Background: an optimization exercise with open tools, aiming at small area. Do not read the settings as production practice. Where RTL was checked, it was by simulation tests only, not by an equivalence proof against the original. The series may have gaps, and a smaller design here may also do less where the tests do not look. Only the layout flow was run in runs 3 and 4; the RTL was not checked for function there. The clock cells of runs 5 to 13 come from the design's own scripts or RTL, not from TritonCTS. The clock input has no modelled driver; a real chip could not lean on it and would need a root buffer or a full tree. Power figures rest on the tool's default switching activity, not on a simulated workload.

--- flow/run.sh ---
#!/bin/bash
# synth_recipe.tcl (not shown) runs the flow's synth.tcl, then flattens the netlist and writes it again
# the make line also repeats each setting of config.mk as NAME=value (left out here)
make -C /OpenROAD-flow-scripts/flow DESIGN_CONFIG=/design/flow/config.mk WORK_HOME=/design/flow/orfs CLKGATE_MAP_FILE= SYNTH_SCRIPT=/design/flow/synth_recipe.tcl finish
--- flow/config.mk ---
export PLATFORM = sky130hd
export DESIGN_NAME = measure_cotr
export DESIGN_NICKNAME = measure_cotr
export VERILOG_FILES = /design/flow/design.v
export SDC_FILE = /design/flow/constraint.sdc
export NUM_CORES = 4
export LEC_CHECK = 0
export CAP_MARGIN = 20
export CORE_MARGIN = 2
export CORE_UTILIZATION = 40
export SLEW_MARGIN = 20
--- flow/constraint.sdc ---
create_clock -name core_clock -period 10.0 [get_ports {clk_sys}]
set_input_delay 2.0000 -clock core_clock [delete_from_list [all_inputs] [get_ports {clk_sys}]]
set_output_delay 2.0000 -clock core_clock [all_outputs]
set_load 0.01 [all_outputs]
--- flow/design.v ---
`timescale 1ns / 1ps
module measure_cotr
(
    input           clk_sys,
    input           clk_samp,
    input           rst_n,
    input [11:0]    AD_data,
    output [1:0]    cotr_sig,
    output [23:0]   data_out
);
    localparam [2:0] PH_IDLE0 = 3'd0,
                     PH_IDLE1 = 3'd1,
                     PH_START = 3'd2,
                     PH_COUNT = 3'd3,
                     PH_DONE  = 3'd4,
                     PH_W     = 3'd5;
    reg        samp0, samp1;
    reg [2:0]  ph;
    reg [1:0]  cotr;
    reg [7:0]  cnt;
    reg [22:0] dout;
    reg [3:0]  k;
    reg        m;
    reg        c;
    reg [13:0] P;
    reg [11:0] Q;
    reg [29:0] S;
    wire strobe   = samp0 & ~samp1;
    wire counting = (ph == PH_COUNT);
    wire cnt_full = &cnt;
    wire cnt_last = (cnt == 8'd254);
    wire active   = |k;
    wire [12:0] term = Q[0] ? {Q[11:1], 1'b0, 1'b1} : 13'd0;
    wire [13:0] V    = {2'b00, P[13:2]} + {1'b0, term};
    wire [1:0]  d    = (k <= 4'd11) ? V[1:0] : 2'b00;
    wire [1:0]  a    = m ? 2'b00 : S[1:0];
    wire        s0   = a[0] ^ d[0] ^ c;
    wire        c0   = (a[0] & d[0]) | (a[0] & c) | (d[0] & c);
    wire        s1   = a[1] ^ d[1] ^ c0;
    wire        c1   = (a[1] & d[1]) | (a[1] & c0) | (d[1] & c0);
    wire [21:0] res  = S[27:6];
    always @(posedge clk_sys) begin
        samp0 <= clk_samp;
        samp1 <= samp0;
    end
    always @(posedge clk_sys) begin
        Q <= strobe ? AD_data : {1'b0, Q[11:1]};
        P <= strobe ? 14'd0 : V;
        c <= active & c1;
        if (active)
            S <= {s1, s0, S[29:2]};
    end
    always @(posedge clk_sys) begin
        if (!rst_n) begin
            k <= 4'd0;
            m <= 1'b1;
        end else begin
            k <= (strobe | active) ? k + 4'd1 : 4'd0;
            if (strobe)
                m <= m | ~counting | cnt_last;
            else if (&k)
                m <= 1'b0;
        end
    end
    always @(posedge clk_sys) begin
        if (!rst_n) begin
            ph   <= PH_IDLE0;
            cotr <= 2'b00;
            cnt  <= 8'd0;
            dout <= 23'd0;
        end else begin
            case (ph)
                PH_IDLE0: ph <= PH_IDLE1;
                PH_IDLE1: begin
                    cotr <= 2'b00;
                    ph   <= PH_START;
                end
                PH_W: begin
                    cotr <= {cotr[0], ~cotr[0]};
                    ph   <= PH_START;
                end
                PH_START: ph <= PH_COUNT;
                PH_COUNT: begin
                    if (cnt_full) begin
                        cnt <= 8'd0;
                        ph  <= PH_DONE;
                    end else if (strobe)
                        cnt <= cnt + 8'd1;
                end
                PH_DONE: begin
                    if (res >= 22'd13141 || cotr[1]) begin
                        dout <= {cotr[1], res};
                        ph   <= PH_IDLE0;
                    end else
                        ph <= PH_W;
                end
                default: ph <= PH_IDLE0;
            endcase
        end
    end
    assign cotr_sig = cotr;
    assign data_out = {dout[22], 1'b0, dout[21:0]};
endmodule
Fig. 1: run 1, pin placement
Bar = 20 um. Pins as bars across the die edge, other pins in gray.
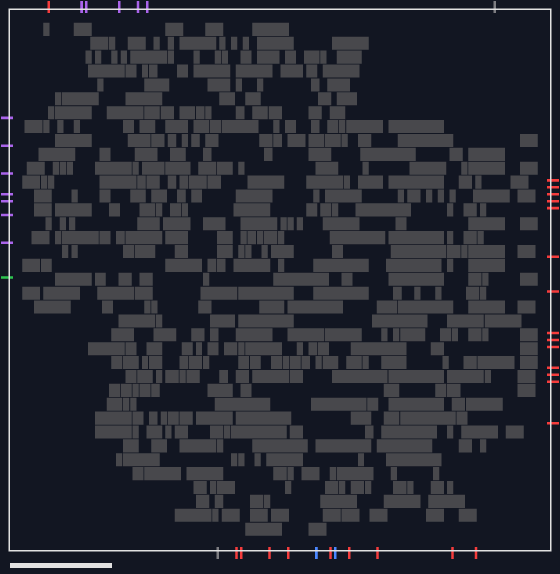
clk_samp: drawn in green, pins 1, direction input, edge left. AD_data: drawn in purple, pins 12, direction input, edge 7 left, 5 top. data_out: drawn in red, pins 24, direction output, edge 14 right, 9 bottom, 1 top. cotr_sig: drawn in blue, pins 2, direction output, edge bottom.
All pins by edge: 14 right, 12 bottom, 8 left, 7 top.
IO Port Bufs: 39
die width: 106 um
Die Ht: 106 um

Fig. 2: run 1, cell sizes after repair
Bar = 20 um.
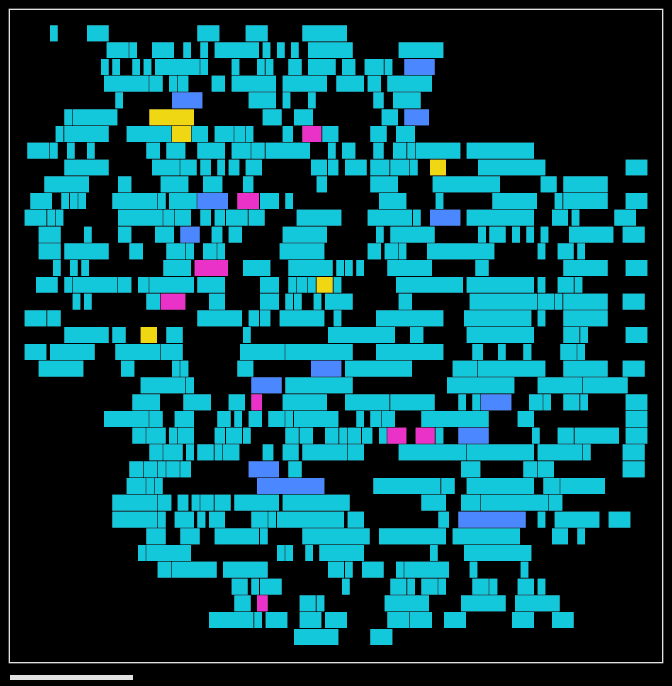
x1 and smaller: drawn in cyan, cells 423, share 94%, most used nand2_1. x2: drawn in magenta, cells 8, share 1.8%. x3 and x4: drawn in yellow, cells 5, share 1.1%, most used buf_4. x6 and larger: drawn in blue, cells 13, share 2.9%, most used clkbuf_8.
area grow syn2layout: 17.3%
Buffers, non-clock: 41
Final Worst Setup Slack: 6660 ps

Fig. 3: run 1, selected gate families
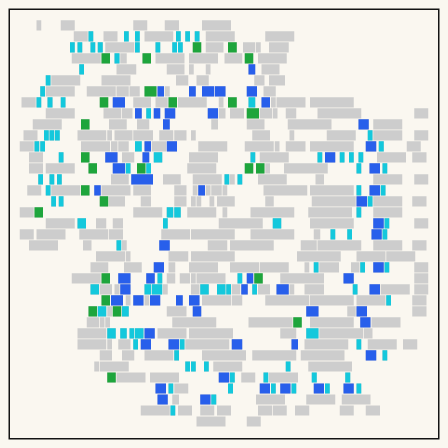
nand cells: drawn in cyan, cells 106, where widely spread. and/or cells: drawn in green, cells 26. aoi and oai cells: drawn in blue, cells 63.
commonest non-fill, non-tap cell in the layout: nand2_1
multi-input combinational area share: 36.4%
Layout Cells excl Fill: 585

==> qor.txt, run 1 <==
clock skew: 8.42 ps
sequential share of power: 55.6%
n_diodes: 0
CTS Buf Count: 9
Pint: 620 uW
Hold Path Class: register to register
via count: 2905
Post-Synth Adder-Cell Area: 5.80%
layout cells sized above 1: 5.79%
share of the synthesized area in the top cell type: 32.8%
sw frac: 24.9%
maximum clock rate: 300 MHz
drt wl/cell: 12.7 um
core area: 10200 um^2
Clk pwr share: 34.6%
vias in the first global route: 2774
total clock sinks: 98
ANT nets after route: 0
ranking of synthesized cells by area: dfxtp_1 (33%), edfxtp_1 (22%), nand2_1 (8.0%)
Top Consumer: registers
row cnt: 37
Flop+latch power: 459 uW
Vias/cell: 4.97
Crit path max-delay family: buffers and inverters
final setup vio count: 0
Post-CTS Resized: 0
Arrival @ worst endpoint: 1340 ps
slowest cell delay on critical path: 560 ps
CP Launch Type: register
Logic power comb: 80.1 uW
PwrDens: 170 nW/um^2
Comb pwr share: 9.7%
clock network power: 286 uW
WP buf/inv: 1
hold endpoint: samp1
drt initial violations: 129
Most used DFF post-synth: dfxtp_1
count leader, synth: nand2_1
xor/xnor cell area share of the yosys netlist: 3.17%
Top Ports: 41
Worst Path Max Fanout: 4
synthesized instance count: 406
Slew Viols, Final: 0
GR Overflow Total: 0
post-DP HPWL: 5190 um
first-pass GRT wire length: 13100 um
worst slew pin tran: 833 ps
Critical Path RT: 8000 ps
Synth top cells by count: nand2_1 (88), dfxtp_1 (68), edfxtp_1 (30)
H-tree levels: 3
Clock Tree Buf Depth: 2
R2R Path End: P[12]
Leakage: 1.88 nW
DR pass1 iterations: 4
RePlAce Congestion: 0.783
critical path type: register to output port
register area share after synthesis: 54.6%
outcome: timing/DRC/antenna clean
R2R Setup Slk: 7560 ps
YS warnings: 1
nets: 477
Hold Vio Cnt, Final: 0
Routed WL: 7450 um
FFs w/ async S/R, synth: 0%
Clock Tree Root: clkbuf_8
DRC viols: 0
gr usage total: 14.6%
RSZ-0062 raised after global routing: false
Synth Net Count: 439
peak supply drop: 0.0619 mV
Tot Pwr: 825 uW
Post-synth EDFFs: 30
initial core utilization: 40.7%
hold path startpoint: samp0
dominant cell type by area after synthesis: dfxtp_1
Skew-Pair Late Insertion Delay: 360 ps
final worst-path cycle share: 33.4%
Crit-path slowest cell: clkdlybuf4s50_1
net switching power: 205 uW
Crit. End Element: output port
critical-path cell list: clkdlybuf4s50_1
Yosys reg bits: 98
combinational family with the most area after synthesis: simple AND/OR/NAND/NOR gates
largest net degree at the start of global routing: 38
mux share of post-synthesis cell area: 0.272%
Reg2Reg Launch Point: Q[0]
Hold Path Stages: 0
cts hold-fix bufs: 0
setup TNS: 0 ps
syn avg cell area: 10.2 um^2
initial antenna violation count: 0
run 1: layout make-up:
type | count | area, um^2
Clock buffer | 9 | 124
Clock inverter | 7 | 101
Fill cell | 982 | 5320
Inverter | 9 | 33.8
Multi-Input combinational cell | 285 | 1770
Sequential cell | 98 | 2260
Tap cell | 136 | 170
Timing Repair Buffer | 41 | 400
run 1: flip-flops by register name (all words and copies together), names as in the netlist, 2 cells and up:
name	count
P	12
Q	12
ph	3
cnt	8
k	4
dout	23
S	30
cotr	2
run 1: cell families after synthesis:
logic type | Yosys count
compound gates | 77
flops | 98
mux | 1
xor+xnor | 15
simple gates | 173
buf+inv | 23
other cells | 1
fa+ha+maj | 18
run 1: cells in the final DEF, fill, tap and decap left out, types with 4 or more instances in the layout:
cell / synthesis / layout
and3_1: 4 / 4
nor2_1: 25 / 25
o21ai_0: 4 / 4
nand3_1: 7 / 7
clkbuf_8: 0 / 9
nand2_1: 88 / 88
and2_1: 19 / 19
o31ai_1: 4 / 4
nor2b_1: 8 / 8
o211ai_1: 5 / 5
a21oi_1: 10 / 10
inv_1: 9 / 9
ha_1: 16 / 16
clkdlybuf4s50_1: 0 / 38
nand2b_1: 5 / 5
edfxtp_1: 30 / 30
dfxtp_1: 68 / 68
nand4_1: 4 / 4
a21boi_1: 20 / 20
xor2_1: 8 / 8
nor3_1: 5 / 5
xnor2_1: 7 / 7
run 1: worst max-delay path by stage:
stage	startpoint	cells after the start	endpoint
after floorplan	rst_n	4	cnt[4]
after CTS	rst_n	3	k[1]
final	cotr[1]	1	cotr_sig[1]
after global routing	cotr[1]	1	cotr_sig[1]
after global placement	rst_n	3	k[3]
after detailed placement	rst_n	3	k[1]
run 1: metal layers:
| metal | up-vias | share of wire (%) | track usage [%] |
|---|---|---|---|
| met5 | - | 0 | 0 |
| met4 | 0 | 2.2 | 6.48 |
| met3 | 13 | 3.0 | 3.53 |
| met2 | 39 | 45 | 22.4 |
| met1 | 1363 | 50 | 19.6 |
| li1 | 1490 | - | - |
run 1: metrics by stage:
stage	std cells	hold WS (ps)	instance area (um^2)	util (%)
after CTS	585	379	4870	47.8
after floorplan	406	345	4150	-
after global routing	585	394	4860	47.7
after detailed placement	569	365	4640	45.6
final	585	372	4860	47.7
after global placement	569	351	4640	45.6
==> run 2, diff against run 1 <==
--- a/flow/config.mk
+++ b/flow/config.mk
@@ -7,5 +7,8 @@
 export LEC_CHECK = 0
 export CAP_MARGIN = 20
 export CORE_MARGIN = 2
-export CORE_UTILIZATION = 40
+export CORE_UTILIZATION = 85
+export CTS_BUF_LIST = sky130_fd_sc_hd__clkbuf_2
+export CTS_CLUSTER_SIZE = 20
+export PLACE_DENSITY = 0.9
 export SLEW_MARGIN = 20
==> qor.txt, run 2 <==
FFs w/ async S/R, synth: 0%
Synth Net Count: 439
first error: [ERROR GPL-0301] Utilization 104.081 % exceeds 100%.
Top Ports: 41
ranking of synthesized cells by area: dfxtp_1 (33%), edfxtp_1 (22%), nand2_1 (8.0%)
count of cell types in the netlist: 52
row cnt: 25
initial core utilization: 87.8%
register area share after synthesis: 54.6%
syn avg cell area: 10.2 um^2
Post-synth EDFFs: 30
Most used DFF post-synth: dfxtp_1
count leader, synth: nand2_1
share of the synthesized area in the top cell type: 32.8%
YS warnings: 1
failing step: global placement
Die Ht: 73.8 um
die width: 73.8 um
synthesized instance count: 406
IO Port Bufs: 39
Synth top cells by count: nand2_1 (88), dfxtp_1 (68), edfxtp_1 (30)
dominant cell type by area after synthesis: dfxtp_1
outcome: aborted with a tool error
Mapped Area: 4150 um^2
Yosys reg bits: 98
run 2: cell counts after synthesis:
Identical to the previous run, type by type.
run 2: cell families after synthesis:
| logic type | share of synthesized area [%] |
|---|---|
| other | 0.0905 |
| multiplexers | 0.272 |
| AND/OR/NAND/NOR | 19.2 |
| adder cells (fa/ha/maj) | 5.80 |
| XOR/XNOR | 3.17 |
| buffers and inverters | 2.72 |
| AO/OA/AOI/OAI | 14.2 |
| flip-flops | 54.6 |
==> run 3, diff against run 2 <==
--- a/flow/design.v
+++ b/flow/design.v
@@ -12,8 +12,9 @@
                      PH_IDLE1 = 3'd1,
                      PH_START = 3'd2,
                      PH_COUNT = 3'd3,
-                     PH_DONE  = 3'd4,
-                     PH_W     = 3'd5;
+                     PH_LAST  = 3'd4,
+                     PH_DONE  = 3'd5,
+                     PH_W     = 3'd6;
     reg        samp0, samp1;
     reg [2:0]  ph;
     reg [1:0]  cotr;
@@ -22,16 +23,15 @@
     reg [3:0]  k;
     reg        m;
     reg        c;
-    reg [13:0] P;
+    reg [10:0] P;
     reg [11:0] Q;
     reg [29:0] S;
     wire strobe   = samp0 & ~samp1;
     wire counting = (ph == PH_COUNT);
-    wire cnt_full = &cnt;
-    wire cnt_last = (cnt == 8'd254);
+    wire cnt_last = (cnt == 8'h80);      
     wire active   = |k;
     wire [12:0] term = Q[0] ? {Q[11:1], 1'b0, 1'b1} : 13'd0;
-    wire [13:0] V    = {2'b00, P[13:2]} + {1'b0, term};
+    wire [12:0] V    = {2'b00, P} + term;
     wire [1:0]  d    = (k <= 4'd11) ? V[1:0] : 2'b00;
     wire [1:0]  a    = m ? 2'b00 : S[1:0];
     wire        s0   = a[0] ^ d[0] ^ c;
@@ -45,7 +45,7 @@
     end
     always @(posedge clk_sys) begin
         Q <= strobe ? AD_data : {1'b0, Q[11:1]};
-        P <= strobe ? 14'd0 : V;
+        P <= strobe ? 11'd0 : V[12:2];
         c <= active & c1;
         if (active)
             S <= {s1, s0, S[29:2]};
@@ -66,7 +66,7 @@
         if (!rst_n) begin
             ph   <= PH_IDLE0;
             cotr <= 2'b00;
-            cnt  <= 8'd0;
+            cnt  <= 8'h01;
             dout <= 23'd0;
         end else begin
             case (ph)
@@ -81,12 +81,13 @@
                 end
                 PH_START: ph <= PH_COUNT;
                 PH_COUNT: begin
-                    if (cnt_full) begin
-                        cnt <= 8'd0;
-                        ph  <= PH_DONE;
-                    end else if (strobe)
-                        cnt <= cnt + 8'd1;
+                    if (strobe) begin
+                        cnt <= {cnt[6:0], cnt[7] ^ cnt[5] ^ cnt[4] ^ cnt[3]};
+                        if (cnt_last)
+                            ph <= PH_LAST;
+                    end
                 end
+                PH_LAST: ph <= PH_DONE;
                 PH_DONE: begin
                     if (res >= 22'd13141 || cotr[1]) begin
                         dout <= {cotr[1], res};
--- a/flow/config.mk
+++ b/flow/config.mk
@@ -7,8 +7,8 @@
 export LEC_CHECK = 0
 export CAP_MARGIN = 20
 export CORE_MARGIN = 2
-export CORE_UTILIZATION = 85
-export CTS_BUF_LIST = sky130_fd_sc_hd__clkbuf_2
-export CTS_CLUSTER_SIZE = 20
-export PLACE_DENSITY = 0.9
+export CORE_UTILIZATION = 70
+export CTS_BUF_LIST = sky130_fd_sc_hd__clkbuf_8
+export CTS_CLUSTER_DIAMETER = 100
+export CTS_CLUSTER_SIZE = 30
 export SLEW_MARGIN = 20
Fig. 4: run 3, pin placement
Bar = 20 um. Pins as bars across the die edge, other pins in gray.
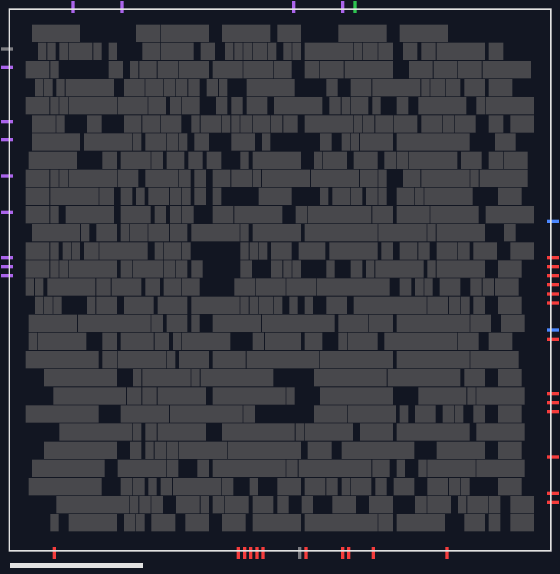
cotr_sig: drawn in blue, pins 2, direction output, edge right. data_out: drawn in red, pins 24, direction output, edge 13 right, 11 bottom. AD_data: drawn in purple, pins 12, direction input, edge 8 left, 4 top. clk_samp: drawn in green, pins 1, direction input, edge top.
All pins by edge: 15 right, 12 bottom, 9 left, 5 top.
Die Ht: 81.0 um
die width: 81.0 um

==> qor.txt, run 3 <==
RePlAce Congestion: 0.821
CP Launch Type: register
Top Ports: 41
Pint: 648 uW
Slew Viols, Final: 0
GR Overflow Total: 0
cts hold-fix bufs: 0
ANT nets after route: 0
gr usage total: 25.0%
Most used DFF post-synth: dfxtp_1
Worst Path Max Fanout: 5
initial core utilization: 71.4%
Arrival @ worst endpoint: 1370 ps
largest net degree at the start of global routing: 62
core area: 5820 um^2
nets: 474
clock skew: 12.9 ps
area grow syn2layout: 15.1%
slowest cell delay on critical path: 580 ps
CTS Buf Count: 9
count leader, synth: nand2_1
setup bufs post-CTS: 0
sequential share of power: 53.5%
n_diodes: 0
biggest regs: S (30), dout (23), Q (12)
Routed WL: 7590 um
Critical Path RT: 8000 ps
syn avg cell area: 10.1 um^2
Hold Path Class: register to register
H-tree levels: 3
total clock sinks: 97
share of the synthesized area in the top cell type: 32.3%
layout cells sized above 1: 9.58%
Crit-path slowest cell: clkdlybuf4s50_1
row cnt: 28
Skew-Pair Late Insertion Delay: 360 ps
final setup vio count: 0
commonest non-fill, non-tap cell in the layout: nand2_1
DRC viols: 0
net switching power: 212 uW
count of cell types in the netlist: 47
Clock Pin Slew Worst Setup and Hold Paths: 90 ps
Final Instance Area: 4780 um^2
ranking of synthesized cells by area: dfxtp_1 (32%), edfxtp_1 (22%), nand2_1 (6.9%)
initial antenna violation count: 0
Clk pwr share: 34.9%
critical-path cell list: clkdlybuf4s50_1
commonest cells after routing, fill and taps aside: nand2_1 (76), dfxtp_1 (67), clkdlybuf4s50_1 (38), nand3_1 (32), edfxtp_1 (30)
Comb pwr share: 11.6%
Synth top cells by count: nand2_1 (76), dfxtp_1 (67), nand3_1 (32)
synthesized instance count: 413
WP buf/inv: 1
vias in the first global route: 2765
DR pass1 iterations: 4
Clock Tree Buf Depth: 2
drt initial violations: 187
outcome: timing/DRC/antenna clean
drt wl/cell: 14.5 um
Yosys reg bits: 97
Die Footprint: 6560 um^2
YS warnings: 1
maximum clock rate: 297 MHz
Hold Vio Cnt, Final: 0
worst slew pin tran: 948 ps
critical path type: register to output port
RSZ-0062 raised after global routing: false
CTS tree: built
Vias/cell: 5.71
Final min period: 3370 ps
Synth Net Count: 443
final worst-path cycle share: 33.7%
Crit. End Element: output port
peak supply drop: 0.212 mV
register area share after synthesis: 54.0%
PwrDens: 180 nW/um^2
FILL cells: 358
setup TNS: 0 ps
Reg with most FFs: S
Mapped Area: 4150 um^2
Post-DP Area: 4540 um^2
Crit path max-delay family: buffers and inverters
FFs w/ async S/R, synth: 0%
dominant cell type by area after synthesis: dfxtp_1
Post-synth EDFFs: 30
Post-CTS Resized: 0
Leakage: 1.80 nW
Clock Tree Root: clkbuf_8
first-pass GRT wire length: 12600 um
sw frac: 24.6%
max cap viols: 0
max FFs per register: 30
IO Port Bufs: 39
post-DP HPWL: 5100 um
Max-slew headroom: 36.8%
Fig. 5: run 3, met2 routing
Bar = 20 um.
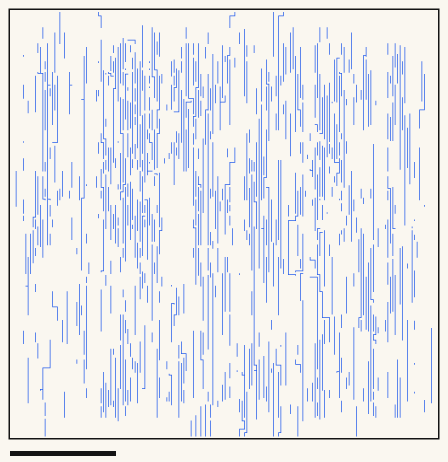
The layer holds 49% of the routed length. The longest straight run is 38.1 um. The wires run mostly vertical. 401 nets have wire on it. The layer carries 3700 um of wire.
met2 Use GR: 41.6%
via count: 2994

-- run 3: cell types whose count changed after synthesis, sizes merged, moves of 5 or more --
cell	change
o21ai	+28
nand3	+25
a21boi	-21
nand2	-12
mux2i	+8
and2	-7
nor2	-6
nor3	+6
buf	+5
-- run 3: area by class of cell --
class	instances	area (um^2)	area share [%]
clock buffers	9	124	2.59
inverters	9	33.8	0.707
well taps	75	93.8	1.96
flip-flops and latches	97	2240	46.9
repair buffers	43	415	8.70
clock inverters	7	116	2.44
multi-input cells	284	1750	36.7
-- run 3: path summary, 6_finish.rpt --
check / depth (start not counted) / endpoint / slack, ps / from
max reg2reg: 7 / P[8] / 7690 / Q[0]
min: 0 / samp1 / 370 / samp0
min reg2reg: 0 / samp1 / 370 / samp0
max: 1 / cotr_sig[1] / 6630 / cotr[1]
-- run 3: logic make-up after synthesis --
family                   count (synthesis)  synth area share [%]
AO/OA/AOI/OAI                           70                  12.3
XOR/XNOR                                11                  2.32
adder cells (fa/ha/maj)                 15                  4.88
buffers and inverters                   32                  3.86
flip-flops                              97                  54.0
multiplexers                             8                  1.93
other                                    1                0.0903
AND/OR/NAND/NOR                        179                  20.6
-- run 3: metal layers --
layer	wire, um	global-route usage [%]
met1	3490	32.7
met2	3700	41.6
met3	303	6.44
met4	98	6.44
met5	0	0
-- run 3: through the flow --
step / setup WS, ps / power [mW] / utilization, % / hold WS, ps / cells
floorplan: 7300 / 0.540 / - / 345 / 413
finish: 6630 / 0.860 / 82.1 / 375 / 524
CTS: 6630 / 0.863 / 82.1 / 375 / 524
global route: 6580 / 0.897 / 82.1 / 384 / 524
detailed placement: 6660 / 0.567 / 78.0 / 364 / 508
global placement: 6680 / 0.562 / 78.0 / 359 / 508
-- run 3: power by group through the flow --
| stage | logic, mW | clock network [mW] | registers (mW) |
|---|---|---|---|
| floorplan | 0.0789 | 0 | 0.462 |
| global placement | 0.0943 | 0 | 0.468 |
| detailed placement | 0.0980 | 0 | 0.469 |
| CTS | 0.0996 | 0.303 | 0.461 |
| global route | 0.113 | 0.321 | 0.464 |
| finish | 0.0994 | 0.300 | 0.460 |
==> run 4, diff against run 3 <==
==> flow/flow/run.sh (new file) <==
#!/bin/bash
# Standard layout, with the port buffers made from buf_1 and no dummy clock loads.
export BUFFER_PORTS_ARGS="-buffer_cell sky130_fd_sc_hd__buf_1"
bash standard.sh > standard.log 2>&1
==> flow/standard.sh (new file) <==
#!/bin/bash
# synth_recipe.tcl (not shown) runs the flow's synth.tcl, then flattens the netlist and writes it again
# the make line also repeats each setting of config.mk as NAME=value (left out here)
make -C /OpenROAD-flow-scripts/flow DESIGN_CONFIG=/design/flow/config.mk WORK_HOME=/design/flow/orfs CLKGATE_MAP_FILE= SYNTH_SCRIPT=/design/flow/synth_recipe.tcl "${@:-finish}"
--- a/flow/config.mk
+++ b/flow/config.mk
@@ -8,7 +8,4 @@
 export CAP_MARGIN = 20
 export CORE_MARGIN = 2
 export CORE_UTILIZATION = 70
-export CTS_BUF_LIST = sky130_fd_sc_hd__clkbuf_8
-export CTS_CLUSTER_DIAMETER = 100
-export CTS_CLUSTER_SIZE = 30
 export SLEW_MARGIN = 20
removed: flow/run.sh
Fig. 6: run 4, selected gate families
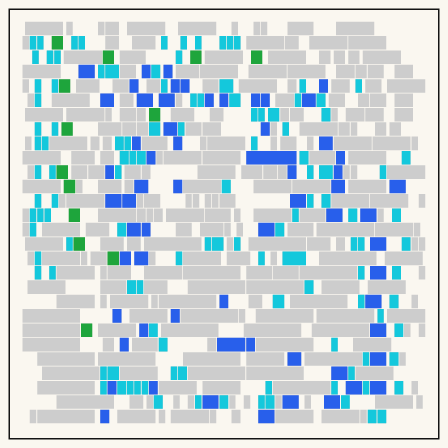
nand cells: drawn in cyan, cells 118, where widely spread. aoi and oai cells: drawn in blue, cells 63. and/or cells: drawn in green, cells 13.
Layout Cells excl Fill: 524
multi-input combinational area share: 38.8%

==> qor.txt, run 4 <==
initial core utilization: 71.4%
Synth Net Count: 443
area grow syn2layout: 8.65%
RePlAce Congestion: 0.802
Yosys reg bits: 97
critical path type: input port to register
total clock sinks: 97
layout cells sized above 1: 9.80%
Worst Reg-to-Reg Cells: 7
Slew Viols, Final: 0
Reg with most FFs: S
Leakage: 1.70 nW
Arrival @ worst endpoint: 3300 ps
FFs w/ async S/R, synth: 0%
commonest non-fill, non-tap cell in the layout: nand2_1
nets: 474
clock skew: 13.9 ps
Clock Pin Slew Worst Setup and Hold Paths: 80 ps
worst slew pin tran: 979 ps
biggest regs: S (30), dout (23), Q (12)
CTS tree: built
WL met3: 321 um
drt wl/cell: 13.9 um
setup bufs post-CTS: 0
CP Launch Type: input port
WL met2: 3380 um
Pint: 609 uW
Crit. End Element: register
largest net degree at the start of global routing: 62
sw frac: 25.9%
share of the synthesized area in the top cell type: 32.3%
Worst Path Max Fanout: 61
max cap viols: 0
Max-slew headroom: 34.7%
core area: 5820 um^2
Mapped Area: 4150 um^2
Inst Count DP: 508
R2R Setup Slk: 7760 ps
Clock Tree Root: clkbuf_8
H-tree levels: 3
Critical Path RT: 10290 ps
peak supply drop: 0.117 mV
hold path startpoint: samp0
hold endpoint: samp1
CTS Buf Count: 9
Die Footprint: 6560 um^2
Synth top cells by count: nand2_1 (76), dfxtp_1 (67), nand3_1 (32)
DRC viols: 0
setup TNS: 0 ps
maximum clock rate: 332 MHz
dominant cell type by area after synthesis: dfxtp_1
sequential share of power: 55.9%
Most used DFF post-synth: dfxtp_1
Tot Pwr: 822 uW
Skew-Pair Late Insertion Delay: 360 ps
GR Overflow Total: 0
DR pass1 iterations: 4
Die Ht: 81.0 um
via count: 2939
Post-CTS Resized: 0
max FFs per register: 30
R2R Path End: P[8]
YS warnings: 1
die width: 81.0 um
Clock Tree Buf Depth: 2
RSZ-0062 raised after global routing: false
count of cell types in the netlist: 47
Routed WL: 7270 um
register area share after synthesis: 54.0%
first-pass GRT wire length: 12000 um
final worst-path cycle share: 30.1%
Top Ports: 41
Vias/cell: 5.61
gr usage total: 23.9%
commonest cells after routing, fill and taps aside: nand2_1 (76), dfxtp_1 (67), buf_1 (38), nand3_1 (32), edfxtp_1 (30)
initial antenna violation count: 0
Post-synth EDFFs: 30
net switching power: 213 uW
PwrDens: 182 nW/um^2
Clk pwr share: 32.4%
ANT nets after route: 0
synthesized instance count: 413
uppermost layer routed: met4
M1 WL: 3380 um
ranking of synthesized cells by area: dfxtp_1 (32%), edfxtp_1 (22%), nand2_1 (6.9%)
count leader, synth: nand2_1
vias in the first global route: 2640
Hold Vio Cnt, Final: 0
Hold Path Class: register to register
IO Port Bufs: 39
drt initial violations: 172
syn avg cell area: 10.1 um^2
Hold Path Stages: 0
Final min period: 3010 ps
final setup vio count: 0
cts hold-fix bufs: 0
post-DP HPWL: 4800 um
n_diodes: 0
Comb pwr share: 11.7%
outcome: timing/DRC/antenna clean
Reg2Reg Launch Point: Q[0]
Fig. 7: run 4, placement view
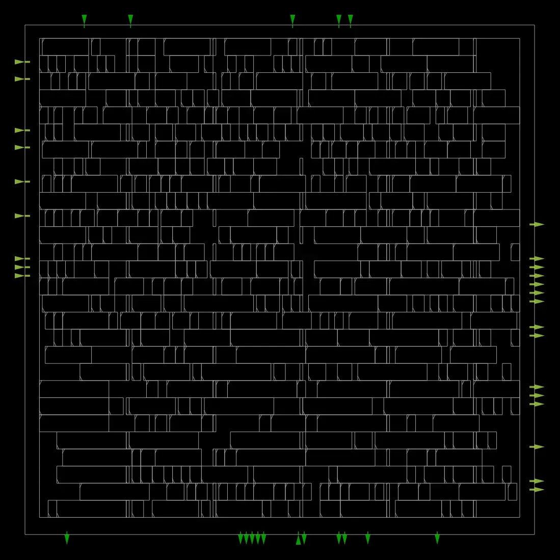
row cnt: 28
seq_cells: 97

[run 4: final cells by class]
| type | instances | area, um^2 |
|---|---|---|
| flip-flops and latches | 97 | 2240 |
| multi-input cells | 284 | 1750 |
| fillers | 424 | 1310 |
| repair buffers | 43 | 178 |
| clock buffers | 11 | 151 |
| well taps | 75 | 93.8 |
| clock inverters | 5 | 60.1 |
| inverters | 9 | 33.8 |
[run 4: kinds of logic (layout without fill, tap and decap cells)]
group | after synthesis | count (layout) | share of synthesized area, %
adder cells (fa/ha/maj) | 15 | 15 | 4.88
AND/OR/NAND/NOR | 179 | 179 | 20.6
AO/OA/AOI/OAI | 70 | 70 | 12.3
multiplexers | 8 | 8 | 1.93
other | 1 | 1 | 0.0903
buffers and inverters | 32 | 68 | 3.86
XOR/XNOR | 11 | 11 | 2.32
flip-flops | 97 | 97 | 54.0
[run 4: worst max path at each step]
stage	slack, ps	cells after the start	start	endpoint
3_5_place_dp	6530	3	rst_n	k[0]
4_1_cts	6900	3	rst_n	k[0]
5_1_grt	6850	3	rst_n	k[3]
3_3_place_gp	6600	3	rst_n	k[3]
2_1_floorplan	7300	4	rst_n	dout[10]
6_report	6990	3	rst_n	k[2]
[run 4: power by group through the flow]
stage,sequential [mW],combinational [mW],clock (mW)
after detailed placement,0.469,0.0947,0
after global placement,0.468,0.0914,0
after CTS,0.460,0.0955,0.272
after floorplan,0.462,0.0789,0
after global routing,0.463,0.109,0.286
final,0.460,0.0959,0.266
[run 4: layer usage]
layer	global-route usage, %	up-vias
li1	-	1510
met1	32.3	1350
met2	37.9	61
met3	4.11	18
met4	11.0	0
met5	0	-
[run 4: metrics by stage]
step / utilization [%] / hold WS [ps] / cell area, um^2 / worst slack, ps
after global placement: 73.9 / 353 / 4300 / 6600
final: 77.6 / 385 / 4510 / 6990
after CTS: 77.6 / 386 / 4510 / 6900
after detailed placement: 73.9 / 366 / 4300 / 6530
after floorplan: - / 345 / 4150 / 7300
after global routing: 77.6 / 394 / 4510 / 6850
[run 4: worst max-delay path, cell delays in order]
cell and delay [ps]:
buf_2 730, o21ai_0 370, nor2_1 170
==> run 5: a larger rewrite; changed files in full <==
==> flow/design.v <==
`timescale 1ns / 1ps
module measure_cotr
(
    input           clk_sys,
    input           clk_samp,
    input           rst_n,
    input [11:0]    AD_data,
    output [1:0]    cotr_sig,
    output [23:0]   data_out
);
    localparam [2:0] PH_IDLE0 = 3'd0,
                     PH_IDLE1 = 3'd3,
                     PH_START = 3'd1,
                     PH_COUNT = 3'd5,
                     PH_LAST  = 3'd4,
                     PH_DONE  = 3'd6,
                     PH_W     = 3'd2;
    reg        samp0, samp1;
    reg [2:0]  ph;
    reg [1:0]  cotr;
    reg [7:0]  cnt;
    reg [22:0] dout;
    reg [3:0]  k;
    reg        m;
    reg        c;
    reg [10:0] P;
    reg [11:0] Q;
    reg [29:0] S;
    wire strobe   = samp0 & ~samp1;
    wire counting = (ph == PH_COUNT);
    wire cnt_last = (cnt == 8'h80);      
    wire active   = |k;
    wire [12:0] term = Q[0] ? {Q[11:1], 1'b0, 1'b1} : 13'd0;
    wire [12:0] V;
    wire [12:0] vc;
    assign V[0]  = P[0] ^ term[0];
    assign vc[0] = P[0] & term[0];
    assign V[1]  = P[1] ^ vc[0];
    assign vc[1] = P[1] & vc[0];
    genvar gi;
    generate
        for (gi = 2; gi <= 10; gi = gi + 1) begin : g_fa
            assign V[gi]  = P[gi] ^ term[gi] ^ vc[gi-1];
            assign vc[gi] = (P[gi] & term[gi]) | (P[gi] & vc[gi-1]) | (term[gi] & vc[gi-1]);
        end
    endgenerate
    assign V[11]  = term[11] ^ vc[10];
    assign vc[11] = term[11] & vc[10];
    assign V[12]  = term[12] ^ vc[11];
    assign vc[12] = 1'b0;
    wire [1:0]  d    = (k <= 4'd11) ? V[1:0] : 2'b00;
    wire [1:0]  a    = m ? 2'b00 : S[1:0];
    wire        s0   = a[0] ^ d[0] ^ c;
    wire        c0   = (a[0] & d[0]) | (a[0] & c) | (d[0] & c);
    wire        s1   = a[1] ^ d[1] ^ c0;
    wire        c1   = (a[1] & d[1]) | (a[1] & c0) | (d[1] & c0);
    wire [21:0] res  = S[27:6];
    always @(posedge clk_sys) begin
        samp0 <= clk_samp;
        samp1 <= samp0;
    end
    always @(posedge clk_sys) begin
        Q <= strobe ? AD_data : {1'b0, Q[11:1]};
        P <= strobe ? 11'd0 : V[12:2];
        c <= active & c1;
        if (active)
            S <= {s1, s0, S[29:2]};
    end
    always @(posedge clk_sys) begin
        if (!rst_n) begin
            k <= 4'd0;
            m <= 1'b1;
        end else begin
            k <= (strobe | active) ? k + 4'd1 : 4'd0;
            if (strobe)
                m <= m | ~counting | cnt_last;
            else if (&k)
                m <= 1'b0;
        end
    end
    wire load = (ph == PH_DONE) && (res >= 22'd13141 || cotr[1]);
    always @(posedge clk_sys) begin
        if (!rst_n || load)
            dout <= {cotr[1], res} & {23{rst_n}};
    end
    always @(posedge clk_sys) begin
        if (!rst_n || (counting && strobe))
            cnt <= rst_n ? {cnt[6:0], cnt[7] ^ cnt[5] ^ cnt[4] ^ cnt[3]} : 8'h01;
    end
    always @(posedge clk_sys) begin
        if (!rst_n) begin
            ph   <= PH_IDLE0;
            cotr <= 2'b00;
        end else begin
            case (ph)
                PH_IDLE0: ph <= PH_IDLE1;
                PH_IDLE1: begin
                    cotr <= 2'b00;
                    ph   <= PH_START;
                end
                PH_W: begin
                    cotr <= {cotr[0], ~cotr[0]};
                    ph   <= PH_START;
                end
                PH_START: ph <= PH_COUNT;
                PH_COUNT: begin
                    if (strobe && cnt_last)
                        ph <= PH_LAST;
                end
                PH_LAST: ph <= PH_DONE;
                PH_DONE: begin
                    if (load)
                        ph <= PH_IDLE0;
                    else
                        ph <= PH_W;
                end
                default: ph <= PH_IDLE0;
            endcase
        end
    end
    assign cotr_sig = cotr;
    assign data_out = {dout[22], 1'b0, dout[21:0]};
endmodule
==> flow/flow/run.sh <==
#!/bin/bash
# Standard ORFS layout with two changes: the port buffers are buf_1 cells, and the
# clock tree is a single level of buffers placed by flow/cts.tcl instead of TritonCTS.
set -euo pipefail
export BUFFER_PORTS_ARGS="-buffer_cell sky130_fd_sc_hd__buf_1"
bash standard.sh place > 1_place.log 2>&1
openroad -no_init -exit flow/cts.tcl > 2_cts.log 2>&1
bash standard.sh finish > 3_finish.log 2>&1
==> flow/flow/cts.tcl <==
# Clock tree: the clock port drives NBUF buffers, each serving one cluster of the
# clock sinks (k-means on the placed sink locations).
set res orfs/results/sky130hd/measure_cotr/base
set plat $::env(FLOW_HOME)/platforms/sky130hd
read_lef $plat/lef/sky130_fd_sc_hd.tlef
read_lef $plat/lef/sky130_fd_sc_hd_merged.lef
read_liberty $plat/lib/sky130_fd_sc_hd__tt_025C_1v80.lib
read_db $res/3_place.odb
read_sdc $res/3_place.sdc
source $plat/setRC.tcl
source flow/manual_cts.tcl
manual_cts 4 sky130_fd_sc_hd__buf_12
set_propagated_clock [all_clocks]
estimate_parasitics -placement
detailed_placement
check_placement -verbose
estimate_parasitics -placement
report_clock_skew
report_checks -path_delay min
report_check_types -max_slew -max_capacitance -violators
write_db $res/4_1_cts.odb
write_sdc -no_timestamp $res/4_cts.sdc
==> flow/flow/manual_cts.tcl <==
# manual_cts NBUF BUFCELL: split the sinks of net clk_sys into NBUF clusters by
# k-means on their locations, and drive each cluster from its own BUFCELL
# instance, placed at the cluster's centroid and fed by clk_sys.
proc manual_cts { nbuf bufcell } {
  set block [ord::get_db_block]
  set db [ord::get_db]
  set clknet [$block findNet clk_sys]
  set master [$db findMaster $bufcell]
  set pts {}
  foreach it [$clknet getITerms] {
    set loc [[$it getInst] getLocation]
    lappend pts [list [lindex $loc 0] [lindex $loc 1] $it]
  }
  set pts [lsort -integer -index 0 $pts]
  set n [llength $pts]
  # initial centres: spread along x
  set cx {}; set cy {}
  for {set b 0} {$b < $nbuf} {incr b} {
    set p [lindex $pts [expr {($b * $n + $n / 2) / $nbuf}]]
    lappend cx [lindex $p 0]; lappend cy [lindex $p 1]
  }
  for {set iter 0} {$iter < 30} {incr iter} {
    set sx [lrepeat $nbuf 0]; set sy [lrepeat $nbuf 0]; set sn [lrepeat $nbuf 0]
    # balanced assignment: nearest centre with room, shortest distances first
    set cap [expr {($n + $nbuf - 1) / $nbuf}]
    set pairs {}
    set i 0
    foreach p $pts {
      for {set b 0} {$b < $nbuf} {incr b} {
        set d [expr {abs([lindex $p 0] - [lindex $cx $b]) + abs([lindex $p 1] - [lindex $cy $b])}]
        lappend pairs [list $d $i $b]
      }
      incr i
    }
    set asg [lrepeat $n -1]
    foreach pr [lsort -integer -index 0 $pairs] {
      lassign $pr d i b
      if {[lindex $asg $i] >= 0 || [lindex $sn $b] >= $cap} { continue }
      lset asg $i $b
      set p [lindex $pts $i]
      lset sx $b [expr {[lindex $sx $b] + [lindex $p 0]}]
      lset sy $b [expr {[lindex $sy $b] + [lindex $p 1]}]
      lset sn $b [expr {[lindex $sn $b] + 1}]
    }
    for {set b 0} {$b < $nbuf} {incr b} {
      if {[lindex $sn $b] > 0} {
        lset cx $b [expr {[lindex $sx $b] / [lindex $sn $b]}]
        lset cy $b [expr {[lindex $sy $b] / [lindex $sn $b]}]
      }
    }
  }
  for {set b 0} {$b < $nbuf} {incr b} {
    if {[lindex $sn $b] == 0} { continue }
    set net [odb::dbNet_create $block "clknet_m$b"]
    $net setSigType CLOCK
    set inst [odb::dbInst_create $block $master "clkbuf_m$b"]
    $inst setLocation [lindex $cx $b] [lindex $cy $b]
    $inst setPlacementStatus PLACED
    [$inst findITerm A] connect $clknet
    [$inst findITerm X] connect $net
  }
  foreach p $pts b $asg {
    set it [lindex $p 2]
    $it disconnect
    $it connect [$block findNet "clknet_m$b"]
  }
  puts "manual_cts: cluster sizes $sn"
}
==> flow/config.mk <==
export PLATFORM = sky130hd
export DESIGN_NAME = measure_cotr
export DESIGN_NICKNAME = measure_cotr
export VERILOG_FILES = /design/flow/design.v
export SDC_FILE = /design/flow/constraint.sdc
export NUM_CORES = 4
export LEC_CHECK = 0
export CAP_MARGIN = 20
export CORE_MARGIN = 2
export CORE_UTILIZATION = 75
export SLEW_MARGIN = 20
Fig. 8: run 5, met2 routing
Bar = 20 um.
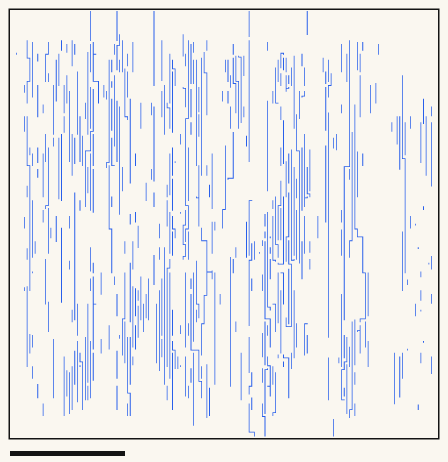
The wires run mostly vertical. The longest straight run is 39.1 um. The layer holds 49% of the routed length.
met2 Use GR: 35.2%
Routed WL: 5330 um
via count: 2013

==> qor.txt, run 5 <==
Arrival @ worst endpoint: 4750 ps
Slew Viols, Final: 0
Final min period: 4720 ps
peak supply drop: 0.164 mV
Crit-path slowest cell: fa_1
Synth Net Count: 305
critical path type: register to register
Mapped Area: 3730 um^2
first-pass GRT wire length: 8830 um
Max-slew headroom: 52.2%
outcome: timing/DRC/antenna clean
YS warnings: 1
Clock Pin Slew Worst Setup and Hold Paths: 90 ps
worst slack, placed: 5290 ps
FFs w/ async S/R, synth: 0%
count of cell types in the netlist: 41
nets: 344
gr usage total: 20.9%
Critical Path RT: 10030 ps
DRC viols: 0
RSZ-0062 raised after global routing: false
CP Launch Point: Q[0]
PwrDens: 180 nW/um^2
Post-DP Area: 3950 um^2
max cap viols: 0
Reg2Reg Launch Point: Q[0]
initial antenna violation count: 0
IO Port Bufs: 39
final setup vio count: 0
CP most frequent cell: fa_1
maximum clock rate: 212 MHz
Worst Path Max Fanout: 12
Post-synth EDFFs: 61
synthesized instance count: 274
Hold Path Class: register to register
CP Launch Type: register
RePlAce Congestion: 0.734
initial core utilization: 78.4%
Leakage: 1.53 nW
layout cells sized above 1: 4.18%
Die Ht: 74.5 um
commonest non-fill, non-tap cell in the layout: edfxtp_1
final worst-path cycle share: 47.2%
GR Overflow Total: 0
dominant cell type by area after synthesis: edfxtp_1
drt initial violations: 177
Die Footprint: 5550 um^2
Vias/cell: 5.33
setup TNS: 0 ps
Tot Pwr: 725 uW
Layout Cells excl Fill: 378
Yosys reg bits: 97
Pint: 568 uW
Skew-Pair Late Insertion Delay: 130 ps
max FFs per register: 30
net switching power: 156 uW
ANT nets after route: 0
share of the synthesized area in the top cell type: 49.1%
post-DP HPWL: 3740 um
Hold Vio Cnt, Final: 0
row cnt: 25
sequential share of power: 68.0%
Core Util, Final: 84.8%
Most used DFF post-synth: edfxtp_1
slowest cell delay on critical path: 410 ps
ranking of synthesized cells by area: edfxtp_1 (49%), dfxtp_1 (19%), and2_1 (8.2%)
sw frac: 21.6%
Inst Count DP: 374
count leader, synth: edfxtp_1
commonest cells after routing, fill and taps aside: edfxtp_1 (61), and2_1 (49), buf_1 (39), nand2_1 (37), dfxtp_1 (36)
Crit. End Element: register
die width: 74.5 um
worst slew pin tran: 717 ps
core area: 4750 um^2
Synth top cells by count: edfxtp_1 (61), and2_1 (49), nand2_1 (37)
DR pass1 iterations: 4
Hold WS: 371 ps
vias in the first global route: 1840
biggest regs: S (30), dout (23), Q (12)
hold path startpoint: samp0
Clk pwr share: 21.5%
syn avg cell area: 13.6 um^2
Top Ports: 41
Comb pwr share: 10.5%
largest net degree at the start of global routing: 38
clock skew: 7.30 ps
n_diodes: 0
Reg with most FFs: S
drt wl/cell: 14.1 um
critical-path cell list: ha_1 > ha_1 > fa_1 > inv_1 > fa_1 > inv_1 > fa_1 > fa_1 > fa_1 > fa_1 > fa_1 > fa_1 > fa_1 > ha_1 > xor2_1 > nor2_1
register area share after synthesis: 68.5%
Fig. 9: run 5, cell sizes after repair
Bar = 20 um.
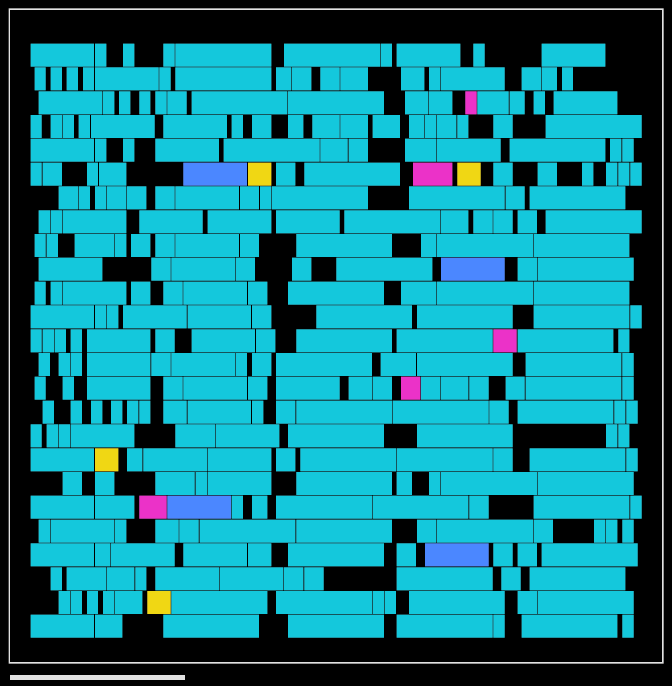
x2: drawn in magenta, cells 5, share 1.6%. x1 and smaller: drawn in cyan, cells 298, share 96%, most used edfxtp_1. x6 and larger: drawn in blue, cells 4, share 1.3%, most used buf_12. x3 and x4: drawn in yellow, cells 4, share 1.3%, most used buf_4.
Final Instance Area: 4030 um^2
area grow syn2layout: 8.12%
Final Worst Setup Slack: 5280 ps

==> run 5: worst max-delay path: cells and delay by family (launching register included) <==
family | cells | cell delay (ps)
DFF | 1 | 400
and+or+nand+nor | 1 | 50
xor gates and xnor gates | 1 | 150
adders and majority gates | 12 | 3900
buffers and inverters | 2 | 130
==> run 5: worst paths after layout <==
check	end	cells past startpoint	slack (ps)
worst max-delay path	P[10]	16	5280
worst min register to register	samp1	0	370
worst min-delay path	samp1	0	370
worst max register to register	P[10]	16	5280
==> run 5: kinds of logic after synthesis <==
kind of cell,synth area share [%]
compound gates,3.93
xor+xnor,1.41
fa+ha+maj,7.58
buf+inv,2.08
flops,68.5
other cells,0.101
simple gates,16.4
==> run 5: layer usage <==
layer / share of wire (%) / GRT usage [%] / vias to the layer above
met5: 0 / 0 / -
met4: 3.2 / 5.16 / 0
met3: 3.7 / 2.03 / 13
met2: 49 / 35.2 / 56
met1: 44 / 29.9 / 946
li1: - / - / 998
==> run 5: cell type report <==
type	count	area [um^2]
timing repair buffer	43	176
tap	67	83.8
buffer	4	80.1
sequential	97	2550
multi-input combinational	158	1100
inverter	9	33.8
fill	259	723
==> run 5: power by group through the flow <==
stage	Clock, mW	Combinational, mW	Sequential, mW
3_5_place_dp	0	0.0756	0.502
3_3_place_gp	0	0.0710	0.500
2_1_floorplan	0	0.0507	0.499
5_1_grt	0.169	0.0888	0.498
6_report	0.156	0.0757	0.493
==> run 6, diff against run 5 <==
==> flow/config.mk (replaced) <==
export PLATFORM = sky130hd
export DESIGN_NAME = measure_cotr
export DESIGN_NICKNAME = measure_cotr
export VERILOG_FILES = /design/flow/design.v
export SDC_FILE = /design/flow/constraint.sdc
export NUM_CORES = 4
export LEC_CHECK = 0
export CAP_MARGIN = 0
export CORE_MARGIN = 2
export CORE_UTILIZATION = 80
export SLEW_MARGIN = 0
Fig. 10: run 6, selected gate families
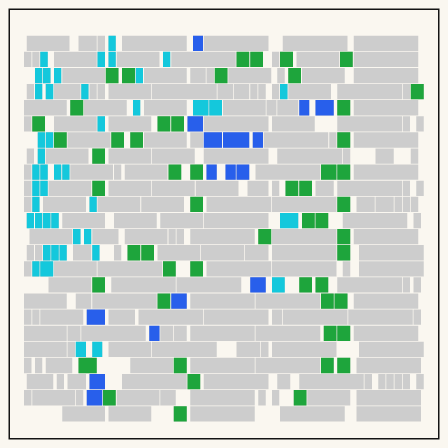
and/or cells: drawn in green, cells 53. nand cells: drawn in cyan, cells 44. aoi and oai cells: drawn in blue, cells 16.
Layout Cells excl Fill: 363
multi-input combinational area share: 27.5%
commonest non-fill, non-tap cell in the layout: edfxtp_1

==> qor.txt, run 6 <==
Crit-path slowest cell: dfxtp_1
WP buf/inv: 2
M1 WL: 2620 um
Leakage: 1.53 nW
register area share after synthesis: 68.5%
Final Worst Setup Slack: 5230 ps
peak supply drop: 0.172 mV
Mapped Area: 3730 um^2
DR pass1 iterations: 5
share of the synthesized area in the top cell type: 49.1%
vias in the first global route: 2137
Vias/cell: 6.03
setup TNS: 0 ps
critical-path cell list: ha_1 > ha_1 > fa_1 > inv_1 > fa_1 > inv_1 > fa_1 > fa_1 > fa_1 > fa_1 > fa_1 > fa_1 > fa_1 > ha_1 > xor2_1 > nor2_1
area grow syn2layout: 7.62%
R2R Setup Slk: 5230 ps
worst slew pin tran: 722 ps
RSZ-0062 raised after global routing: false
GR Overflow Total: 0
ANT nets after route: 0
Critical Path RT: 10020 ps
synthesized instance count: 274
biggest regs: S (30), dout (23), Q (12)
drt wl/cell: 18.2 um
layout cells sized above 1: 4.18%
core area: 4410 um^2
largest net degree at the start of global routing: 38
syn avg cell area: 13.6 um^2
Core Util, Final: 90.9%
row cnt: 24
post-DP HPWL: 4440 um
critical path type: register to register
DRC viols: 0
final setup vio count: 0
WL met2: 3340 um
Yosys reg bits: 97
count leader, synth: edfxtp_1
commonest cells after routing, fill and taps aside: edfxtp_1 (61), and2_1 (49), buf_1 (39), nand2_1 (37), dfxtp_1 (36)
Die Ht: 72.3 um
Worst Path Max Fanout: 12
PwrDens: 183 nW/um^2
slowest cell delay on critical path: 420 ps
Synth Net Count: 305
final worst-path cycle share: 47.7%
Hold Path Class: register to register
initial core utilization: 84.5%
Final min period: 4770 ps
Reg with most FFs: S
gr usage total: 26.7%
Top Ports: 41
clock skew: 6.73 ps
first-pass GRT wire length: 10600 um
CP Launch Type: register
outcome: timing/DRC/antenna clean
nets: 344
Max-slew headroom: 51.9%
ranking of synthesized cells by area: edfxtp_1 (49%), dfxtp_1 (19%), and2_1 (8.2%)
initial antenna violation count: 0
Slew Viols, Final: 0
n_diodes: 0
Most used DFF post-synth: edfxtp_1
Arrival @ worst endpoint: 4800 ps
Crit. End Element: register
RePlAce Congestion: 0.783
YS warnings: 1
uppermost layer routed: met4
count of cell types in the netlist: 41
max FFs per register: 30
CP most frequent cell: fa_1
Die Footprint: 5220 um^2
IO Port Bufs: 39
Crit path max-delay family: adder cells
Synth top cells by count: edfxtp_1 (61), and2_1 (49), nand2_1 (37)
Hold Vio Cnt, Final: 0
Hold WS: 377 ps
Post-synth EDFFs: 61
Clock Pin Slew Worst Setup and Hold Paths: 90 ps
max cap viols: 0
worst slack, placed: 5300 ps
dominant cell type by area after synthesis: edfxtp_1
die width: 72.3 um
drt initial violations: 205
FFs w/ async S/R, synth: 0%
maximum clock rate: 210 MHz
WL met3: 506 um
Skew-Pair Late Insertion Delay: 130 ps
Fig. 11: run 6, met2 routing
Bar = 20 um.
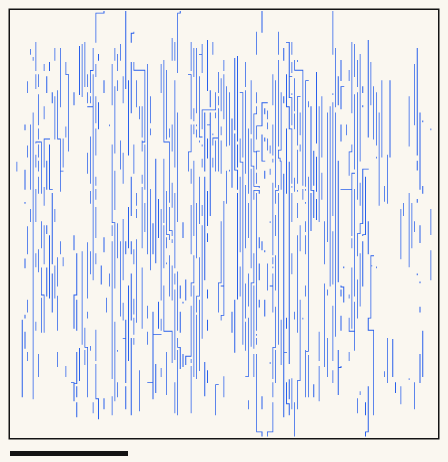
The layer holds 50% of the routed length. 294 nets have wire on it. The layer carries 3340 um of wire. The longest straight run is 48.3 um. The wires run mostly vertical.
Routed WL: 6610 um
met2 Use GR: 48.1%
via count: 2189

-- run 6: cell counts after synthesis --
Identical to the previous run, type by type.
-- run 6: power breakdown --
group	switching (mW)	internal, mW	total (mW)
Clock	0.0922	0.0651	0.157
Combinational	0.0483	0.0330	0.0813
Sequential	0.0248	0.472	0.497
-- run 6: worst paths after layout --
check | from | to | depth (start not counted)
setup / recovery | Q[0] | P[10] | 16
hold / removal | samp0 | samp1 | 0
setup reg to reg | Q[0] | P[10] | 16
hold reg to reg | samp0 | samp1 | 0
-- run 6: cells by family after synthesis --
kind of cell             after synthesis  synth area share [%]
AND/OR/NAND/NOR                      115                  16.4
flip-flops                            97                  68.5
buffers and inverters                 19                  2.08
adder cells (fa/ha/maj)               16                  7.58
XOR/XNOR                               6                  1.41
AO/OA/AOI/OAI                         20                  3.93
other                                  1                 0.101
-- run 6: layer usage --
metal	GRT usage, %	vias to the layer above
met3	2.50	11
met2	48.1	121
met1	35.7	1056
met4	6.08	0
met5	0	-
li1	-	1001
-- run 6: stage by stage --
stage	instance area [um^2]	cells	total power, mW
finish	4010	363	0.735
global route	4010	363	0.758
detailed placement	3930	359	0.583
global placement	3930	359	0.571
floorplan	3730	274	0.550
-- run 6: final cells by class --
| type | instances | area (um^2) |
|---|---|---|
| sequential | 97 | 2550 |
| multi-input combinational | 158 | 1100 |
| fill | 170 | 402 |
| timing repair buffer | 43 | 176 |
| buffer | 4 | 80.1 |
| tap | 52 | 65.1 |
| inverter | 9 | 33.8 |
==> run 7, diff against run 6 <==
==> flow/flow/run.sh (replaced) <==
#!/bin/bash
# Standard ORFS layout with these changes: synthesis buffers are removed before
# placement (flow/pre_place.tcl), the port buffers are buf_1 cells, and the
# clock tree is a single level of buffers placed by flow/cts.tcl instead of TritonCTS.
set -euo pipefail
export BUFFER_PORTS_ARGS="-buffer_cell sky130_fd_sc_hd__buf_1"
bash standard.sh floorplan > 1_floorplan.log 2>&1
openroad -no_init -exit flow/pre_place.tcl > 2_pre_place.log 2>&1
bash standard.sh place > 3_place.log 2>&1
openroad -no_init -exit flow/cts.tcl > 4_cts.log 2>&1
bash standard.sh finish > 5_finish.log 2>&1
==> flow/flow/pre_place.tcl (new file) <==
# Before placement: remove the buffers synthesis inserted (timing-driven
# global placement, which would otherwise do it, is off in this flow).
set res orfs/results/sky130hd/measure_cotr/base
set plat $::env(FLOW_HOME)/platforms/sky130hd
read_lef $plat/lef/sky130_fd_sc_hd.tlef
read_lef $plat/lef/sky130_fd_sc_hd_merged.lef
read_liberty $plat/lib/sky130_fd_sc_hd__tt_025C_1v80.lib
read_db $res/2_floorplan.odb
read_sdc $res/2_floorplan.sdc
source $plat/setRC.tcl
remove_buffers
write_db $res/2_floorplan.odb
--- a/flow/config.mk
+++ b/flow/config.mk
@@ -5,7 +5,8 @@
 export SDC_FILE = /design/flow/constraint.sdc
 export NUM_CORES = 4
 export LEC_CHECK = 0
-export CAP_MARGIN = 0
+export CAP_MARGIN = 20
 export CORE_MARGIN = 2
-export CORE_UTILIZATION = 80
-export SLEW_MARGIN = 0
+export CORE_UTILIZATION = 75
+export GPL_TIMING_DRIVEN = 0
+export SLEW_MARGIN = 20
Fig. 12: run 7, pin placement
Bar = 20 um. Pins as bars across the die edge, other pins in gray.
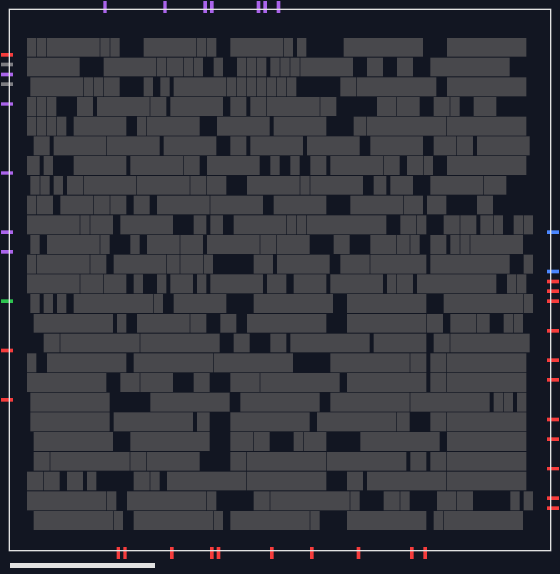
AD_data: drawn in purple, pins 12, direction input, edge 7 top, 5 left. data_out: drawn in red, pins 24, direction output, edge 11 right, 10 bottom, 3 left. cotr_sig: drawn in blue, pins 2, direction output, edge right. clk_samp: drawn in green, pins 1, direction input, edge left.
All pins by edge: 13 right, 11 left, 10 bottom, 7 top.
Die Ht: 74.5 um
die width: 74.5 um

==> qor.txt, run 7 <==
Yosys reg bits: 97
biggest regs: S (30), dout (23), Q (12)
nets: 340
synthesized instance count: 274
Post-synth EDFFs: 61
combinational family with the most area after synthesis: simple AND/OR/NAND/NOR gates
syn avg cell area: 13.6 um^2
vias in the first global route: 1886
layout cells sized above 1: 3.91%
multi-input logic area: 1120 um^2
Vias/cell: 5.38
Most used DFF post-synth: edfxtp_1
maximum clock rate: 212 MHz
Crit. End Element: register
xor/xnor cell area share of the yosys netlist: 1.41%
FFs w/ async S/R, synth: 0%
commonest non-fill, non-tap cell in the layout: edfxtp_1
Synth top cells by count: edfxtp_1 (61), and2_1 (49), nand2_1 (37)
initial core utilization: 78.4%
count of cell types in the netlist: 41
Post-Synth Adder-Cell Area: 7.58%
Worst Path Max Fanout: 12
initial antenna violation count: 0
Reg area: 2550 um^2
Hold Vio Cnt, Final: 0
Max-slew headroom: 47.3%
Clock Pin Slew Worst Setup and Hold Paths: 100 ps
gr usage total: 20.3%
Arrival @ worst endpoint: 4710 ps
setup TNS: 0 ps
R2R Setup Slk: 5280 ps
via count: 2011
drt wl/cell: 14.2 um
final worst-path cycle share: 47.2%
peak supply drop: 0.188 mV
Skew-Pair Late Insertion Delay: 130 ps
post-synthesis simple-gate area fraction: 16.4%
count leader, synth: edfxtp_1
Reg with most FFs: S
Slew Viols, Final: 0
IO Port Bufs: 39
DR pass1 iterations: 4
core area: 4750 um^2
drt initial violations: 72
Critical Path RT: 9990 ps
Final min period: 4720 ps
Die Footprint: 5550 um^2
final setup vio count: 0
Routed WL: 5320 um
Hold WS: 371 ps
RePlAce Congestion: 0.707
FILL cells: 277
Mapped Area: 3730 um^2
Hold Path Class: register to register
first-pass GRT wire length: 8680 um
largest net degree at the start of global routing: 38
mux share of post-synthesis cell area: 0%
DRC viols: 0
Leakage: 1.52 nW
Synth Area in Compound Gates: 3.93%
register area share after synthesis: 68.5%
post-DP HPWL: 3640 um
dominant cell type by area after synthesis: edfxtp_1
worst slew pin tran: 791 ps
max FFs per register: 30
CP Launch Type: register
Top Ports: 41
max cap viols: 0
ANT nets after route: 0
YS warnings: 1
n_diodes: 0
ranking of synthesized cells by area: edfxtp_1 (49%), dfxtp_1 (19%), and2_1 (8.2%)
Synth Net Count: 305
share of the synthesized area in the top cell type: 49.1%
GR Overflow Total: 0
critical path type: register to register
commonest cells after routing, fill and taps aside: edfxtp_1 (61), and2_1 (49), buf_1 (38), nand2_1 (37), dfxtp_1 (36)
outcome: timing/DRC/antenna clean
PwrDens: 180 nW/um^2
RSZ-0062 raised after global routing: false
row cnt: 25
Core Util, Final: 84.4%
clock skew: 12.5 ps
Fig. 13: run 7, cell sizes after repair
Bar = 20 um.
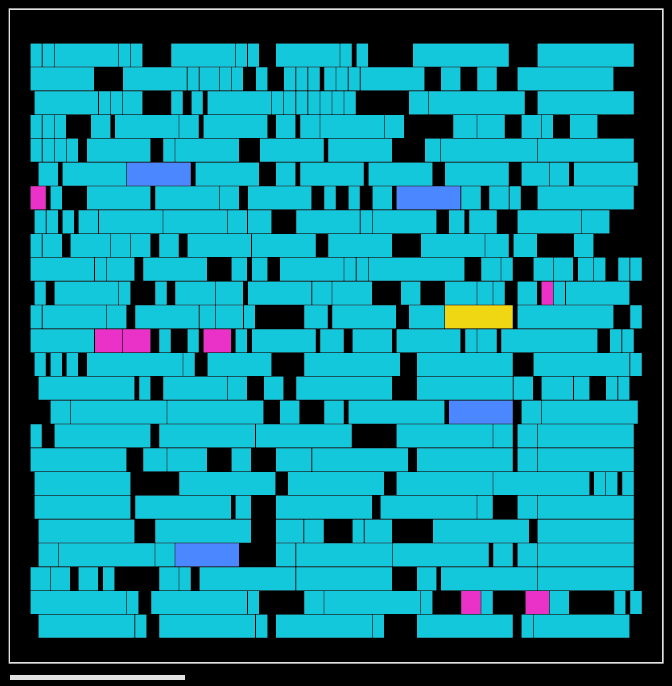
x2: drawn in magenta, cells 7, share 2.3%. x6 and larger: drawn in blue, cells 4, share 1.3%, most used buf_12. x3 and x4: drawn in yellow, cells 1, share 0.33%, most used a31oi_4. x1 and smaller: drawn in cyan, cells 295, share 96%, most used edfxtp_1.
Final Worst Setup Slack: 5280 ps
Final Instance Area: 4010 um^2
area grow syn2layout: 7.65%

-- run 7: cell counts after synthesis --
No cell type changed its count.
-- run 7: worst paths after layout --
check,from,to,cells after the start
setup / recovery,Q[0],P[10],16
hold / removal,samp0,samp1,0
setup reg to reg,Q[0],P[10],16
hold reg to reg,samp0,samp1,0
-- run 7: where the power goes --
| group | internal (mW) | switching, mW |
|---|---|---|
| combinational | 0.0304 | 0.0415 |
| sequential | 0.472 | 0.0211 |
| clock | 0.0651 | 0.0916 |
-- run 7: cell type report --
cell class                 instances  share of cell area, %
tap                               67                   2.09
buffer                             4                   2.00
inverter                           9                  0.842
multi-input combinational        158                   27.8
sequential                        97                   63.6
timing repair buffer              39                   3.68
-- run 7: cell families after synthesis --
logic type	Yosys count
AND/OR/NAND/NOR	115
AO/OA/AOI/OAI	20
adder cells (fa/ha/maj)	16
flip-flops	97
buffers and inverters	19
other	1
XOR/XNOR	6
-- run 7: worst max-delay path, stage by stage (launching register included) --
cell and delay, ps:
dfxtp_1 430, ha_1 230, ha_1 200, fa_1 350, inv_1 70, fa_1 150
inv_1 50, fa_1 370, fa_1 390, fa_1 390, fa_1 390, fa_1 390
fa_1 400, fa_1 380, ha_1 200, xor2_1 150, nor2_1 50
-- run 7: per-stage QoR --
step | setup slack [ps] | power (mW) | std cells | area [um^2]
after floorplan | 5620 | 0.550 | 274 | 3730
after global placement | 5100 | 0.569 | 370 | 3920
after detailed placement | 5250 | 0.575 | 370 | 3930
after global routing | 5060 | 0.753 | 374 | 4010
final | 5280 | 0.722 | 374 | 4010
-- run 7: layer usage --
layer | track usage (%) | routed length, um | part of all wire (%)
met5 | 0 | 0 | 0
met2 | 37.1 | 2840 | 53
met1 | 28.3 | 2270 | 43
met3 | 1.08 | 132 | 2.5
met4 | 2.18 | 79 | 1.5
==> run 8, diff against run 7 <==
==> flow/flow/run.sh (replaced) <==
#!/bin/bash
# Standard ORFS layout with these changes:
#  - synthesis maps logic with an area-oriented ABC script (flow/abc.script);
#    everything else in synthesis, including the registers, is the standard one;
#  - synthesis buffers are removed before placement (flow/pre_place.tcl);
#  - the port buffers are buf_1 cells;
#  - the clock tree is one level of buffers placed by flow/cts.tcl.
set -euo pipefail
export BUFFER_PORTS_ARGS="-buffer_cell sky130_fd_sc_hd__buf_1"
rm -rf scripts_abc
cp -r "$FLOW_HOME/scripts" scripts_abc
cp flow/abc.script scripts_abc/abc_speed.script
bash standard.sh SCRIPTS_DIR="$PWD/scripts_abc" synth > 0_synth.log 2>&1
bash standard.sh floorplan > 1_floorplan.log 2>&1
openroad -no_init -exit flow/pre_place.tcl > 2_pre_place.log 2>&1
bash standard.sh place > 3_place.log 2>&1
openroad -no_init -exit flow/cts.tcl > 4_cts.log 2>&1
bash standard.sh finish > 5_finish.log 2>&1
==> flow/flow/abc.script (new file) <==
strash
&get -n
&fraig -x
&put
scorr
dc2
strash
&get -n
&dch -f
&nf -p -R 1000
&put
topo
dnsize -c
Fig. 14: run 8, selected gate families
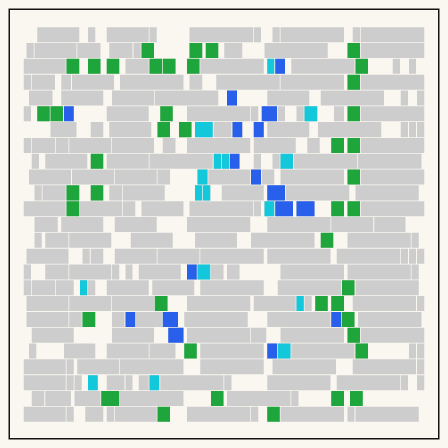
and/or cells: drawn in green, cells 43, where widely spread. aoi and oai cells: drawn in blue, cells 17. nand cells: drawn in cyan, cells 16.
multi-input combinational area share: 26.5%
Layout Cells excl Fill: 339

==> qor.txt, run 8 <==
Reg2Reg Launch Point: Q[0]
die width: 73.6 um
post-DP HPWL: 3410 um
Final min period: 4830 ps
Synth top cells by count: edfxtp_1 (61), and2_0 (40), dfxtp_1 (36)
commonest cells after routing, fill and taps aside: edfxtp_1 (61), and2_0 (40), buf_1 (38), dfxtp_1 (36), nor2b_1 (13)
drt initial violations: 46
peak supply drop: 0.149 mV
count of cell types in the netlist: 30
CP Launch Type: register
R2R Path End: P[10]
multi-input logic area: 1050 um^2
YS warnings: 1
biggest regs: S (30), dout (23), Q (12)
synthesized instance count: 241
Worst Reg-to-Reg Cells: 16
count leader, synth: edfxtp_1
core area: 4690 um^2
sw frac: 21.3%
Slew Viols, Final: 0
RSZ-0062 raised after global routing: false
Top Ports: 41
RePlAce Congestion: 0.745
ranking of synthesized cells by area: edfxtp_1 (50%), dfxtp_1 (20%), and2_0 (6.9%)
vias in the first global route: 1829
hold path startpoint: samp0
Reg area: 2550 um^2
PwrDens: 187 nW/um^2
Worst Path Max Fanout: 13
initial antenna violation count: 0
clock skew: 3.63 ps
Reg with most FFs: S
initial core utilization: 77.5%
Routed WL: 4840 um
Post-synth EDFFs: 61
outcome: timing/DRC/antenna clean
dominant cell type by area after synthesis: edfxtp_1
register area share after synthesis: 70.2%
setup TNS: 0 ps
sequential share of power: 67.6%
Die Ht: 73.6 um
layout cells sized above 1: 3.51%
DRC viols: 0
Pint: 583 uW
max cap viols: 0
Synth Net Count: 272
Core Util, Final: 84.4%
maximum clock rate: 207 MHz
net switching power: 158 uW
Vias/cell: 5.50
hold endpoint: samp1
GR Overflow Total: 0
Hold Vio Cnt, Final: 0
worst slack, placed: 5230 ps
drt wl/cell: 14.3 um
Yosys reg bits: 97
largest net degree at the start of global routing: 38
worst slew pin tran: 781 ps
final worst-path cycle share: 48.3%
ANT nets after route: 0
first-pass GRT wire length: 8130 um
Clock Pin Slew Worst Setup and Hold Paths: 90 ps
Critical Path RT: 10050 ps
gr usage total: 19.1%
R2R Setup Slk: 5170 ps
n_diodes: 0
Arrival @ worst endpoint: 4890 ps
Max-slew headroom: 47.9%
via count: 1864
DR pass1 iterations: 4
nets: 318
Most used DFF post-synth: edfxtp_1
FFs w/ async S/R, synth: 0%
commonest non-fill, non-tap cell in the layout: edfxtp_1
Clk pwr share: 20.5%
final setup vio count: 0
share of the synthesized area in the top cell type: 50.4%
max FFs per register: 30
row cnt: 25
critical path type: register to register
FILL cells: 235
Inst Count DP: 335
IO Port Bufs: 39
Hold Path Class: register to register
Die Footprint: 5420 um^2
Crit. End Element: register
Leakage: 1.41 nW
Hold Path Stages: 0
Mapped Area: 3630 um^2
Comb pwr share: 12.0%
Fig. 15: run 8, cell sizes after repair
Bar = 20 um.
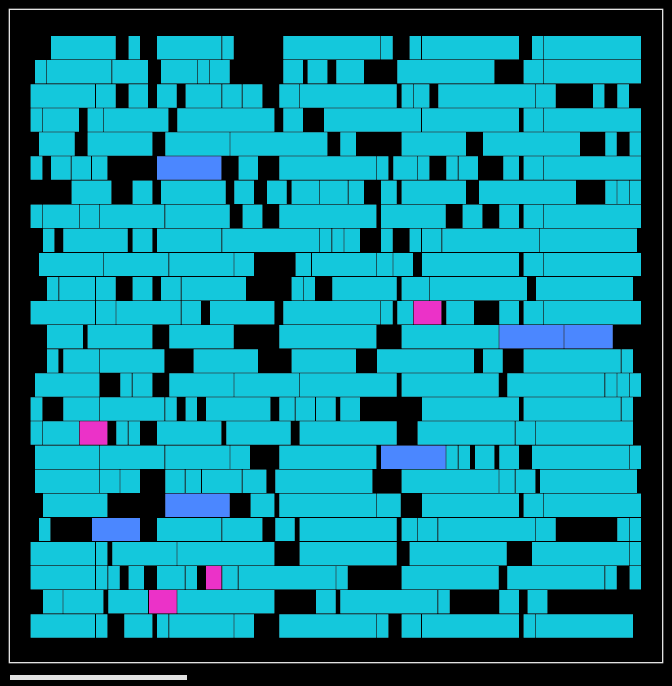
x1 and smaller: drawn in cyan, cells 275, share 96%, most used edfxtp_1. x2: drawn in magenta, cells 4, share 1.4%. x6 and larger: drawn in blue, cells 6, share 2.1%, most used buf_12.
Final Worst Setup Slack: 5170 ps
area grow syn2layout: 8.92%

==> run 8: worst max path at each step <==
stage	from	endpoint	slack [ps]	depth (start not counted)
finish	Q[0]	P[10]	5170	16
detailed placement	Q[0]	P[10]	5230	16
global placement	rst_n	dout[0]	4950	2
floorplan	Q[0]	P[9]	5450	15
global route	Q[0]	P[10]	4950	16
==> run 8: logic make-up after synthesis <==
family,Yosys count,synth area share (%)
DFF,97,70.2
AOI/OAI and AO/OA,18,2.96
muxes,11,3.41
buffers and inverters,9,1.03
and+or+nand+nor,85,13.5
xor gates and xnor gates,4,0.964
other,1,0.103
adders and majority gates,16,7.78
==> run 8: worst max-delay path, stage by stage (launching register included) <==
cell,delay [ps]
dfxtp_1,420
ha_1,230
ha_1,200
fa_1,380
clkinv_1,60
fa_1,160
clkinv_1,70
fa_1,380
fa_1,390
fa_1,400
fa_1,390
fa_1,390
fa_1,400
fa_1,380
ha_1,200
and3_1,180
nor3_1,110
==> run 8: metal layers <==
layer  routed length, um  vias up  global-route usage [%]
met3                 125        8                    1.10
met2                2530       33                    35.4
met1                2110      896                    25.9
met5                   0        -                       0
met4                  74        0                    2.42
li1                    -      927                       -
==> run 8: cell type report <==
class,instances,share of cell area (%)
Tap cell,54,1.71
Timing Repair Buffer,41,4.49
Sequential cell,97,64.5
Multi-Input combinational cell,135,26.5
Inverter,8,0.759
Buffer,4,2.02
==> run 8: per-stage QoR <==
| stage | hold slack (ps) | cell area [um^2] | total power, mW |
|---|---|---|---|
| 3_5_place_dp | 344 | 3880 | 0.599 |
| 3_3_place_gp | 331 | 3840 | 0.592 |
| 6_report | 363 | 3960 | 0.742 |
| 5_1_grt | 371 | 3960 | 0.774 |
| 2_1_floorplan | 324 | 3630 | 0.566 |
==> run 8: power groups by stage <==
stage	registers [mW]	clock network, mW	logic, mW
2_1_floorplan	0.507	0	0.0595
3_3_place_gp	0.509	0	0.0826
3_5_place_dp	0.510	0	0.0894
5_1_grt	0.507	0.163	0.103
6_report	0.501	0.152	0.0887
==> run 9, diff against run 8 <==
--- a/flow/design.v
+++ b/flow/design.v
@@ -60,7 +60,7 @@
         samp1 <= samp0;
     end
     always @(posedge clk_sys) begin
-        Q <= strobe ? AD_data : {1'b0, Q[11:1]};
+        Q <= ({1'b0, Q[11:1]} & {12{active}}) | (AD_data & {12{strobe}});
         P <= strobe ? 11'd0 : V[12:2];
         c <= active & c1;
         if (active)
--- a/flow/flow/run.sh
+++ b/flow/flow/run.sh
@@ -4,7 +4,8 @@
 #    everything else in synthesis, including the registers, is the standard one;
 #  - synthesis buffers are removed before placement (flow/pre_place.tcl);
 #  - the port buffers are buf_1 cells;
-#  - the clock tree is one level of buffers placed by flow/cts.tcl.
+#  - after placement, cells and buffers larger than slew and capacitance need are
+#    downsized, and the clock tree is one level of buffers (flow/cts.tcl).
 set -euo pipefail
 export BUFFER_PORTS_ARGS="-buffer_cell sky130_fd_sc_hd__buf_1"
 rm -rf scripts_abc
--- a/flow/flow/cts.tcl
+++ b/flow/flow/cts.tcl
@@ -1,4 +1,5 @@
-# Clock tree: the clock port drives NBUF buffers, each serving one cluster of the
+# Downsizing of over-sized logic cells and buffers (flow/downsize.tcl), then the
+# clock tree: the clock port drives NBUF buffers, each serving one cluster of the
 # clock sinks (k-means on the placed sink locations).
 set res orfs/results/sky130hd/measure_cotr/base
 set plat $::env(FLOW_HOME)/platforms/sky130hd
@@ -9,6 +10,9 @@
 read_sdc $res/3_place.sdc
 source $plat/setRC.tcl
 source flow/manual_cts.tcl
+source flow/downsize.tcl
+estimate_parasitics -placement
+downsize_cells 0.3
 manual_cts 4 sky130_fd_sc_hd__buf_12
 set_propagated_clock [all_clocks]
 estimate_parasitics -placement
==> flow/flow/downsize.tcl (new file) <==
# downsize_cells MARGIN: give each non-register, non-port-buffer cell the smallest
# drive strength of its function for which every max-slew and max-capacitance
# check keeps at least MARGIN of its limit as slack and setup slack stays positive
# (placement parasitics).  Returns the area saved.
proc ds_ok { margin } {
  estimate_parasitics -placement
  if {[sta::max_slew_check_slack_limit] < $margin} { return 0 }
  if {[sta::max_capacitance_check_slack_limit] < $margin} { return 0 }
  if {[sta::worst_slack_cmd max] < 1e-9} { return 0 }
  return 1
}
proc downsize_cells { margin } {
  set db [ord::get_db]
  set saved 0
  foreach inst [[ord::get_db_block] getInsts] {
    set name [$inst getName]
    set m [[$inst getMaster] getName]
    if {![regexp {^(sky130_fd_sc_hd__(\w+?))_(\d+)$} $m -> base fn drive]} { continue }
    if {$drive < 2 || [string match "*df*" $fn] || [string match "input*" $name] || [string match "output*" $name]
        || [string match "clkbuf_m*" $name] || $fn eq "conb" || [string match "tap*" $fn] || [string match "fill*" $fn]} { continue }
    set a0 [$inst getMaster]
    set area0 [expr {[$a0 getWidth] * [$a0 getHeight]}]
    foreach d {0 1 2 4 6 8} {
      if {$d >= $drive} { break }
      set cand "${base}_$d"
      set cm [$db findMaster $cand]
      if {$cm eq "NULL" || [get_lib_cells -quiet $cand] eq ""} { continue }
      if {[$cm getWidth] * [$cm getHeight] >= $area0} { continue }
      replace_cell [get_cells $name] [get_lib_cells $cand]
      if {[ds_ok $margin]} {
        puts "downsize $name $m -> $cand"
        set saved [expr {$saved + $area0 - [$cm getWidth] * [$cm getHeight]}]
        break
      }
      replace_cell [get_cells $name] [get_lib_cells $m]
    }
  }
  estimate_parasitics -placement
  puts "downsize saved [expr {$saved / 1e6}] um2"
}
Fig. 16: run 9, placement view
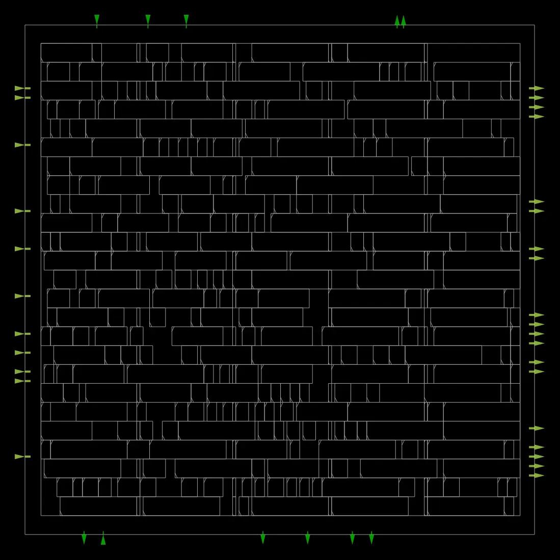
Tap Count: 54
Layout Cells excl Fill: 344

==> qor.txt, run 9 <==
outcome: timing/DRC/antenna clean
Clock Pin Slew Worst Setup and Hold Paths: 100 ps
sequential share of power: 69.9%
setup TNS: 0 ps
clock skew: 8.52 ps
Synth top cells by count: edfxtp_1 (61), and2_0 (40), dfxtp_1 (36)
critical path type: register to register
FFs w/ async S/R, synth: 0%
Most used DFF post-synth: edfxtp_1
commonest non-fill, non-tap cell in the layout: edfxtp_1
Slew Viols, Final: 0
layout cells sized above 1: 2.07%
RePlAce Congestion: 0.744
commonest cells after routing, fill and taps aside: edfxtp_1 (61), and2_0 (40), buf_1 (40), dfxtp_1 (36), nor2b_1 (14)
register area share after synthesis: 70.7%
Clk pwr share: 23.2%
gr usage total: 20.7%
first-pass GRT wire length: 8780 um
n_diodes: 0
core area: 4690 um^2
GRT busiest layer: met2
Pint: 540 uW
Comb pwr share: 6.8%
routing usage on met1: 28.4%
GRT met3 Usage: 1.10%
Tot Pwr: 677 uW
Yosys reg bits: 97
Skew-Pair Late Insertion Delay: 130 ps
Routed WL: 5180 um
PwrDens: 173 nW/um^2
net switching power: 137 uW
Vias/cell: 5.74
Arrival @ worst endpoint: 4910 ps
initial core utilization: 76.9%
vias in the first global route: 1868
Leakage: 1.41 nW
synthesized instance count: 245
biggest regs: S (30), dout (23), Q (12)
final worst-path cycle share: 48.5%
Hold Path Stages: 0
Worst Path Max Fanout: 13
Post-synth EDFFs: 61
largest net degree at the start of global routing: 40
max FFs per register: 30
count of cell types in the netlist: 27
count leader, synth: edfxtp_1
dominant cell type by area after synthesis: edfxtp_1
ANT nets after route: 0
IO Port Bufs: 39
post-DP HPWL: 3620 um
worst slew pin tran: 907 ps
Hold Path Class: register to register
peak supply drop: 0.183 mV
area grow syn2layout: 8.32%
RSZ-0062 raised after global routing: false
final setup vio count: 0
drt wl/cell: 15.1 um
initial antenna violation count: 0
YS warnings: 1
share of the synthesized area in the top cell type: 50.7%
Hold Vio Cnt, Final: 0
Reg with most FFs: S
max cap viols: 0
maximum clock rate: 206 MHz
DR pass1 iterations: 4
DRC viols: 0
met2 Use GR: 38.2%
GR Overflow Total: 0
sw frac: 20.2%
Worst Reg-to-Reg Cells: 16
Critical Path RT: 10050 ps
ranking of synthesized cells by area: edfxtp_1 (51%), dfxtp_1 (20%), and2_0 (6.9%)
Die Footprint: 5380 um^2
drt initial violations: 141
nets: 323
Mapped Area: 3610 um^2
Final min period: 4850 ps
syn avg cell area: 14.7 um^2
Top Ports: 41
Max-slew headroom: 39.4%
via count: 1975
CP Launch Type: register
Crit. End Element: register
Synth Net Count: 276
row cnt: 25
Fig. 17: run 9, pin placement
Bar = 20 um. Pins as bars across the die edge, other pins in gray.
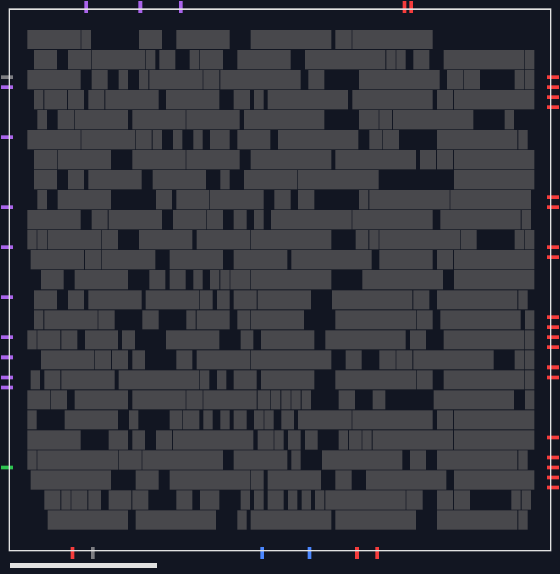
cotr_sig: drawn in blue, pins 2, direction output, edge bottom. clk_samp: drawn in green, pins 1, direction input, edge left. AD_data: drawn in purple, pins 12, direction input, edge 9 left, 3 top. data_out: drawn in red, pins 24, direction output, edge 19 right, 3 bottom, 2 top.
Die Ht: 73.4 um
die width: 73.4 um

run 9: changes by cell type in the layout (fill, tap and decap cells not counted), moves of 2 or more:
cell / delta
nand3_1: +2
nand2_1: +5
nor2_1: +2
a21boi_0: +2
buf_8: -2
nand4_1: -2
mux2_1: -11
buf_1: +2
a22o_1: +11
run 9: cell type report:
cell class                 instances  area (um^2)
multi-input combinational        140         1020
fill                             266          782
sequential                        97         2550
inverter                           7         26.3
timing repair buffer              42          160
tap                               54         67.6
buffer                             4         80.1
run 9: layer usage:
| metal | share of wire, % | vias up |
|---|---|---|
| li1 | - | 945 |
| met1 | 44 | 975 |
| met2 | 52 | 46 |
| met3 | 2.7 | 9 |
| met4 | 1.3 | 0 |
| met5 | 0 | - |
run 9: final timing paths:
| check | end | from | slack [ps] |
|---|---|---|---|
| worst max-delay path | P[10] | Q[0] | 5150 |
| worst min register to register | samp1 | samp0 | 360 |
| worst max register to register | P[10] | Q[0] | 5150 |
| worst min-delay path | samp1 | samp0 | 360 |
run 9: cells by family after synthesis:
| group | share of synthesized area, % |
|---|---|
| simple gates | 13.9 |
| other cells | 0.104 |
| buf+inv | 0.936 |
| compound gates | 5.58 |
| xor+xnor | 0.971 |
| flops | 70.7 |
| fa+ha+maj | 7.83 |
run 9: worst max-delay path: stages (launching register included):
cell and delay (ps):
dfxtp_1 440, ha_1 250, ha_1 200, fa_1 370
clkinv_1 70, fa_1 160, clkinv_1 70, fa_1 380
fa_1 380, fa_1 390, fa_1 400, fa_1 400
fa_1 390, fa_1 380, ha_1 200, and3_1 180
nor3_1 120
run 9: power groups by stage:
stage / clock [mW] / combinational (mW) / sequential [mW]
2_1_floorplan: 0 / 0.0268 / 0.482
3_3_place_gp: 0 / 0.0437 / 0.482
3_5_place_dp: 0 / 0.0497 / 0.482
5_1_grt: 0.169 / 0.0528 / 0.477
6_report: 0.157 / 0.0462 / 0.474
run 9: stage by stage:
stage	instances	cell area (um^2)	setup slack [ps]	util [%]	hold slack, ps
5_1_grt	344	3910	4900	83.3	369
2_1_floorplan	245	3610	5460	-	324
3_5_place_dp	340	3870	5160	82.5	348
6_report	344	3910	5150	83.3	358
3_3_place_gp	337	3820	4910	81.3	329
==> run 10, diff against run 9 <==
--- a/flow/design.v
+++ b/flow/design.v
@@ -60,7 +60,7 @@
         samp1 <= samp0;
     end
     always @(posedge clk_sys) begin
-        Q <= ({1'b0, Q[11:1]} & {12{active}}) | (AD_data & {12{strobe}});
+        Q <= strobe ? AD_data : {1'b0, Q[11:1]};
         P <= strobe ? 11'd0 : V[12:2];
         c <= active & c1;
         if (active)
Fig. 18: run 10, placement view
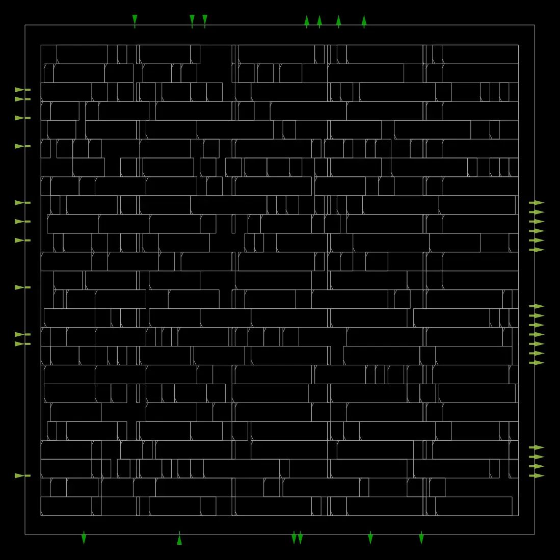
sequential fraction of total cell area: 64.9%
Core Util, Final: 83.8%
Layout Cells excl Fill: 339

==> qor.txt, run 10 <==
Routed WL: 4730 um
Vias/cell: 5.45
Clock Pin Slew Worst Setup and Hold Paths: 90 ps
post-synthesis simple-gate area fraction: 13.5%
Reg with most FFs: S
mux share of post-synthesis cell area: 3.41%
setup TNS: 0 ps
Synth Area in Compound Gates: 2.96%
count of cell types in the netlist: 30
worst slew pin tran: 924 ps
count leader, synth: edfxtp_1
Crit. End Element: register
IO Port Bufs: 39
vias in the first global route: 1820
Skew-Pair Late Insertion Delay: 130 ps
Top Ports: 41
biggest regs: S (30), dout (23), Q (12)
peak supply drop: 0.154 mV
Post-DP Area: 3880 um^2
Mapped Area: 3630 um^2
Hold Vio Cnt, Final: 0
Final Instance Area: 3930 um^2
Synth Net Count: 272
Most used DFF post-synth: edfxtp_1
FFs w/ async S/R, synth: 0%
critical path type: register to register
register area share after synthesis: 70.2%
Critical Path RT: 10050 ps
PwrDens: 188 nW/um^2
final setup vio count: 0
post-DP HPWL: 3410 um
max cap viols: 0
layout cells sized above 1: 2.11%
final worst-path cycle share: 48.4%
first-pass GRT wire length: 8050 um
DRC viols: 0
CP Launch Point: Q[0]
initial antenna violation count: 0
ANT nets after route: 0
core area: 4690 um^2
combinational family with the most area after synthesis: simple AND/OR/NAND/NOR gates
Synth top cells by count: edfxtp_1 (61), and2_0 (40), dfxtp_1 (36)
RePlAce Congestion: 0.745
Die Footprint: 5420 um^2
n_diodes: 0
Yosys reg bits: 97
share of the synthesized area in the top cell type: 50.4%
drt initial violations: 79
syn avg cell area: 15.1 um^2
GR Overflow Total: 0
RSZ-0062 raised after global routing: false
maximum clock rate: 207 MHz
Slew Viols, Final: 0
commonest non-fill, non-tap cell in the layout: edfxtp_1
clock skew: 2.61 ps
ranking of synthesized cells by area: edfxtp_1 (50%), dfxtp_1 (20%), and2_0 (6.9%)
YS warnings: 1
row cnt: 25
gr usage total: 18.8%
Post-synth EDFFs: 61
dominant cell type by area after synthesis: edfxtp_1
xor/xnor cell area share of the yosys netlist: 0.964%
drt wl/cell: 13.9 um
largest net degree at the start of global routing: 38
max FFs per register: 30
outcome: timing/DRC/antenna clean
synthesized instance count: 241
Reg2Reg Launch Point: Q[0]
nets: 318
Post-Synth Adder-Cell Area: 7.78%
worst slack, placed: 5230 ps
via count: 1848
area grow syn2layout: 8.12%
Leakage: 1.40 nW
Max-slew headroom: 38.3%
DR pass1 iterations: 4
Final Worst Setup Slack: 5160 ps
Arrival @ worst endpoint: 4890 ps
Worst Path Max Fanout: 13
Hold Path Class: register to register
Worst Setup EP: P[10]
R2R Path End: P[10]
initial core utilization: 77.5%
Worst Reg-to-Reg Cells: 16
R2R Setup Slk: 5160 ps
commonest cells after routing, fill and taps aside: edfxtp_1 (61), and2_0 (40), buf_1 (40), dfxtp_1 (36), nor2b_1 (14)
CP Launch Type: register
Final min period: 4840 ps
Fig. 19: run 10, pin placement
Bar = 20 um. Pins as bars across the die edge, other pins in gray.
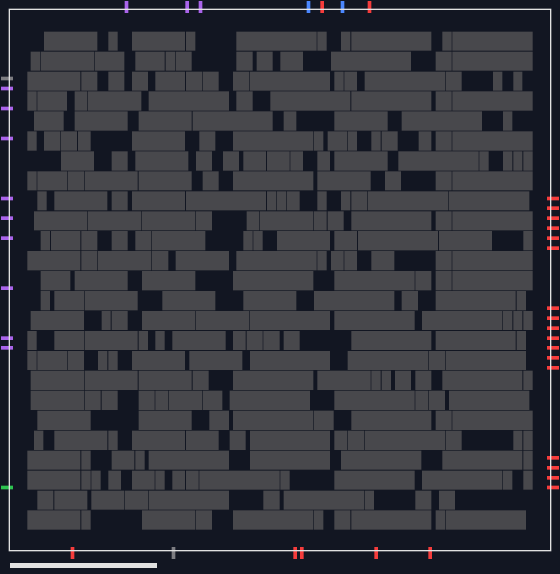
cotr_sig: drawn in blue, pins 2, direction output, edge top. data_out: drawn in red, pins 24, direction output, edge 17 right, 5 bottom, 2 top. AD_data: drawn in purple, pins 12, direction input, edge 9 left, 3 top. clk_samp: drawn in green, pins 1, direction input, edge left.
All pins by edge: 17 right, 11 left, 7 top, 6 bottom.
Die Ht: 73.6 um
die width: 73.6 um

==> run 10: cell count changes after synthesis, sizes merged, moves of 2 or more <==
cell	change
nand3	-2
mux2	+11
a22o	-11
a21boi	-2
nand2	-5
nor2	-2
nand4	+2
==> run 10: layer usage <==
layer,vias to the layer above,global-route usage (%),share of wire (%)
met5,-,0,0
met4,0,2.02,1.1
met3,5,1.65,2.5
met2,34,33.9,51
met1,883,26.2,45
li1,926,-,-
==> run 10: per-stage QoR <==
step	power, mW	cells	hold WS [ps]
floorplan	0.566	241	324
global placement	0.592	333	331
detailed placement	0.599	335	344
global route	0.772	339	373
finish	0.740	339	360
==> run 10: worst min path at each step <==
stage                 end  cells past startpoint  startpoint  slack (ps)
floorplan           samp1                      0       samp0         320
global placement    samp1                      0       samp0         330
detailed placement  samp1                      0       samp0         340
global route        samp1                      0       samp0         370
finish              samp1                      0       samp0         360
==> run 10: area by class of cell <==
| type | count | area (um^2) |
|---|---|---|
| Multi-Input combinational cell | 135 | 1040 |
| Sequential cell | 97 | 2550 |
| Inverter | 8 | 30.0 |
| Fill cell | 239 | 762 |
| Buffer | 4 | 80.1 |
| Tap cell | 54 | 67.6 |
| Timing Repair Buffer | 41 | 155 |
==> run 10: kinds of logic (layout without fill, tap and decap cells) <==
kind of cell | after synthesis | count (layout)
other | 1 | 1
flip-flops | 97 | 97
XOR/XNOR | 4 | 4
multiplexers | 11 | 11
adder cells (fa/ha/maj) | 16 | 16
AND/OR/NAND/NOR | 85 | 85
buffers and inverters | 9 | 53
AO/OA/AOI/OAI | 18 | 18
==> run 10: power breakdown <==
part           internal [mW]  switching [mW]  leakage [nW]
registers              0.478          0.0231         0.894
clock network         0.0650          0.0872        0.0376
logic                 0.0398          0.0473         0.466
total                  0.582           0.158          1.40
==> run 10: critical path, stage by stage (launching register included) <==
cell,delay (ps)
dfxtp_1,420
ha_1,230
ha_1,200
fa_1,380
clkinv_1,70
fa_1,160
clkinv_1,70
fa_1,380
fa_1,390
fa_1,400
fa_1,390
fa_1,390
fa_1,400
fa_1,380
ha_1,200
and3_1,180
nor3_1,110
==> run 11, diff against run 10 <==
--- a/flow/design.v
+++ b/flow/design.v
@@ -60,7 +60,7 @@
         samp1 <= samp0;
     end
     always @(posedge clk_sys) begin
-        Q <= strobe ? AD_data : {1'b0, Q[11:1]};
+        Q <= ({1'b0, Q[11:1]} & {12{active}}) | (AD_data & {12{strobe}});
         P <= strobe ? 11'd0 : V[12:2];
         c <= active & c1;
         if (active)
--- a/flow/flow/run.sh
+++ b/flow/flow/run.sh
@@ -5,7 +5,7 @@
 #  - synthesis buffers are removed before placement (flow/pre_place.tcl);
 #  - the port buffers are buf_1 cells;
 #  - after placement, cells and buffers larger than slew and capacitance need are
-#    downsized, and the clock tree is one level of buffers (flow/cts.tcl).
+#    downsized, and the clock tree is two levels of inverters (flow/cts.tcl).
 set -euo pipefail
 export BUFFER_PORTS_ARGS="-buffer_cell sky130_fd_sc_hd__buf_1"
 rm -rf scripts_abc
--- a/flow/flow/cts.tcl
+++ b/flow/flow/cts.tcl
@@ -1,5 +1,5 @@
 # Downsizing of over-sized logic cells and buffers (flow/downsize.tcl), then the
-# clock tree: the clock port drives NBUF buffers, each serving one cluster of the
+# clock tree: the clock port drives one inverter, which drives five inverters, each serving one cluster of the
 # clock sinks (k-means on the placed sink locations).
 set res orfs/results/sky130hd/measure_cotr/base
 set plat $::env(FLOW_HOME)/platforms/sky130hd
@@ -13,7 +13,7 @@
 source flow/downsize.tcl
 estimate_parasitics -placement
 downsize_cells 0.3
-manual_cts 4 sky130_fd_sc_hd__buf_12
+manual_cts 5 sky130_fd_sc_hd__inv_8 sky130_fd_sc_hd__inv_4
 set_propagated_clock [all_clocks]
 estimate_parasitics -placement
 detailed_placement
==> flow/flow/manual_cts.tcl (replaced) <==
# manual_cts NLEAF LEAFCELL ROOTCELL: split the sinks of net clk_sys into NLEAF
# equal-size clusters (capacity-limited k-means on the placed sink locations) and
# drive each cluster from its own LEAFCELL instance placed at the cluster's
# centroid.  The leaves are fed by one ROOTCELL instance, the only cell on the
# clock port.  ROOTCELL and LEAFCELL are both inverters, so the sinks see the
# clock with its own polarity.
proc manual_cts { nleaf leafcell rootcell } {
  set block [ord::get_db_block]
  set db [ord::get_db]
  set clknet [$block findNet clk_sys]
  set pts {}
  foreach it [$clknet getITerms] {
    set loc [[$it getInst] getLocation]
    lappend pts [list [lindex $loc 0] [lindex $loc 1] $it]
  }
  set pts [lsort -integer -index 0 $pts]
  set n [llength $pts]
  set cx {}; set cy {}
  for {set b 0} {$b < $nleaf} {incr b} {
    set p [lindex $pts [expr {($b * $n + $n / 2) / $nleaf}]]
    lappend cx [lindex $p 0]; lappend cy [lindex $p 1]
  }
  set cap [expr {($n + $nleaf - 1) / $nleaf}]
  for {set iter 0} {$iter < 30} {incr iter} {
    set sx [lrepeat $nleaf 0]; set sy [lrepeat $nleaf 0]; set sn [lrepeat $nleaf 0]
    # balanced assignment: nearest centre with room, shortest distances first
    set pairs {}
    set i 0
    foreach p $pts {
      for {set b 0} {$b < $nleaf} {incr b} {
        set d [expr {abs([lindex $p 0] - [lindex $cx $b]) + abs([lindex $p 1] - [lindex $cy $b])}]
        lappend pairs [list $d $i $b]
      }
      incr i
    }
    set asg [lrepeat $n -1]
    foreach pr [lsort -integer -index 0 $pairs] {
      lassign $pr d i b
      if {[lindex $asg $i] >= 0 || [lindex $sn $b] >= $cap} { continue }
      lset asg $i $b
      set p [lindex $pts $i]
      lset sx $b [expr {[lindex $sx $b] + [lindex $p 0]}]
      lset sy $b [expr {[lindex $sy $b] + [lindex $p 1]}]
      lset sn $b [expr {[lindex $sn $b] + 1}]
    }
    for {set b 0} {$b < $nleaf} {incr b} {
      if {[lindex $sn $b] > 0} {
        lset cx $b [expr {[lindex $sx $b] / [lindex $sn $b]}]
        lset cy $b [expr {[lindex $sy $b] / [lindex $sn $b]}]
      }
    }
  }
  # root cell at the centre of the leaves
  set rnet [odb::dbNet_create $block "clknet_root"]
  $rnet setSigType CLOCK
  set rinst [odb::dbInst_create $block [$db findMaster $rootcell] "clkroot"]
  set rx 0; set ry 0
  for {set b 0} {$b < $nleaf} {incr b} {
    set rx [expr {$rx + [lindex $cx $b]}]; set ry [expr {$ry + [lindex $cy $b]}]
  }
  $rinst setLocation [expr {$rx / $nleaf}] [expr {$ry / $nleaf}]
  $rinst setPlacementStatus PLACED
  [$rinst findITerm A] connect $clknet
  [$rinst findITerm Y] connect $rnet
  set leafmaster [$db findMaster $leafcell]
  for {set b 0} {$b < $nleaf} {incr b} {
    set net [odb::dbNet_create $block "clknet_m$b"]
    $net setSigType CLOCK
    set inst [odb::dbInst_create $block $leafmaster "clkbuf_m$b"]
    $inst setLocation [lindex $cx $b] [lindex $cy $b]
    $inst setPlacementStatus PLACED
    [$inst findITerm A] connect $rnet
    [$inst findITerm Y] connect $net
  }
  foreach p $pts b $asg {
    set it [lindex $p 2]
    $it disconnect
    $it connect [$block findNet "clknet_m$b"]
  }
  puts "manual_cts: cluster sizes $sn"
}
--- a/flow/config.mk
+++ b/flow/config.mk
@@ -7,6 +7,6 @@
 export LEC_CHECK = 0
 export CAP_MARGIN = 20
 export CORE_MARGIN = 2
-export CORE_UTILIZATION = 75
+export CORE_UTILIZATION = 80
 export GPL_TIMING_DRIVEN = 0
 export SLEW_MARGIN = 20
Fig. 20: run 11, cell sizes after repair
Bar = 20 um.
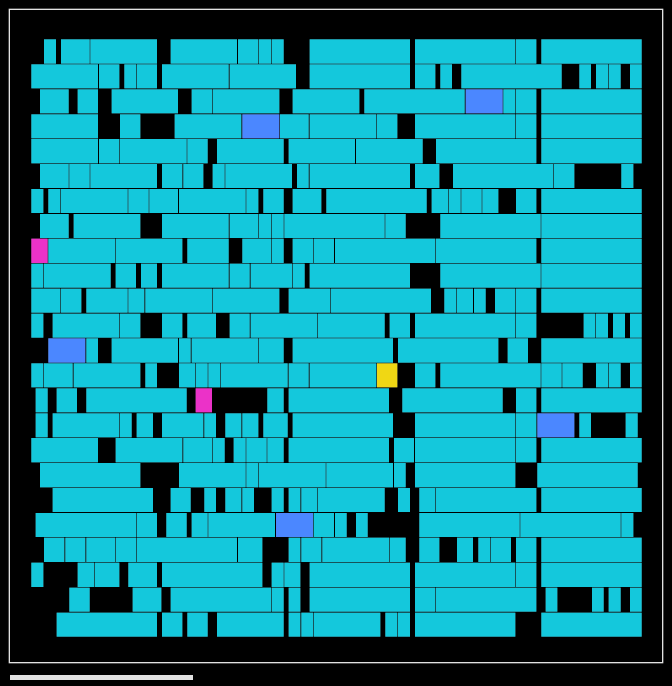
x1 and smaller: drawn in cyan, cells 284, share 97%, most used edfxtp_1. x2: drawn in magenta, cells 2, share 0.68%, most used buf_2. x6 and larger: drawn in blue, cells 5, share 1.7%, most used inv_8. x3 and x4: drawn in yellow, cells 1, share 0.34%, most used inv_4.
Final Worst Setup Slack: 5120 ps
area grow syn2layout: 7.76%
Final Instance Area: 3890 um^2

==> qor.txt, run 11 <==
maximum clock rate: 205 MHz
Synth Area in Compound Gates: 5.58%
combinational family with the most area after synthesis: simple AND/OR/NAND/NOR gates
share of the synthesized area in the top cell type: 50.7%
Post-synth EDFFs: 61
biggest regs: S (30), dout (23), Q (12)
Mapped Area: 3610 um^2
final setup vio count: 0
syn avg cell area: 14.7 um^2
Reg2Reg Launch Point: Q[0]
row cnt: 24
IO Port Bufs: 39
Clock Pin Slew Worst Setup and Hold Paths: 100 ps
CP Launch Type: register
Top Ports: 41
drt initial violations: 144
setup TNS: 0 ps
final worst-path cycle share: 48.8%
Skew-Pair Late Insertion Delay: 240 ps
FILL cells: 177
mux share of post-synthesis cell area: 0%
Die Footprint: 5070 um^2
hold path startpoint: samp0
CP Launch Point: Q[0]
layout cells sized above 1: 2.74%
Max-slew headroom: 36.1%
n_diodes: 0
DRC viols: 0
Critical Path RT: 10160 ps
ranking of synthesized cells by area: edfxtp_1 (51%), dfxtp_1 (20%), and2_0 (6.9%)
synthesized instance count: 245
YS warnings: 1
Post-Synth Adder-Cell Area: 7.83%
peak supply drop: 0.172 mV
max FFs per register: 30
worst slew pin tran: 949 ps
count of cell types in the netlist: 27
PwrDens: 172 nW/um^2
via count: 1977
FFs w/ async S/R, synth: 0%
RePlAce Congestion: 0.767
nets: 325
RSZ-0062 raised after global routing: false
Yosys reg bits: 97
GR Overflow Total: 0
post-synthesis simple-gate area fraction: 13.9%
Hold Path Class: register to register
Synth top cells by count: edfxtp_1 (61), and2_0 (40), dfxtp_1 (36)
Worst Path Max Fanout: 13
Slew Viols, Final: 0
Arrival @ worst endpoint: 5040 ps
DR pass1 iterations: 6
dominant cell type by area after synthesis: edfxtp_1
outcome: timing/DRC/antenna clean
drt wl/cell: 16.3 um
commonest non-fill, non-tap cell in the layout: edfxtp_1
register area share after synthesis: 70.7%
Synth Net Count: 276
Leakage: 1.41 nW
vias in the first global route: 2012
count leader, synth: edfxtp_1
clock skew: 7.33 ps
Most used DFF post-synth: edfxtp_1
initial antenna violation count: 0
Reg with most FFs: S
initial core utilization: 82.9%
xor/xnor cell area share of the yosys netlist: 0.971%
gr usage total: 23.4%
max cap viols: 0
Crit. End Element: register
Vias/cell: 5.75
largest net degree at the start of global routing: 40
post-DP HPWL: 3950 um
critical path type: register to register
core area: 4350 um^2
Final min period: 4880 ps
Hold Vio Cnt, Final: 0
Core Util, Final: 89.3%
ANT nets after route: 0
Routed WL: 5600 um
first-pass GRT wire length: 9260 um
commonest cells after routing, fill and taps aside: edfxtp_1 (61), and2_0 (40), buf_1 (40), dfxtp_1 (36), nor2b_1 (14)
Fig. 21: run 11, pin placement
Bar = 20 um. Pins as bars across the die edge, other pins in gray.
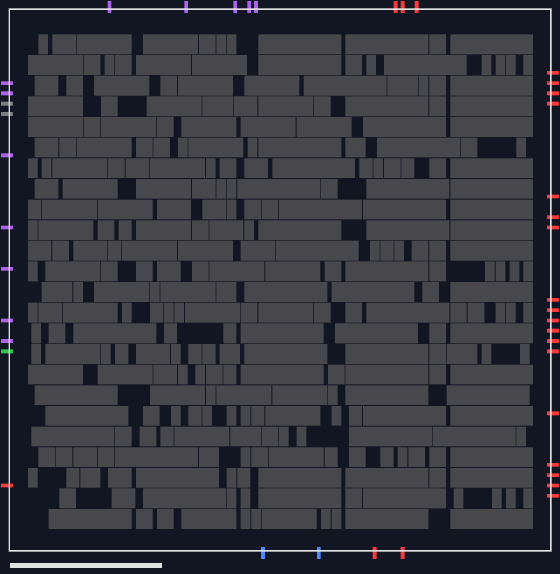
AD_data: drawn in purple, pins 12, direction input, edge 7 left, 5 top. data_out: drawn in red, pins 24, direction output, edge 18 right, 3 top, 2 bottom, 1 left. cotr_sig: drawn in blue, pins 2, direction output, edge bottom. clk_samp: drawn in green, pins 1, direction input, edge left.
All pins by edge: 18 right, 11 left, 8 top, 4 bottom.
Die Ht: 71.2 um
die width: 71.2 um

[run 11: cells by family after synthesis]
family                   count (synthesis)
flip-flops                              97
XOR/XNOR                                 4
AO/OA/AOI/OAI                           29
buffers and inverters                    8
adder cells (fa/ha/maj)                 16
AND/OR/NAND/NOR                         90
other                                    1
[run 11: final timing paths]
path / to / slack (ps) / cells past startpoint
setup / recovery: P[10] / 5120 / 16
hold reg to reg: samp1 / 360 / 0
hold / removal: samp1 / 360 / 0
setup reg to reg: P[10] / 5120 / 16
[run 11: layer usage]
layer	part of all wire [%]	track usage (%)	wire, um
met5	0	0	0
met4	1.9	4.61	107
met3	4.7	2.71	265
met2	52	43.2	2890
met1	42	30.4	2340
[run 11: worst max-delay path, cell delays in order (launching register included)]
cell      delay [ps]
dfxtp_1          440
ha_1             240
ha_1             190
fa_1             380
clkinv_1          70
fa_1             160
clkinv_1          70
fa_1             380
fa_1             390
fa_1             400
fa_1             410
fa_1             400
fa_1             410
fa_1             380
ha_1             200
and3_1           180
nor3_1           110
[run 11: cell type report]
cell class	instances	area (um^2)	area share [%]
Inverter	13	88.8	2.28
Tap cell	52	65.1	1.67
Sequential cell	97	2550	65.6
Multi-Input combinational cell	140	1020	26.3
Timing Repair Buffer	42	160	4.12
[run 11: through the flow]
| step | instance area (um^2) | setup WS, ps | instances | hold slack [ps] | power, mW |
|---|---|---|---|---|---|
| after floorplan | 3610 | 5460 | 245 | 324 | 0.509 |
| after global placement | 3810 | 4880 | 335 | 329 | 0.526 |
| after detailed placement | 3870 | 5180 | 338 | 342 | 0.533 |
| after global routing | 3890 | 4950 | 344 | 367 | 0.690 |
| final | 3890 | 5120 | 344 | 359 | 0.668 |
[run 11: power by group]
| group | switching (mW) | internal, mW |
|---|---|---|
| logic | 0.0305 | 0.0167 |
| registers | 0.0154 | 0.459 |
| clock network | 0.128 | 0.0191 |
==> run 12, diff against run 11 <==
--- a/flow/config.mk
+++ b/flow/config.mk
@@ -7,6 +7,6 @@
 export LEC_CHECK = 0
 export CAP_MARGIN = 20
 export CORE_MARGIN = 2
-export CORE_UTILIZATION = 80
+export CORE_UTILIZATION = 75
 export GPL_TIMING_DRIVEN = 0
 export SLEW_MARGIN = 20
Fig. 22: run 12, met2 routing
Bar = 20 um.
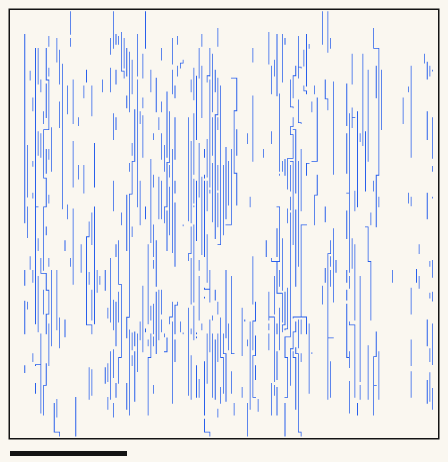
The layer carries 2660 um of wire. 287 nets have wire on it. The longest straight run is 47.3 um. The wires run mostly vertical. The layer holds 52% of the routed length.
via count: 1967
met2 Use GR: 37.7%
Routed WL: 5120 um

==> qor.txt, run 12 <==
outcome: timing/DRC/antenna clean
maximum clock rate: 206 MHz
n_diodes: 0
Critical Path RT: 10150 ps
peak supply drop: 0.139 mV
critical-path cell list: ha_1 > ha_1 > fa_1 > clkinv_1 > fa_1 > clkinv_1 > fa_1 > fa_1 > fa_1 > fa_1 > fa_1 > fa_1 > fa_1 > ha_1 > and3_1 > nor3_1
R2R Path End: P[10]
FFs w/ async S/R, synth: 0%
DR pass1 iterations: 4
final worst-path cycle share: 48.6%
biggest regs: S (30), dout (23), Q (12)
Top Ports: 41
Vias/cell: 5.68
Clock Pin Slew Worst Setup and Hold Paths: 100 ps
RePlAce Congestion: 0.744
Arrival @ worst endpoint: 5010 ps
Final min period: 4860 ps
initial core utilization: 76.9%
Hold Vio Cnt, Final: 0
clock skew: 6.99 ps
Worst Reg-to-Reg Cells: 16
register area share after synthesis: 70.7%
RSZ-0062 raised after global routing: false
CP most frequent cell: fa_1
Hold Path Class: register to register
row cnt: 25
R2R Setup Slk: 5140 ps
Synth Net Count: 276
Mapped Area: 3610 um^2
Post-synth EDFFs: 61
Final Instance Area: 3890 um^2
synthesized instance count: 245
Slew Viols, Final: 0
ANT nets after route: 0
Max-slew headroom: 40.1%
CP Launch Type: register
commonest non-fill, non-tap cell in the layout: edfxtp_1
Post-DP Area: 3870 um^2
first-pass GRT wire length: 8670 um
vias in the first global route: 1891
final setup vio count: 0
layout cells sized above 1: 2.74%
hold path startpoint: samp0
Reg with most FFs: S
WP buf/inv: 2
Synth top cells by count: edfxtp_1 (61), and2_0 (40), dfxtp_1 (36)
area grow syn2layout: 7.83%
IO Port Bufs: 39
drt wl/cell: 14.8 um
setup TNS: 0 ps
max FFs per register: 30
Hold Path Stages: 0
slowest cell delay on critical path: 430 ps
critical path type: register to register
share of the synthesized area in the top cell type: 50.7%
largest net degree at the start of global routing: 40
Crit. End Element: register
core area: 4690 um^2
YS warnings: 1
count leader, synth: edfxtp_1
commonest cells after routing, fill and taps aside: edfxtp_1 (61), and2_0 (40), buf_1 (40), dfxtp_1 (36), nor2b_1 (14)
Die Footprint: 5380 um^2
initial antenna violation count: 0
Reg2Reg Launch Point: Q[0]
gr usage total: 20.5%
nets: 325
post-DP HPWL: 3620 um
worst slew pin tran: 896 ps
Skew-Pair Late Insertion Delay: 220 ps
Leakage: 1.41 nW
hold endpoint: samp1
Tot Pwr: 662 uW
Yosys reg bits: 97
max cap viols: 0
drt initial violations: 159
count of cell types in the netlist: 27
dominant cell type by area after synthesis: edfxtp_1
syn avg cell area: 14.7 um^2
Crit-path slowest cell: dfxtp_1
PwrDens: 170 nW/um^2
GR Overflow Total: 0
Crit path max-delay family: adder cells
ranking of synthesized cells by area: edfxtp_1 (51%), dfxtp_1 (20%), and2_0 (6.9%)
Worst Path Max Fanout: 13
Most used DFF post-synth: edfxtp_1
DRC viols: 0
Fig. 23: run 12, pin placement
Bar = 20 um. Pins as bars across the die edge, other pins in gray.
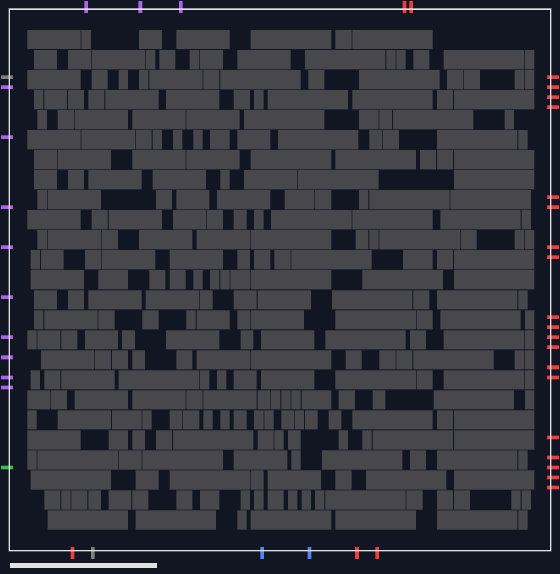
AD_data: drawn in purple, pins 12, direction input, edge 9 left, 3 top. clk_samp: drawn in green, pins 1, direction input, edge left. data_out: drawn in red, pins 24, direction output, edge 19 right, 3 bottom, 2 top. cotr_sig: drawn in blue, pins 2, direction output, edge bottom.
All pins by edge: 19 right, 11 left, 6 bottom, 5 top.
die width: 73.4 um
Die Ht: 73.4 um

## run 12: power breakdown
| group | total [mW] | switching [mW] | internal (mW) |
|---|---|---|---|
| clock | 0.142 | 0.123 | 0.0191 |
| combinational | 0.0459 | 0.0294 | 0.0165 |
| sequential | 0.473 | 0.0149 | 0.458 |
## run 12: worst max-delay path by stage
stage	cells past startpoint	slack (ps)	startpoint	end
6_report	16	5140	Q[0]	P[10]
3_5_place_dp	16	5160	Q[0]	P[10]
2_1_floorplan	15	5460	Q[0]	P[9]
5_1_grt	16	4910	Q[0]	P[10]
3_3_place_gp	2	4910	rst_n	dout[2]
## run 12: kinds of logic after synthesis
kind of cell / synth area share (%)
compound gates: 5.58
buf+inv: 0.936
simple gates: 13.9
xor+xnor: 0.971
other cells: 0.104
flops: 70.7
fa+ha+maj: 7.83
## run 12: cell type report
class	instances	area, um^2
multi-input cells	140	1020
inverters	13	88.8
well taps	54	67.6
flip-flops and latches	97	2550
repair buffers	42	160
fillers	268	800
## run 12: worst reg2reg max path, cell delays in order (launching register included)
cell      delay (ps)
dfxtp_1          430
ha_1             250
ha_1             200
fa_1             370
clkinv_1          70
fa_1             160
clkinv_1          70
fa_1             380
fa_1             380
fa_1             390
fa_1             400
fa_1             400
fa_1             390
fa_1             380
ha_1             200
and3_1           180
nor3_1           130
## run 12: through the flow
step                worst slack [ps]  util (%)  instances  hold slack, ps
floorplan                       5460         -        245             324
global placement                4910      81.3        337             329
detailed placement              5160      82.5        340             348
global route                    4910      83.0        346             372
finish                          5140      83.0        346             361
## run 12: per-layer routing
metal / global-route usage, % / part of all wire (%) / wire length (um) / vias to the layer above
met5: 0 / 0 / 0 / -
met1: 27.6 / 43 / 2200 / 954
met3: 1.78 / 3.8 / 193 / 8
met2: 37.7 / 52 / 2660 / 58
li1: - / - / - / 947
met4: 2.83 / 1.4 / 70 / 0
==> run 13, diff against run 12 <==
--- a/flow/design.v
+++ b/flow/design.v
@@ -30,6 +30,7 @@
     wire counting = (ph == PH_COUNT);
     wire cnt_last = (cnt == 8'h80);      
     wire active   = |k;
+    wire k_end    = (k == 4'b1000);
     wire [12:0] term = Q[0] ? {Q[11:1], 1'b0, 1'b1} : 13'd0;
     wire [12:0] V;
     wire [12:0] vc;
@@ -48,7 +49,8 @@
     assign vc[11] = term[11] & vc[10];
     assign V[12]  = term[12] ^ vc[11];
     assign vc[12] = 1'b0;
-    wire [1:0]  d    = (k <= 4'd11) ? V[1:0] : 2'b00;
+    wire        k_tail = k[3] & (k[2] | ~k[1]) & (k[1] | ~k[0]);
+    wire [1:0]  d    = k_tail ? 2'b00 : V[1:0];
     wire [1:0]  a    = m ? 2'b00 : S[1:0];
     wire        s0   = a[0] ^ d[0] ^ c;
     wire        c0   = (a[0] & d[0]) | (a[0] & c) | (d[0] & c);
@@ -71,10 +73,10 @@
             k <= 4'd0;
             m <= 1'b1;
         end else begin
-            k <= (strobe | active) ? k + 4'd1 : 4'd0;
+            k <= strobe ? 4'b0001 : (k_end ? 4'd0 : {k[2:0], k[3] ^ k[2]});
             if (strobe)
                 m <= m | ~counting | cnt_last;
-            else if (&k)
+            else if (k_end)
                 m <= 1'b0;
         end
     end
Fig. 24: run 13, pin placement
Bar = 20 um. Pins as bars across the die edge, other pins in gray.
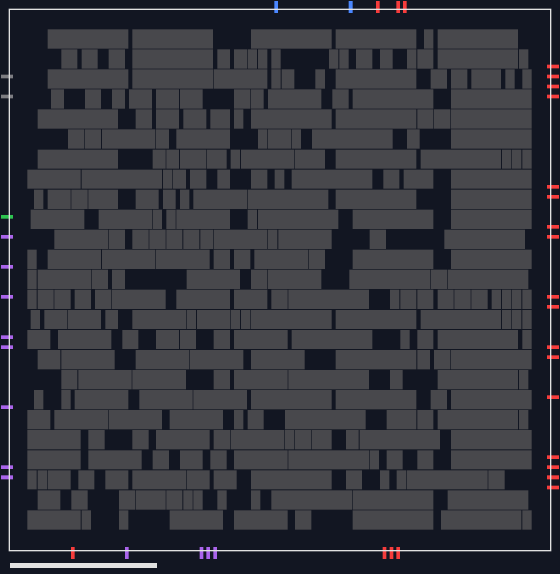
cotr_sig: drawn in blue, pins 2, direction output, edge top. data_out: drawn in red, pins 24, direction output, edge 17 right, 4 bottom, 3 top. AD_data: drawn in purple, pins 12, direction input, edge 8 left, 4 bottom. clk_samp: drawn in green, pins 1, direction input, edge left.
die width: 73.3 um
Die Ht: 73.3 um

==> qor.txt, run 13 <==
Post-Synth Adder-Cell Area: 7.16%
Slew Viols, Final: 0
maximum clock rate: 205 MHz
R2R Path End: P[10]
DR pass1 iterations: 4
combinational family with the most area after synthesis: simple AND/OR/NAND/NOR gates
Tot Pwr: 651 uW
Synth Area in Compound Gates: 6.08%
biggest regs: S (30), dout (23), Q (12)
worst slew pin tran: 700 ps
commonest cells after routing, fill and taps aside: edfxtp_1 (61), and2_0 (51), buf_1 (38), dfxtp_1 (36)
Hold Path Class: register to register
Routed WL: 5520 um
first-pass GRT wire length: 9050 um
Final min period: 4870 ps
Yosys reg bits: 97
PwrDens: 166 nW/um^2
Post-DP Area: 3840 um^2
Post-synth EDFFs: 61
max FFs per register: 30
sequential share of power: 71.3%
Synth top cells by count: edfxtp_1 (61), and2_0 (51), dfxtp_1 (36)
Pint: 487 uW
FFs w/ async S/R, synth: 0%
Reg with most FFs: S
final worst-path cycle share: 48.7%
hold endpoint: samp1
nets: 320
share of the synthesized area in the top cell type: 50.9%
gr usage total: 21.7%
synthesized instance count: 243
Vias/cell: 5.78
vias in the first global route: 1974
initial core utilization: 77.2%
mux share of post-synthesis cell area: 0%
Arrival @ worst endpoint: 5030 ps
Hold Vio Cnt, Final: 0
Layout Cells excl Fill: 343
peak supply drop: 0.132 mV
post-synthesis simple-gate area fraction: 14.1%
max cap viols: 0
Clock Pin Slew Worst Setup and Hold Paths: 100 ps
count of cell types in the netlist: 30
Worst Reg-to-Reg Cells: 16
Critical Path RT: 10160 ps
DRC viols: 0
layout cells sized above 1: 4.15%
post-DP HPWL: 4010 um
count leader, synth: edfxtp_1
Max-slew headroom: 53.0%
Final Worst Setup Slack: 5130 ps
net switching power: 164 uW
drt initial violations: 104
Most used DFF post-synth: edfxtp_1
ANT nets after route: 0
ranking of synthesized cells by area: edfxtp_1 (51%), dfxtp_1 (20%), and2_0 (8.9%)
Skew-Pair Late Insertion Delay: 240 ps
row cnt: 25
CP Launch Point: Q[0]
Comb pwr share: 6.7%
Crit. End Element: register
worst slack, placed: 5180 ps
syn avg cell area: 14.8 um^2
n_diodes: 0
Top Ports: 41
CP Launch Type: register
Clk pwr share: 22.0%
RePlAce Congestion: 0.758
Core Util, Final: 83.9%
area grow syn2layout: 8.62%
initial antenna violation count: 0
IO Port Bufs: 39
Inst Count DP: 337
RSZ-0062 raised after global routing: false
critical path type: register to register
Leakage: 1.40 nW
Hold Path Stages: 0
final setup vio count: 0
core area: 4660 um^2
Mapped Area: 3600 um^2
GR Overflow Total: 0
Worst Path Max Fanout: 13
setup TNS: 0 ps
hold path startpoint: samp0
clock skew: 11.3 ps
commonest non-fill, non-tap cell in the layout: edfxtp_1
YS warnings: 1
xor/xnor cell area share of the yosys netlist: 0.487%
Synth Net Count: 272
sw frac: 25.2%
Hold WS: 369 ps
register area share after synthesis: 70.9%
Final Instance Area: 3910 um^2
dominant cell type by area after synthesis: edfxtp_1
drt wl/cell: 16.1 um
Die Footprint: 5370 um^2
outcome: timing/DRC/antenna clean
Reg2Reg Launch Point: Q[0]
R2R Setup Slk: 5130 ps
largest net degree at the start of global routing: 41
Fig. 25: run 13, met2 routing
Bar = 20 um.
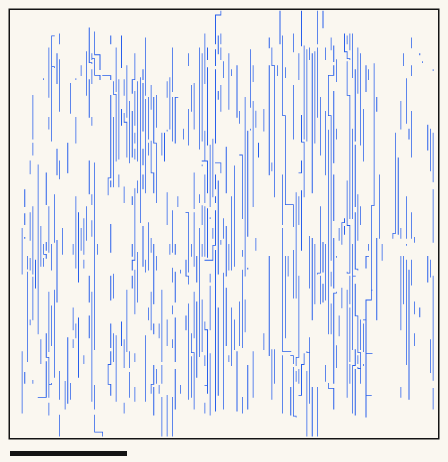
The layer holds 55% of the routed length. The wires run mostly vertical. The longest straight run is 34.9 um. 298 nets have wire on it. The layer carries 3030 um of wire.
met2 Use GR: 41.5%
via count: 1984

[run 13: cell types whose count changed after synthesis, moves of 4 or more]
cell	before	now
nand2_1	12	8
nand3_1	6	2
and2_0	40	51
a21boi_0	4	0
nor2b_1	14	3
[run 13: cell families after synthesis]
family | Yosys count
buffers and inverters | 10
adder cells (fa/ha/maj) | 14
flip-flops | 97
AO/OA/AOI/OAI | 32
XOR/XNOR | 2
AND/OR/NAND/NOR | 87
other | 1
[run 13: worst max-delay path by stage]
stage | to | cells past startpoint
floorplan | P[10] | 16
global route | P[10] | 16
detailed placement | P[10] | 16
global placement | dout[1] | 2
finish | P[10] | 16
[run 13: cell type report]
type	instances	area (um^2)
fill	245	751
timing repair buffer	41	179
tap	54	67.6
sequential	97	2550
inverter	15	96.3
multi-input combinational	136	1010
[run 13: power groups by stage]
stage / clock network, mW / registers, mW / logic, mW
floorplan: 0 / 0.473 / 0.0232
finish: 0.143 / 0.464 / 0.0434
detailed placement: 0 / 0.473 / 0.0438
global placement: 0 / 0.473 / 0.0387
global route: 0.158 / 0.468 / 0.0488
[run 13: worst max-delay path, stage by stage, from the launching register on]
cell and delay (ps):
dfxtp_1 440, ha_1 250, ha_1 190, fa_1 370, clkinv_1 80, fa_1 180, clkinv_1 70, fa_1 370
fa_1 380, fa_1 380, fa_1 390, fa_1 400, fa_1 410, fa_1 380, ha_1 200, and3_1 170
nor3_1 110
[run 13: layer usage]
metal	GRT usage (%)	vias to the layer above	wire length, um
met4	2.88	0	70
met1	27.2	976	2180
met2	41.5	52	3030
li1	-	949	-
met3	2.33	7	238
met5	0	-	0

==> gallery <==
Met2 routing.
Bar = 20 um.
(a)
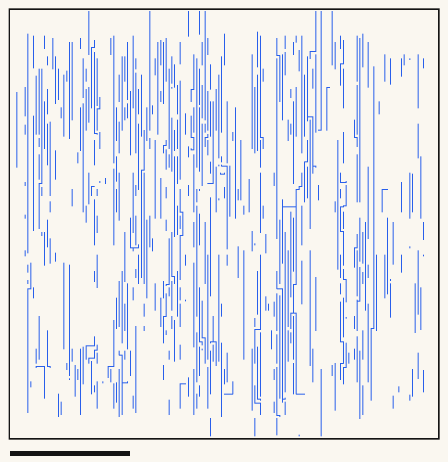
(b)
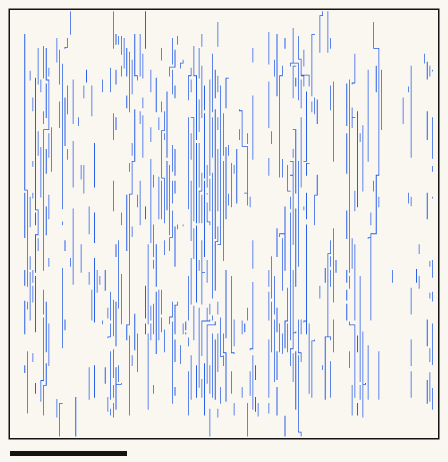
(c)
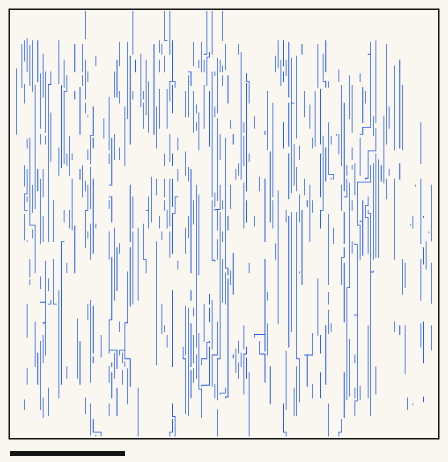
(d)
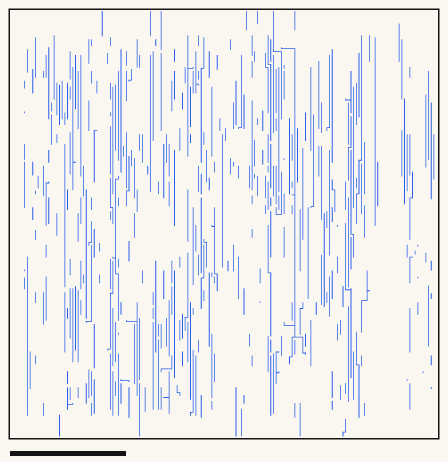
(e)
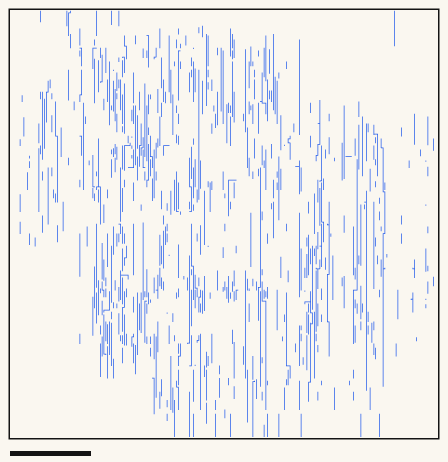
| picture | from |
|---|---|
| (d) | run 8 |
| (c) | run 7 |
| (b) | run 9 |
| (a) | run 11 |
| (e) | run 1 |
Of these, largest die: (e)

Key to (b):
283 nets have wire on it. The wires run mostly vertical. The layer holds 52% of the routed length.

## re-timing with driven ports
How much do the figures lean on ideal ports? The routed layouts below were timed once more, with nothing changed but the port constraints. Step 1: set_driving_cell puts a clkbuf_16 on clk_sys and a buf_2 on each other input, an assumption about the parent block. Step 2 adds t to the input delays and takes it off the output delays; t is the mean of the earliest and latest rising clock arrival at the registers after step 1. Input paths then give back, and output paths get back, about the clock's delay inside the block. Three values: ideal ports, drivers, drivers and shift; two values: the first two.
run | t (ns) | slack for setup (ns) | slew at the worst register clock pin (ns)
run 1 | 0.396 | 6.665 / 6.630 / 7.025 | 0.10 / 0.10
run 3 | 0.383 | 6.632 / 6.603 / 6.641 | 0.10 / 0.10
run 4 | 0.386 | 6.991 / 6.996 / 6.610 | 0.10 / 0.10
run 5 | 0.205 | 5.277 / 5.277 / 5.277 | 0.09 / 0.10
run 6 | 0.207 | 5.229 / 5.229 / 5.229 | 0.09 / 0.09
run 7 | 0.206 | 5.279 / 5.279 / 5.279 | 0.10 / 0.10
run 8 | 0.200 | 5.166 / 5.166 / 5.166 | 0.09 / 0.09
run 9 | 0.201 | 5.145 / 5.145 / 5.145 | 0.10 / 0.10
run 10 | 0.202 | 5.158 / 5.158 / 5.158 | 0.09 / 0.09
run 11 | 0.270 | 5.120 / 5.120 / 5.120 | 0.10 / 0.10
run 12 | 0.253 | 5.141 / 5.141 / 5.141 | 0.10 / 0.10
run 13 | 0.264 | 5.132 / 5.132 / 5.132 | 0.10 / 0.10
After both steps every run listed still meets setup and hold. The setup slack of run 4, which loses most, moves by +0.005 ns with the drivers and by -0.381 ns with both steps.
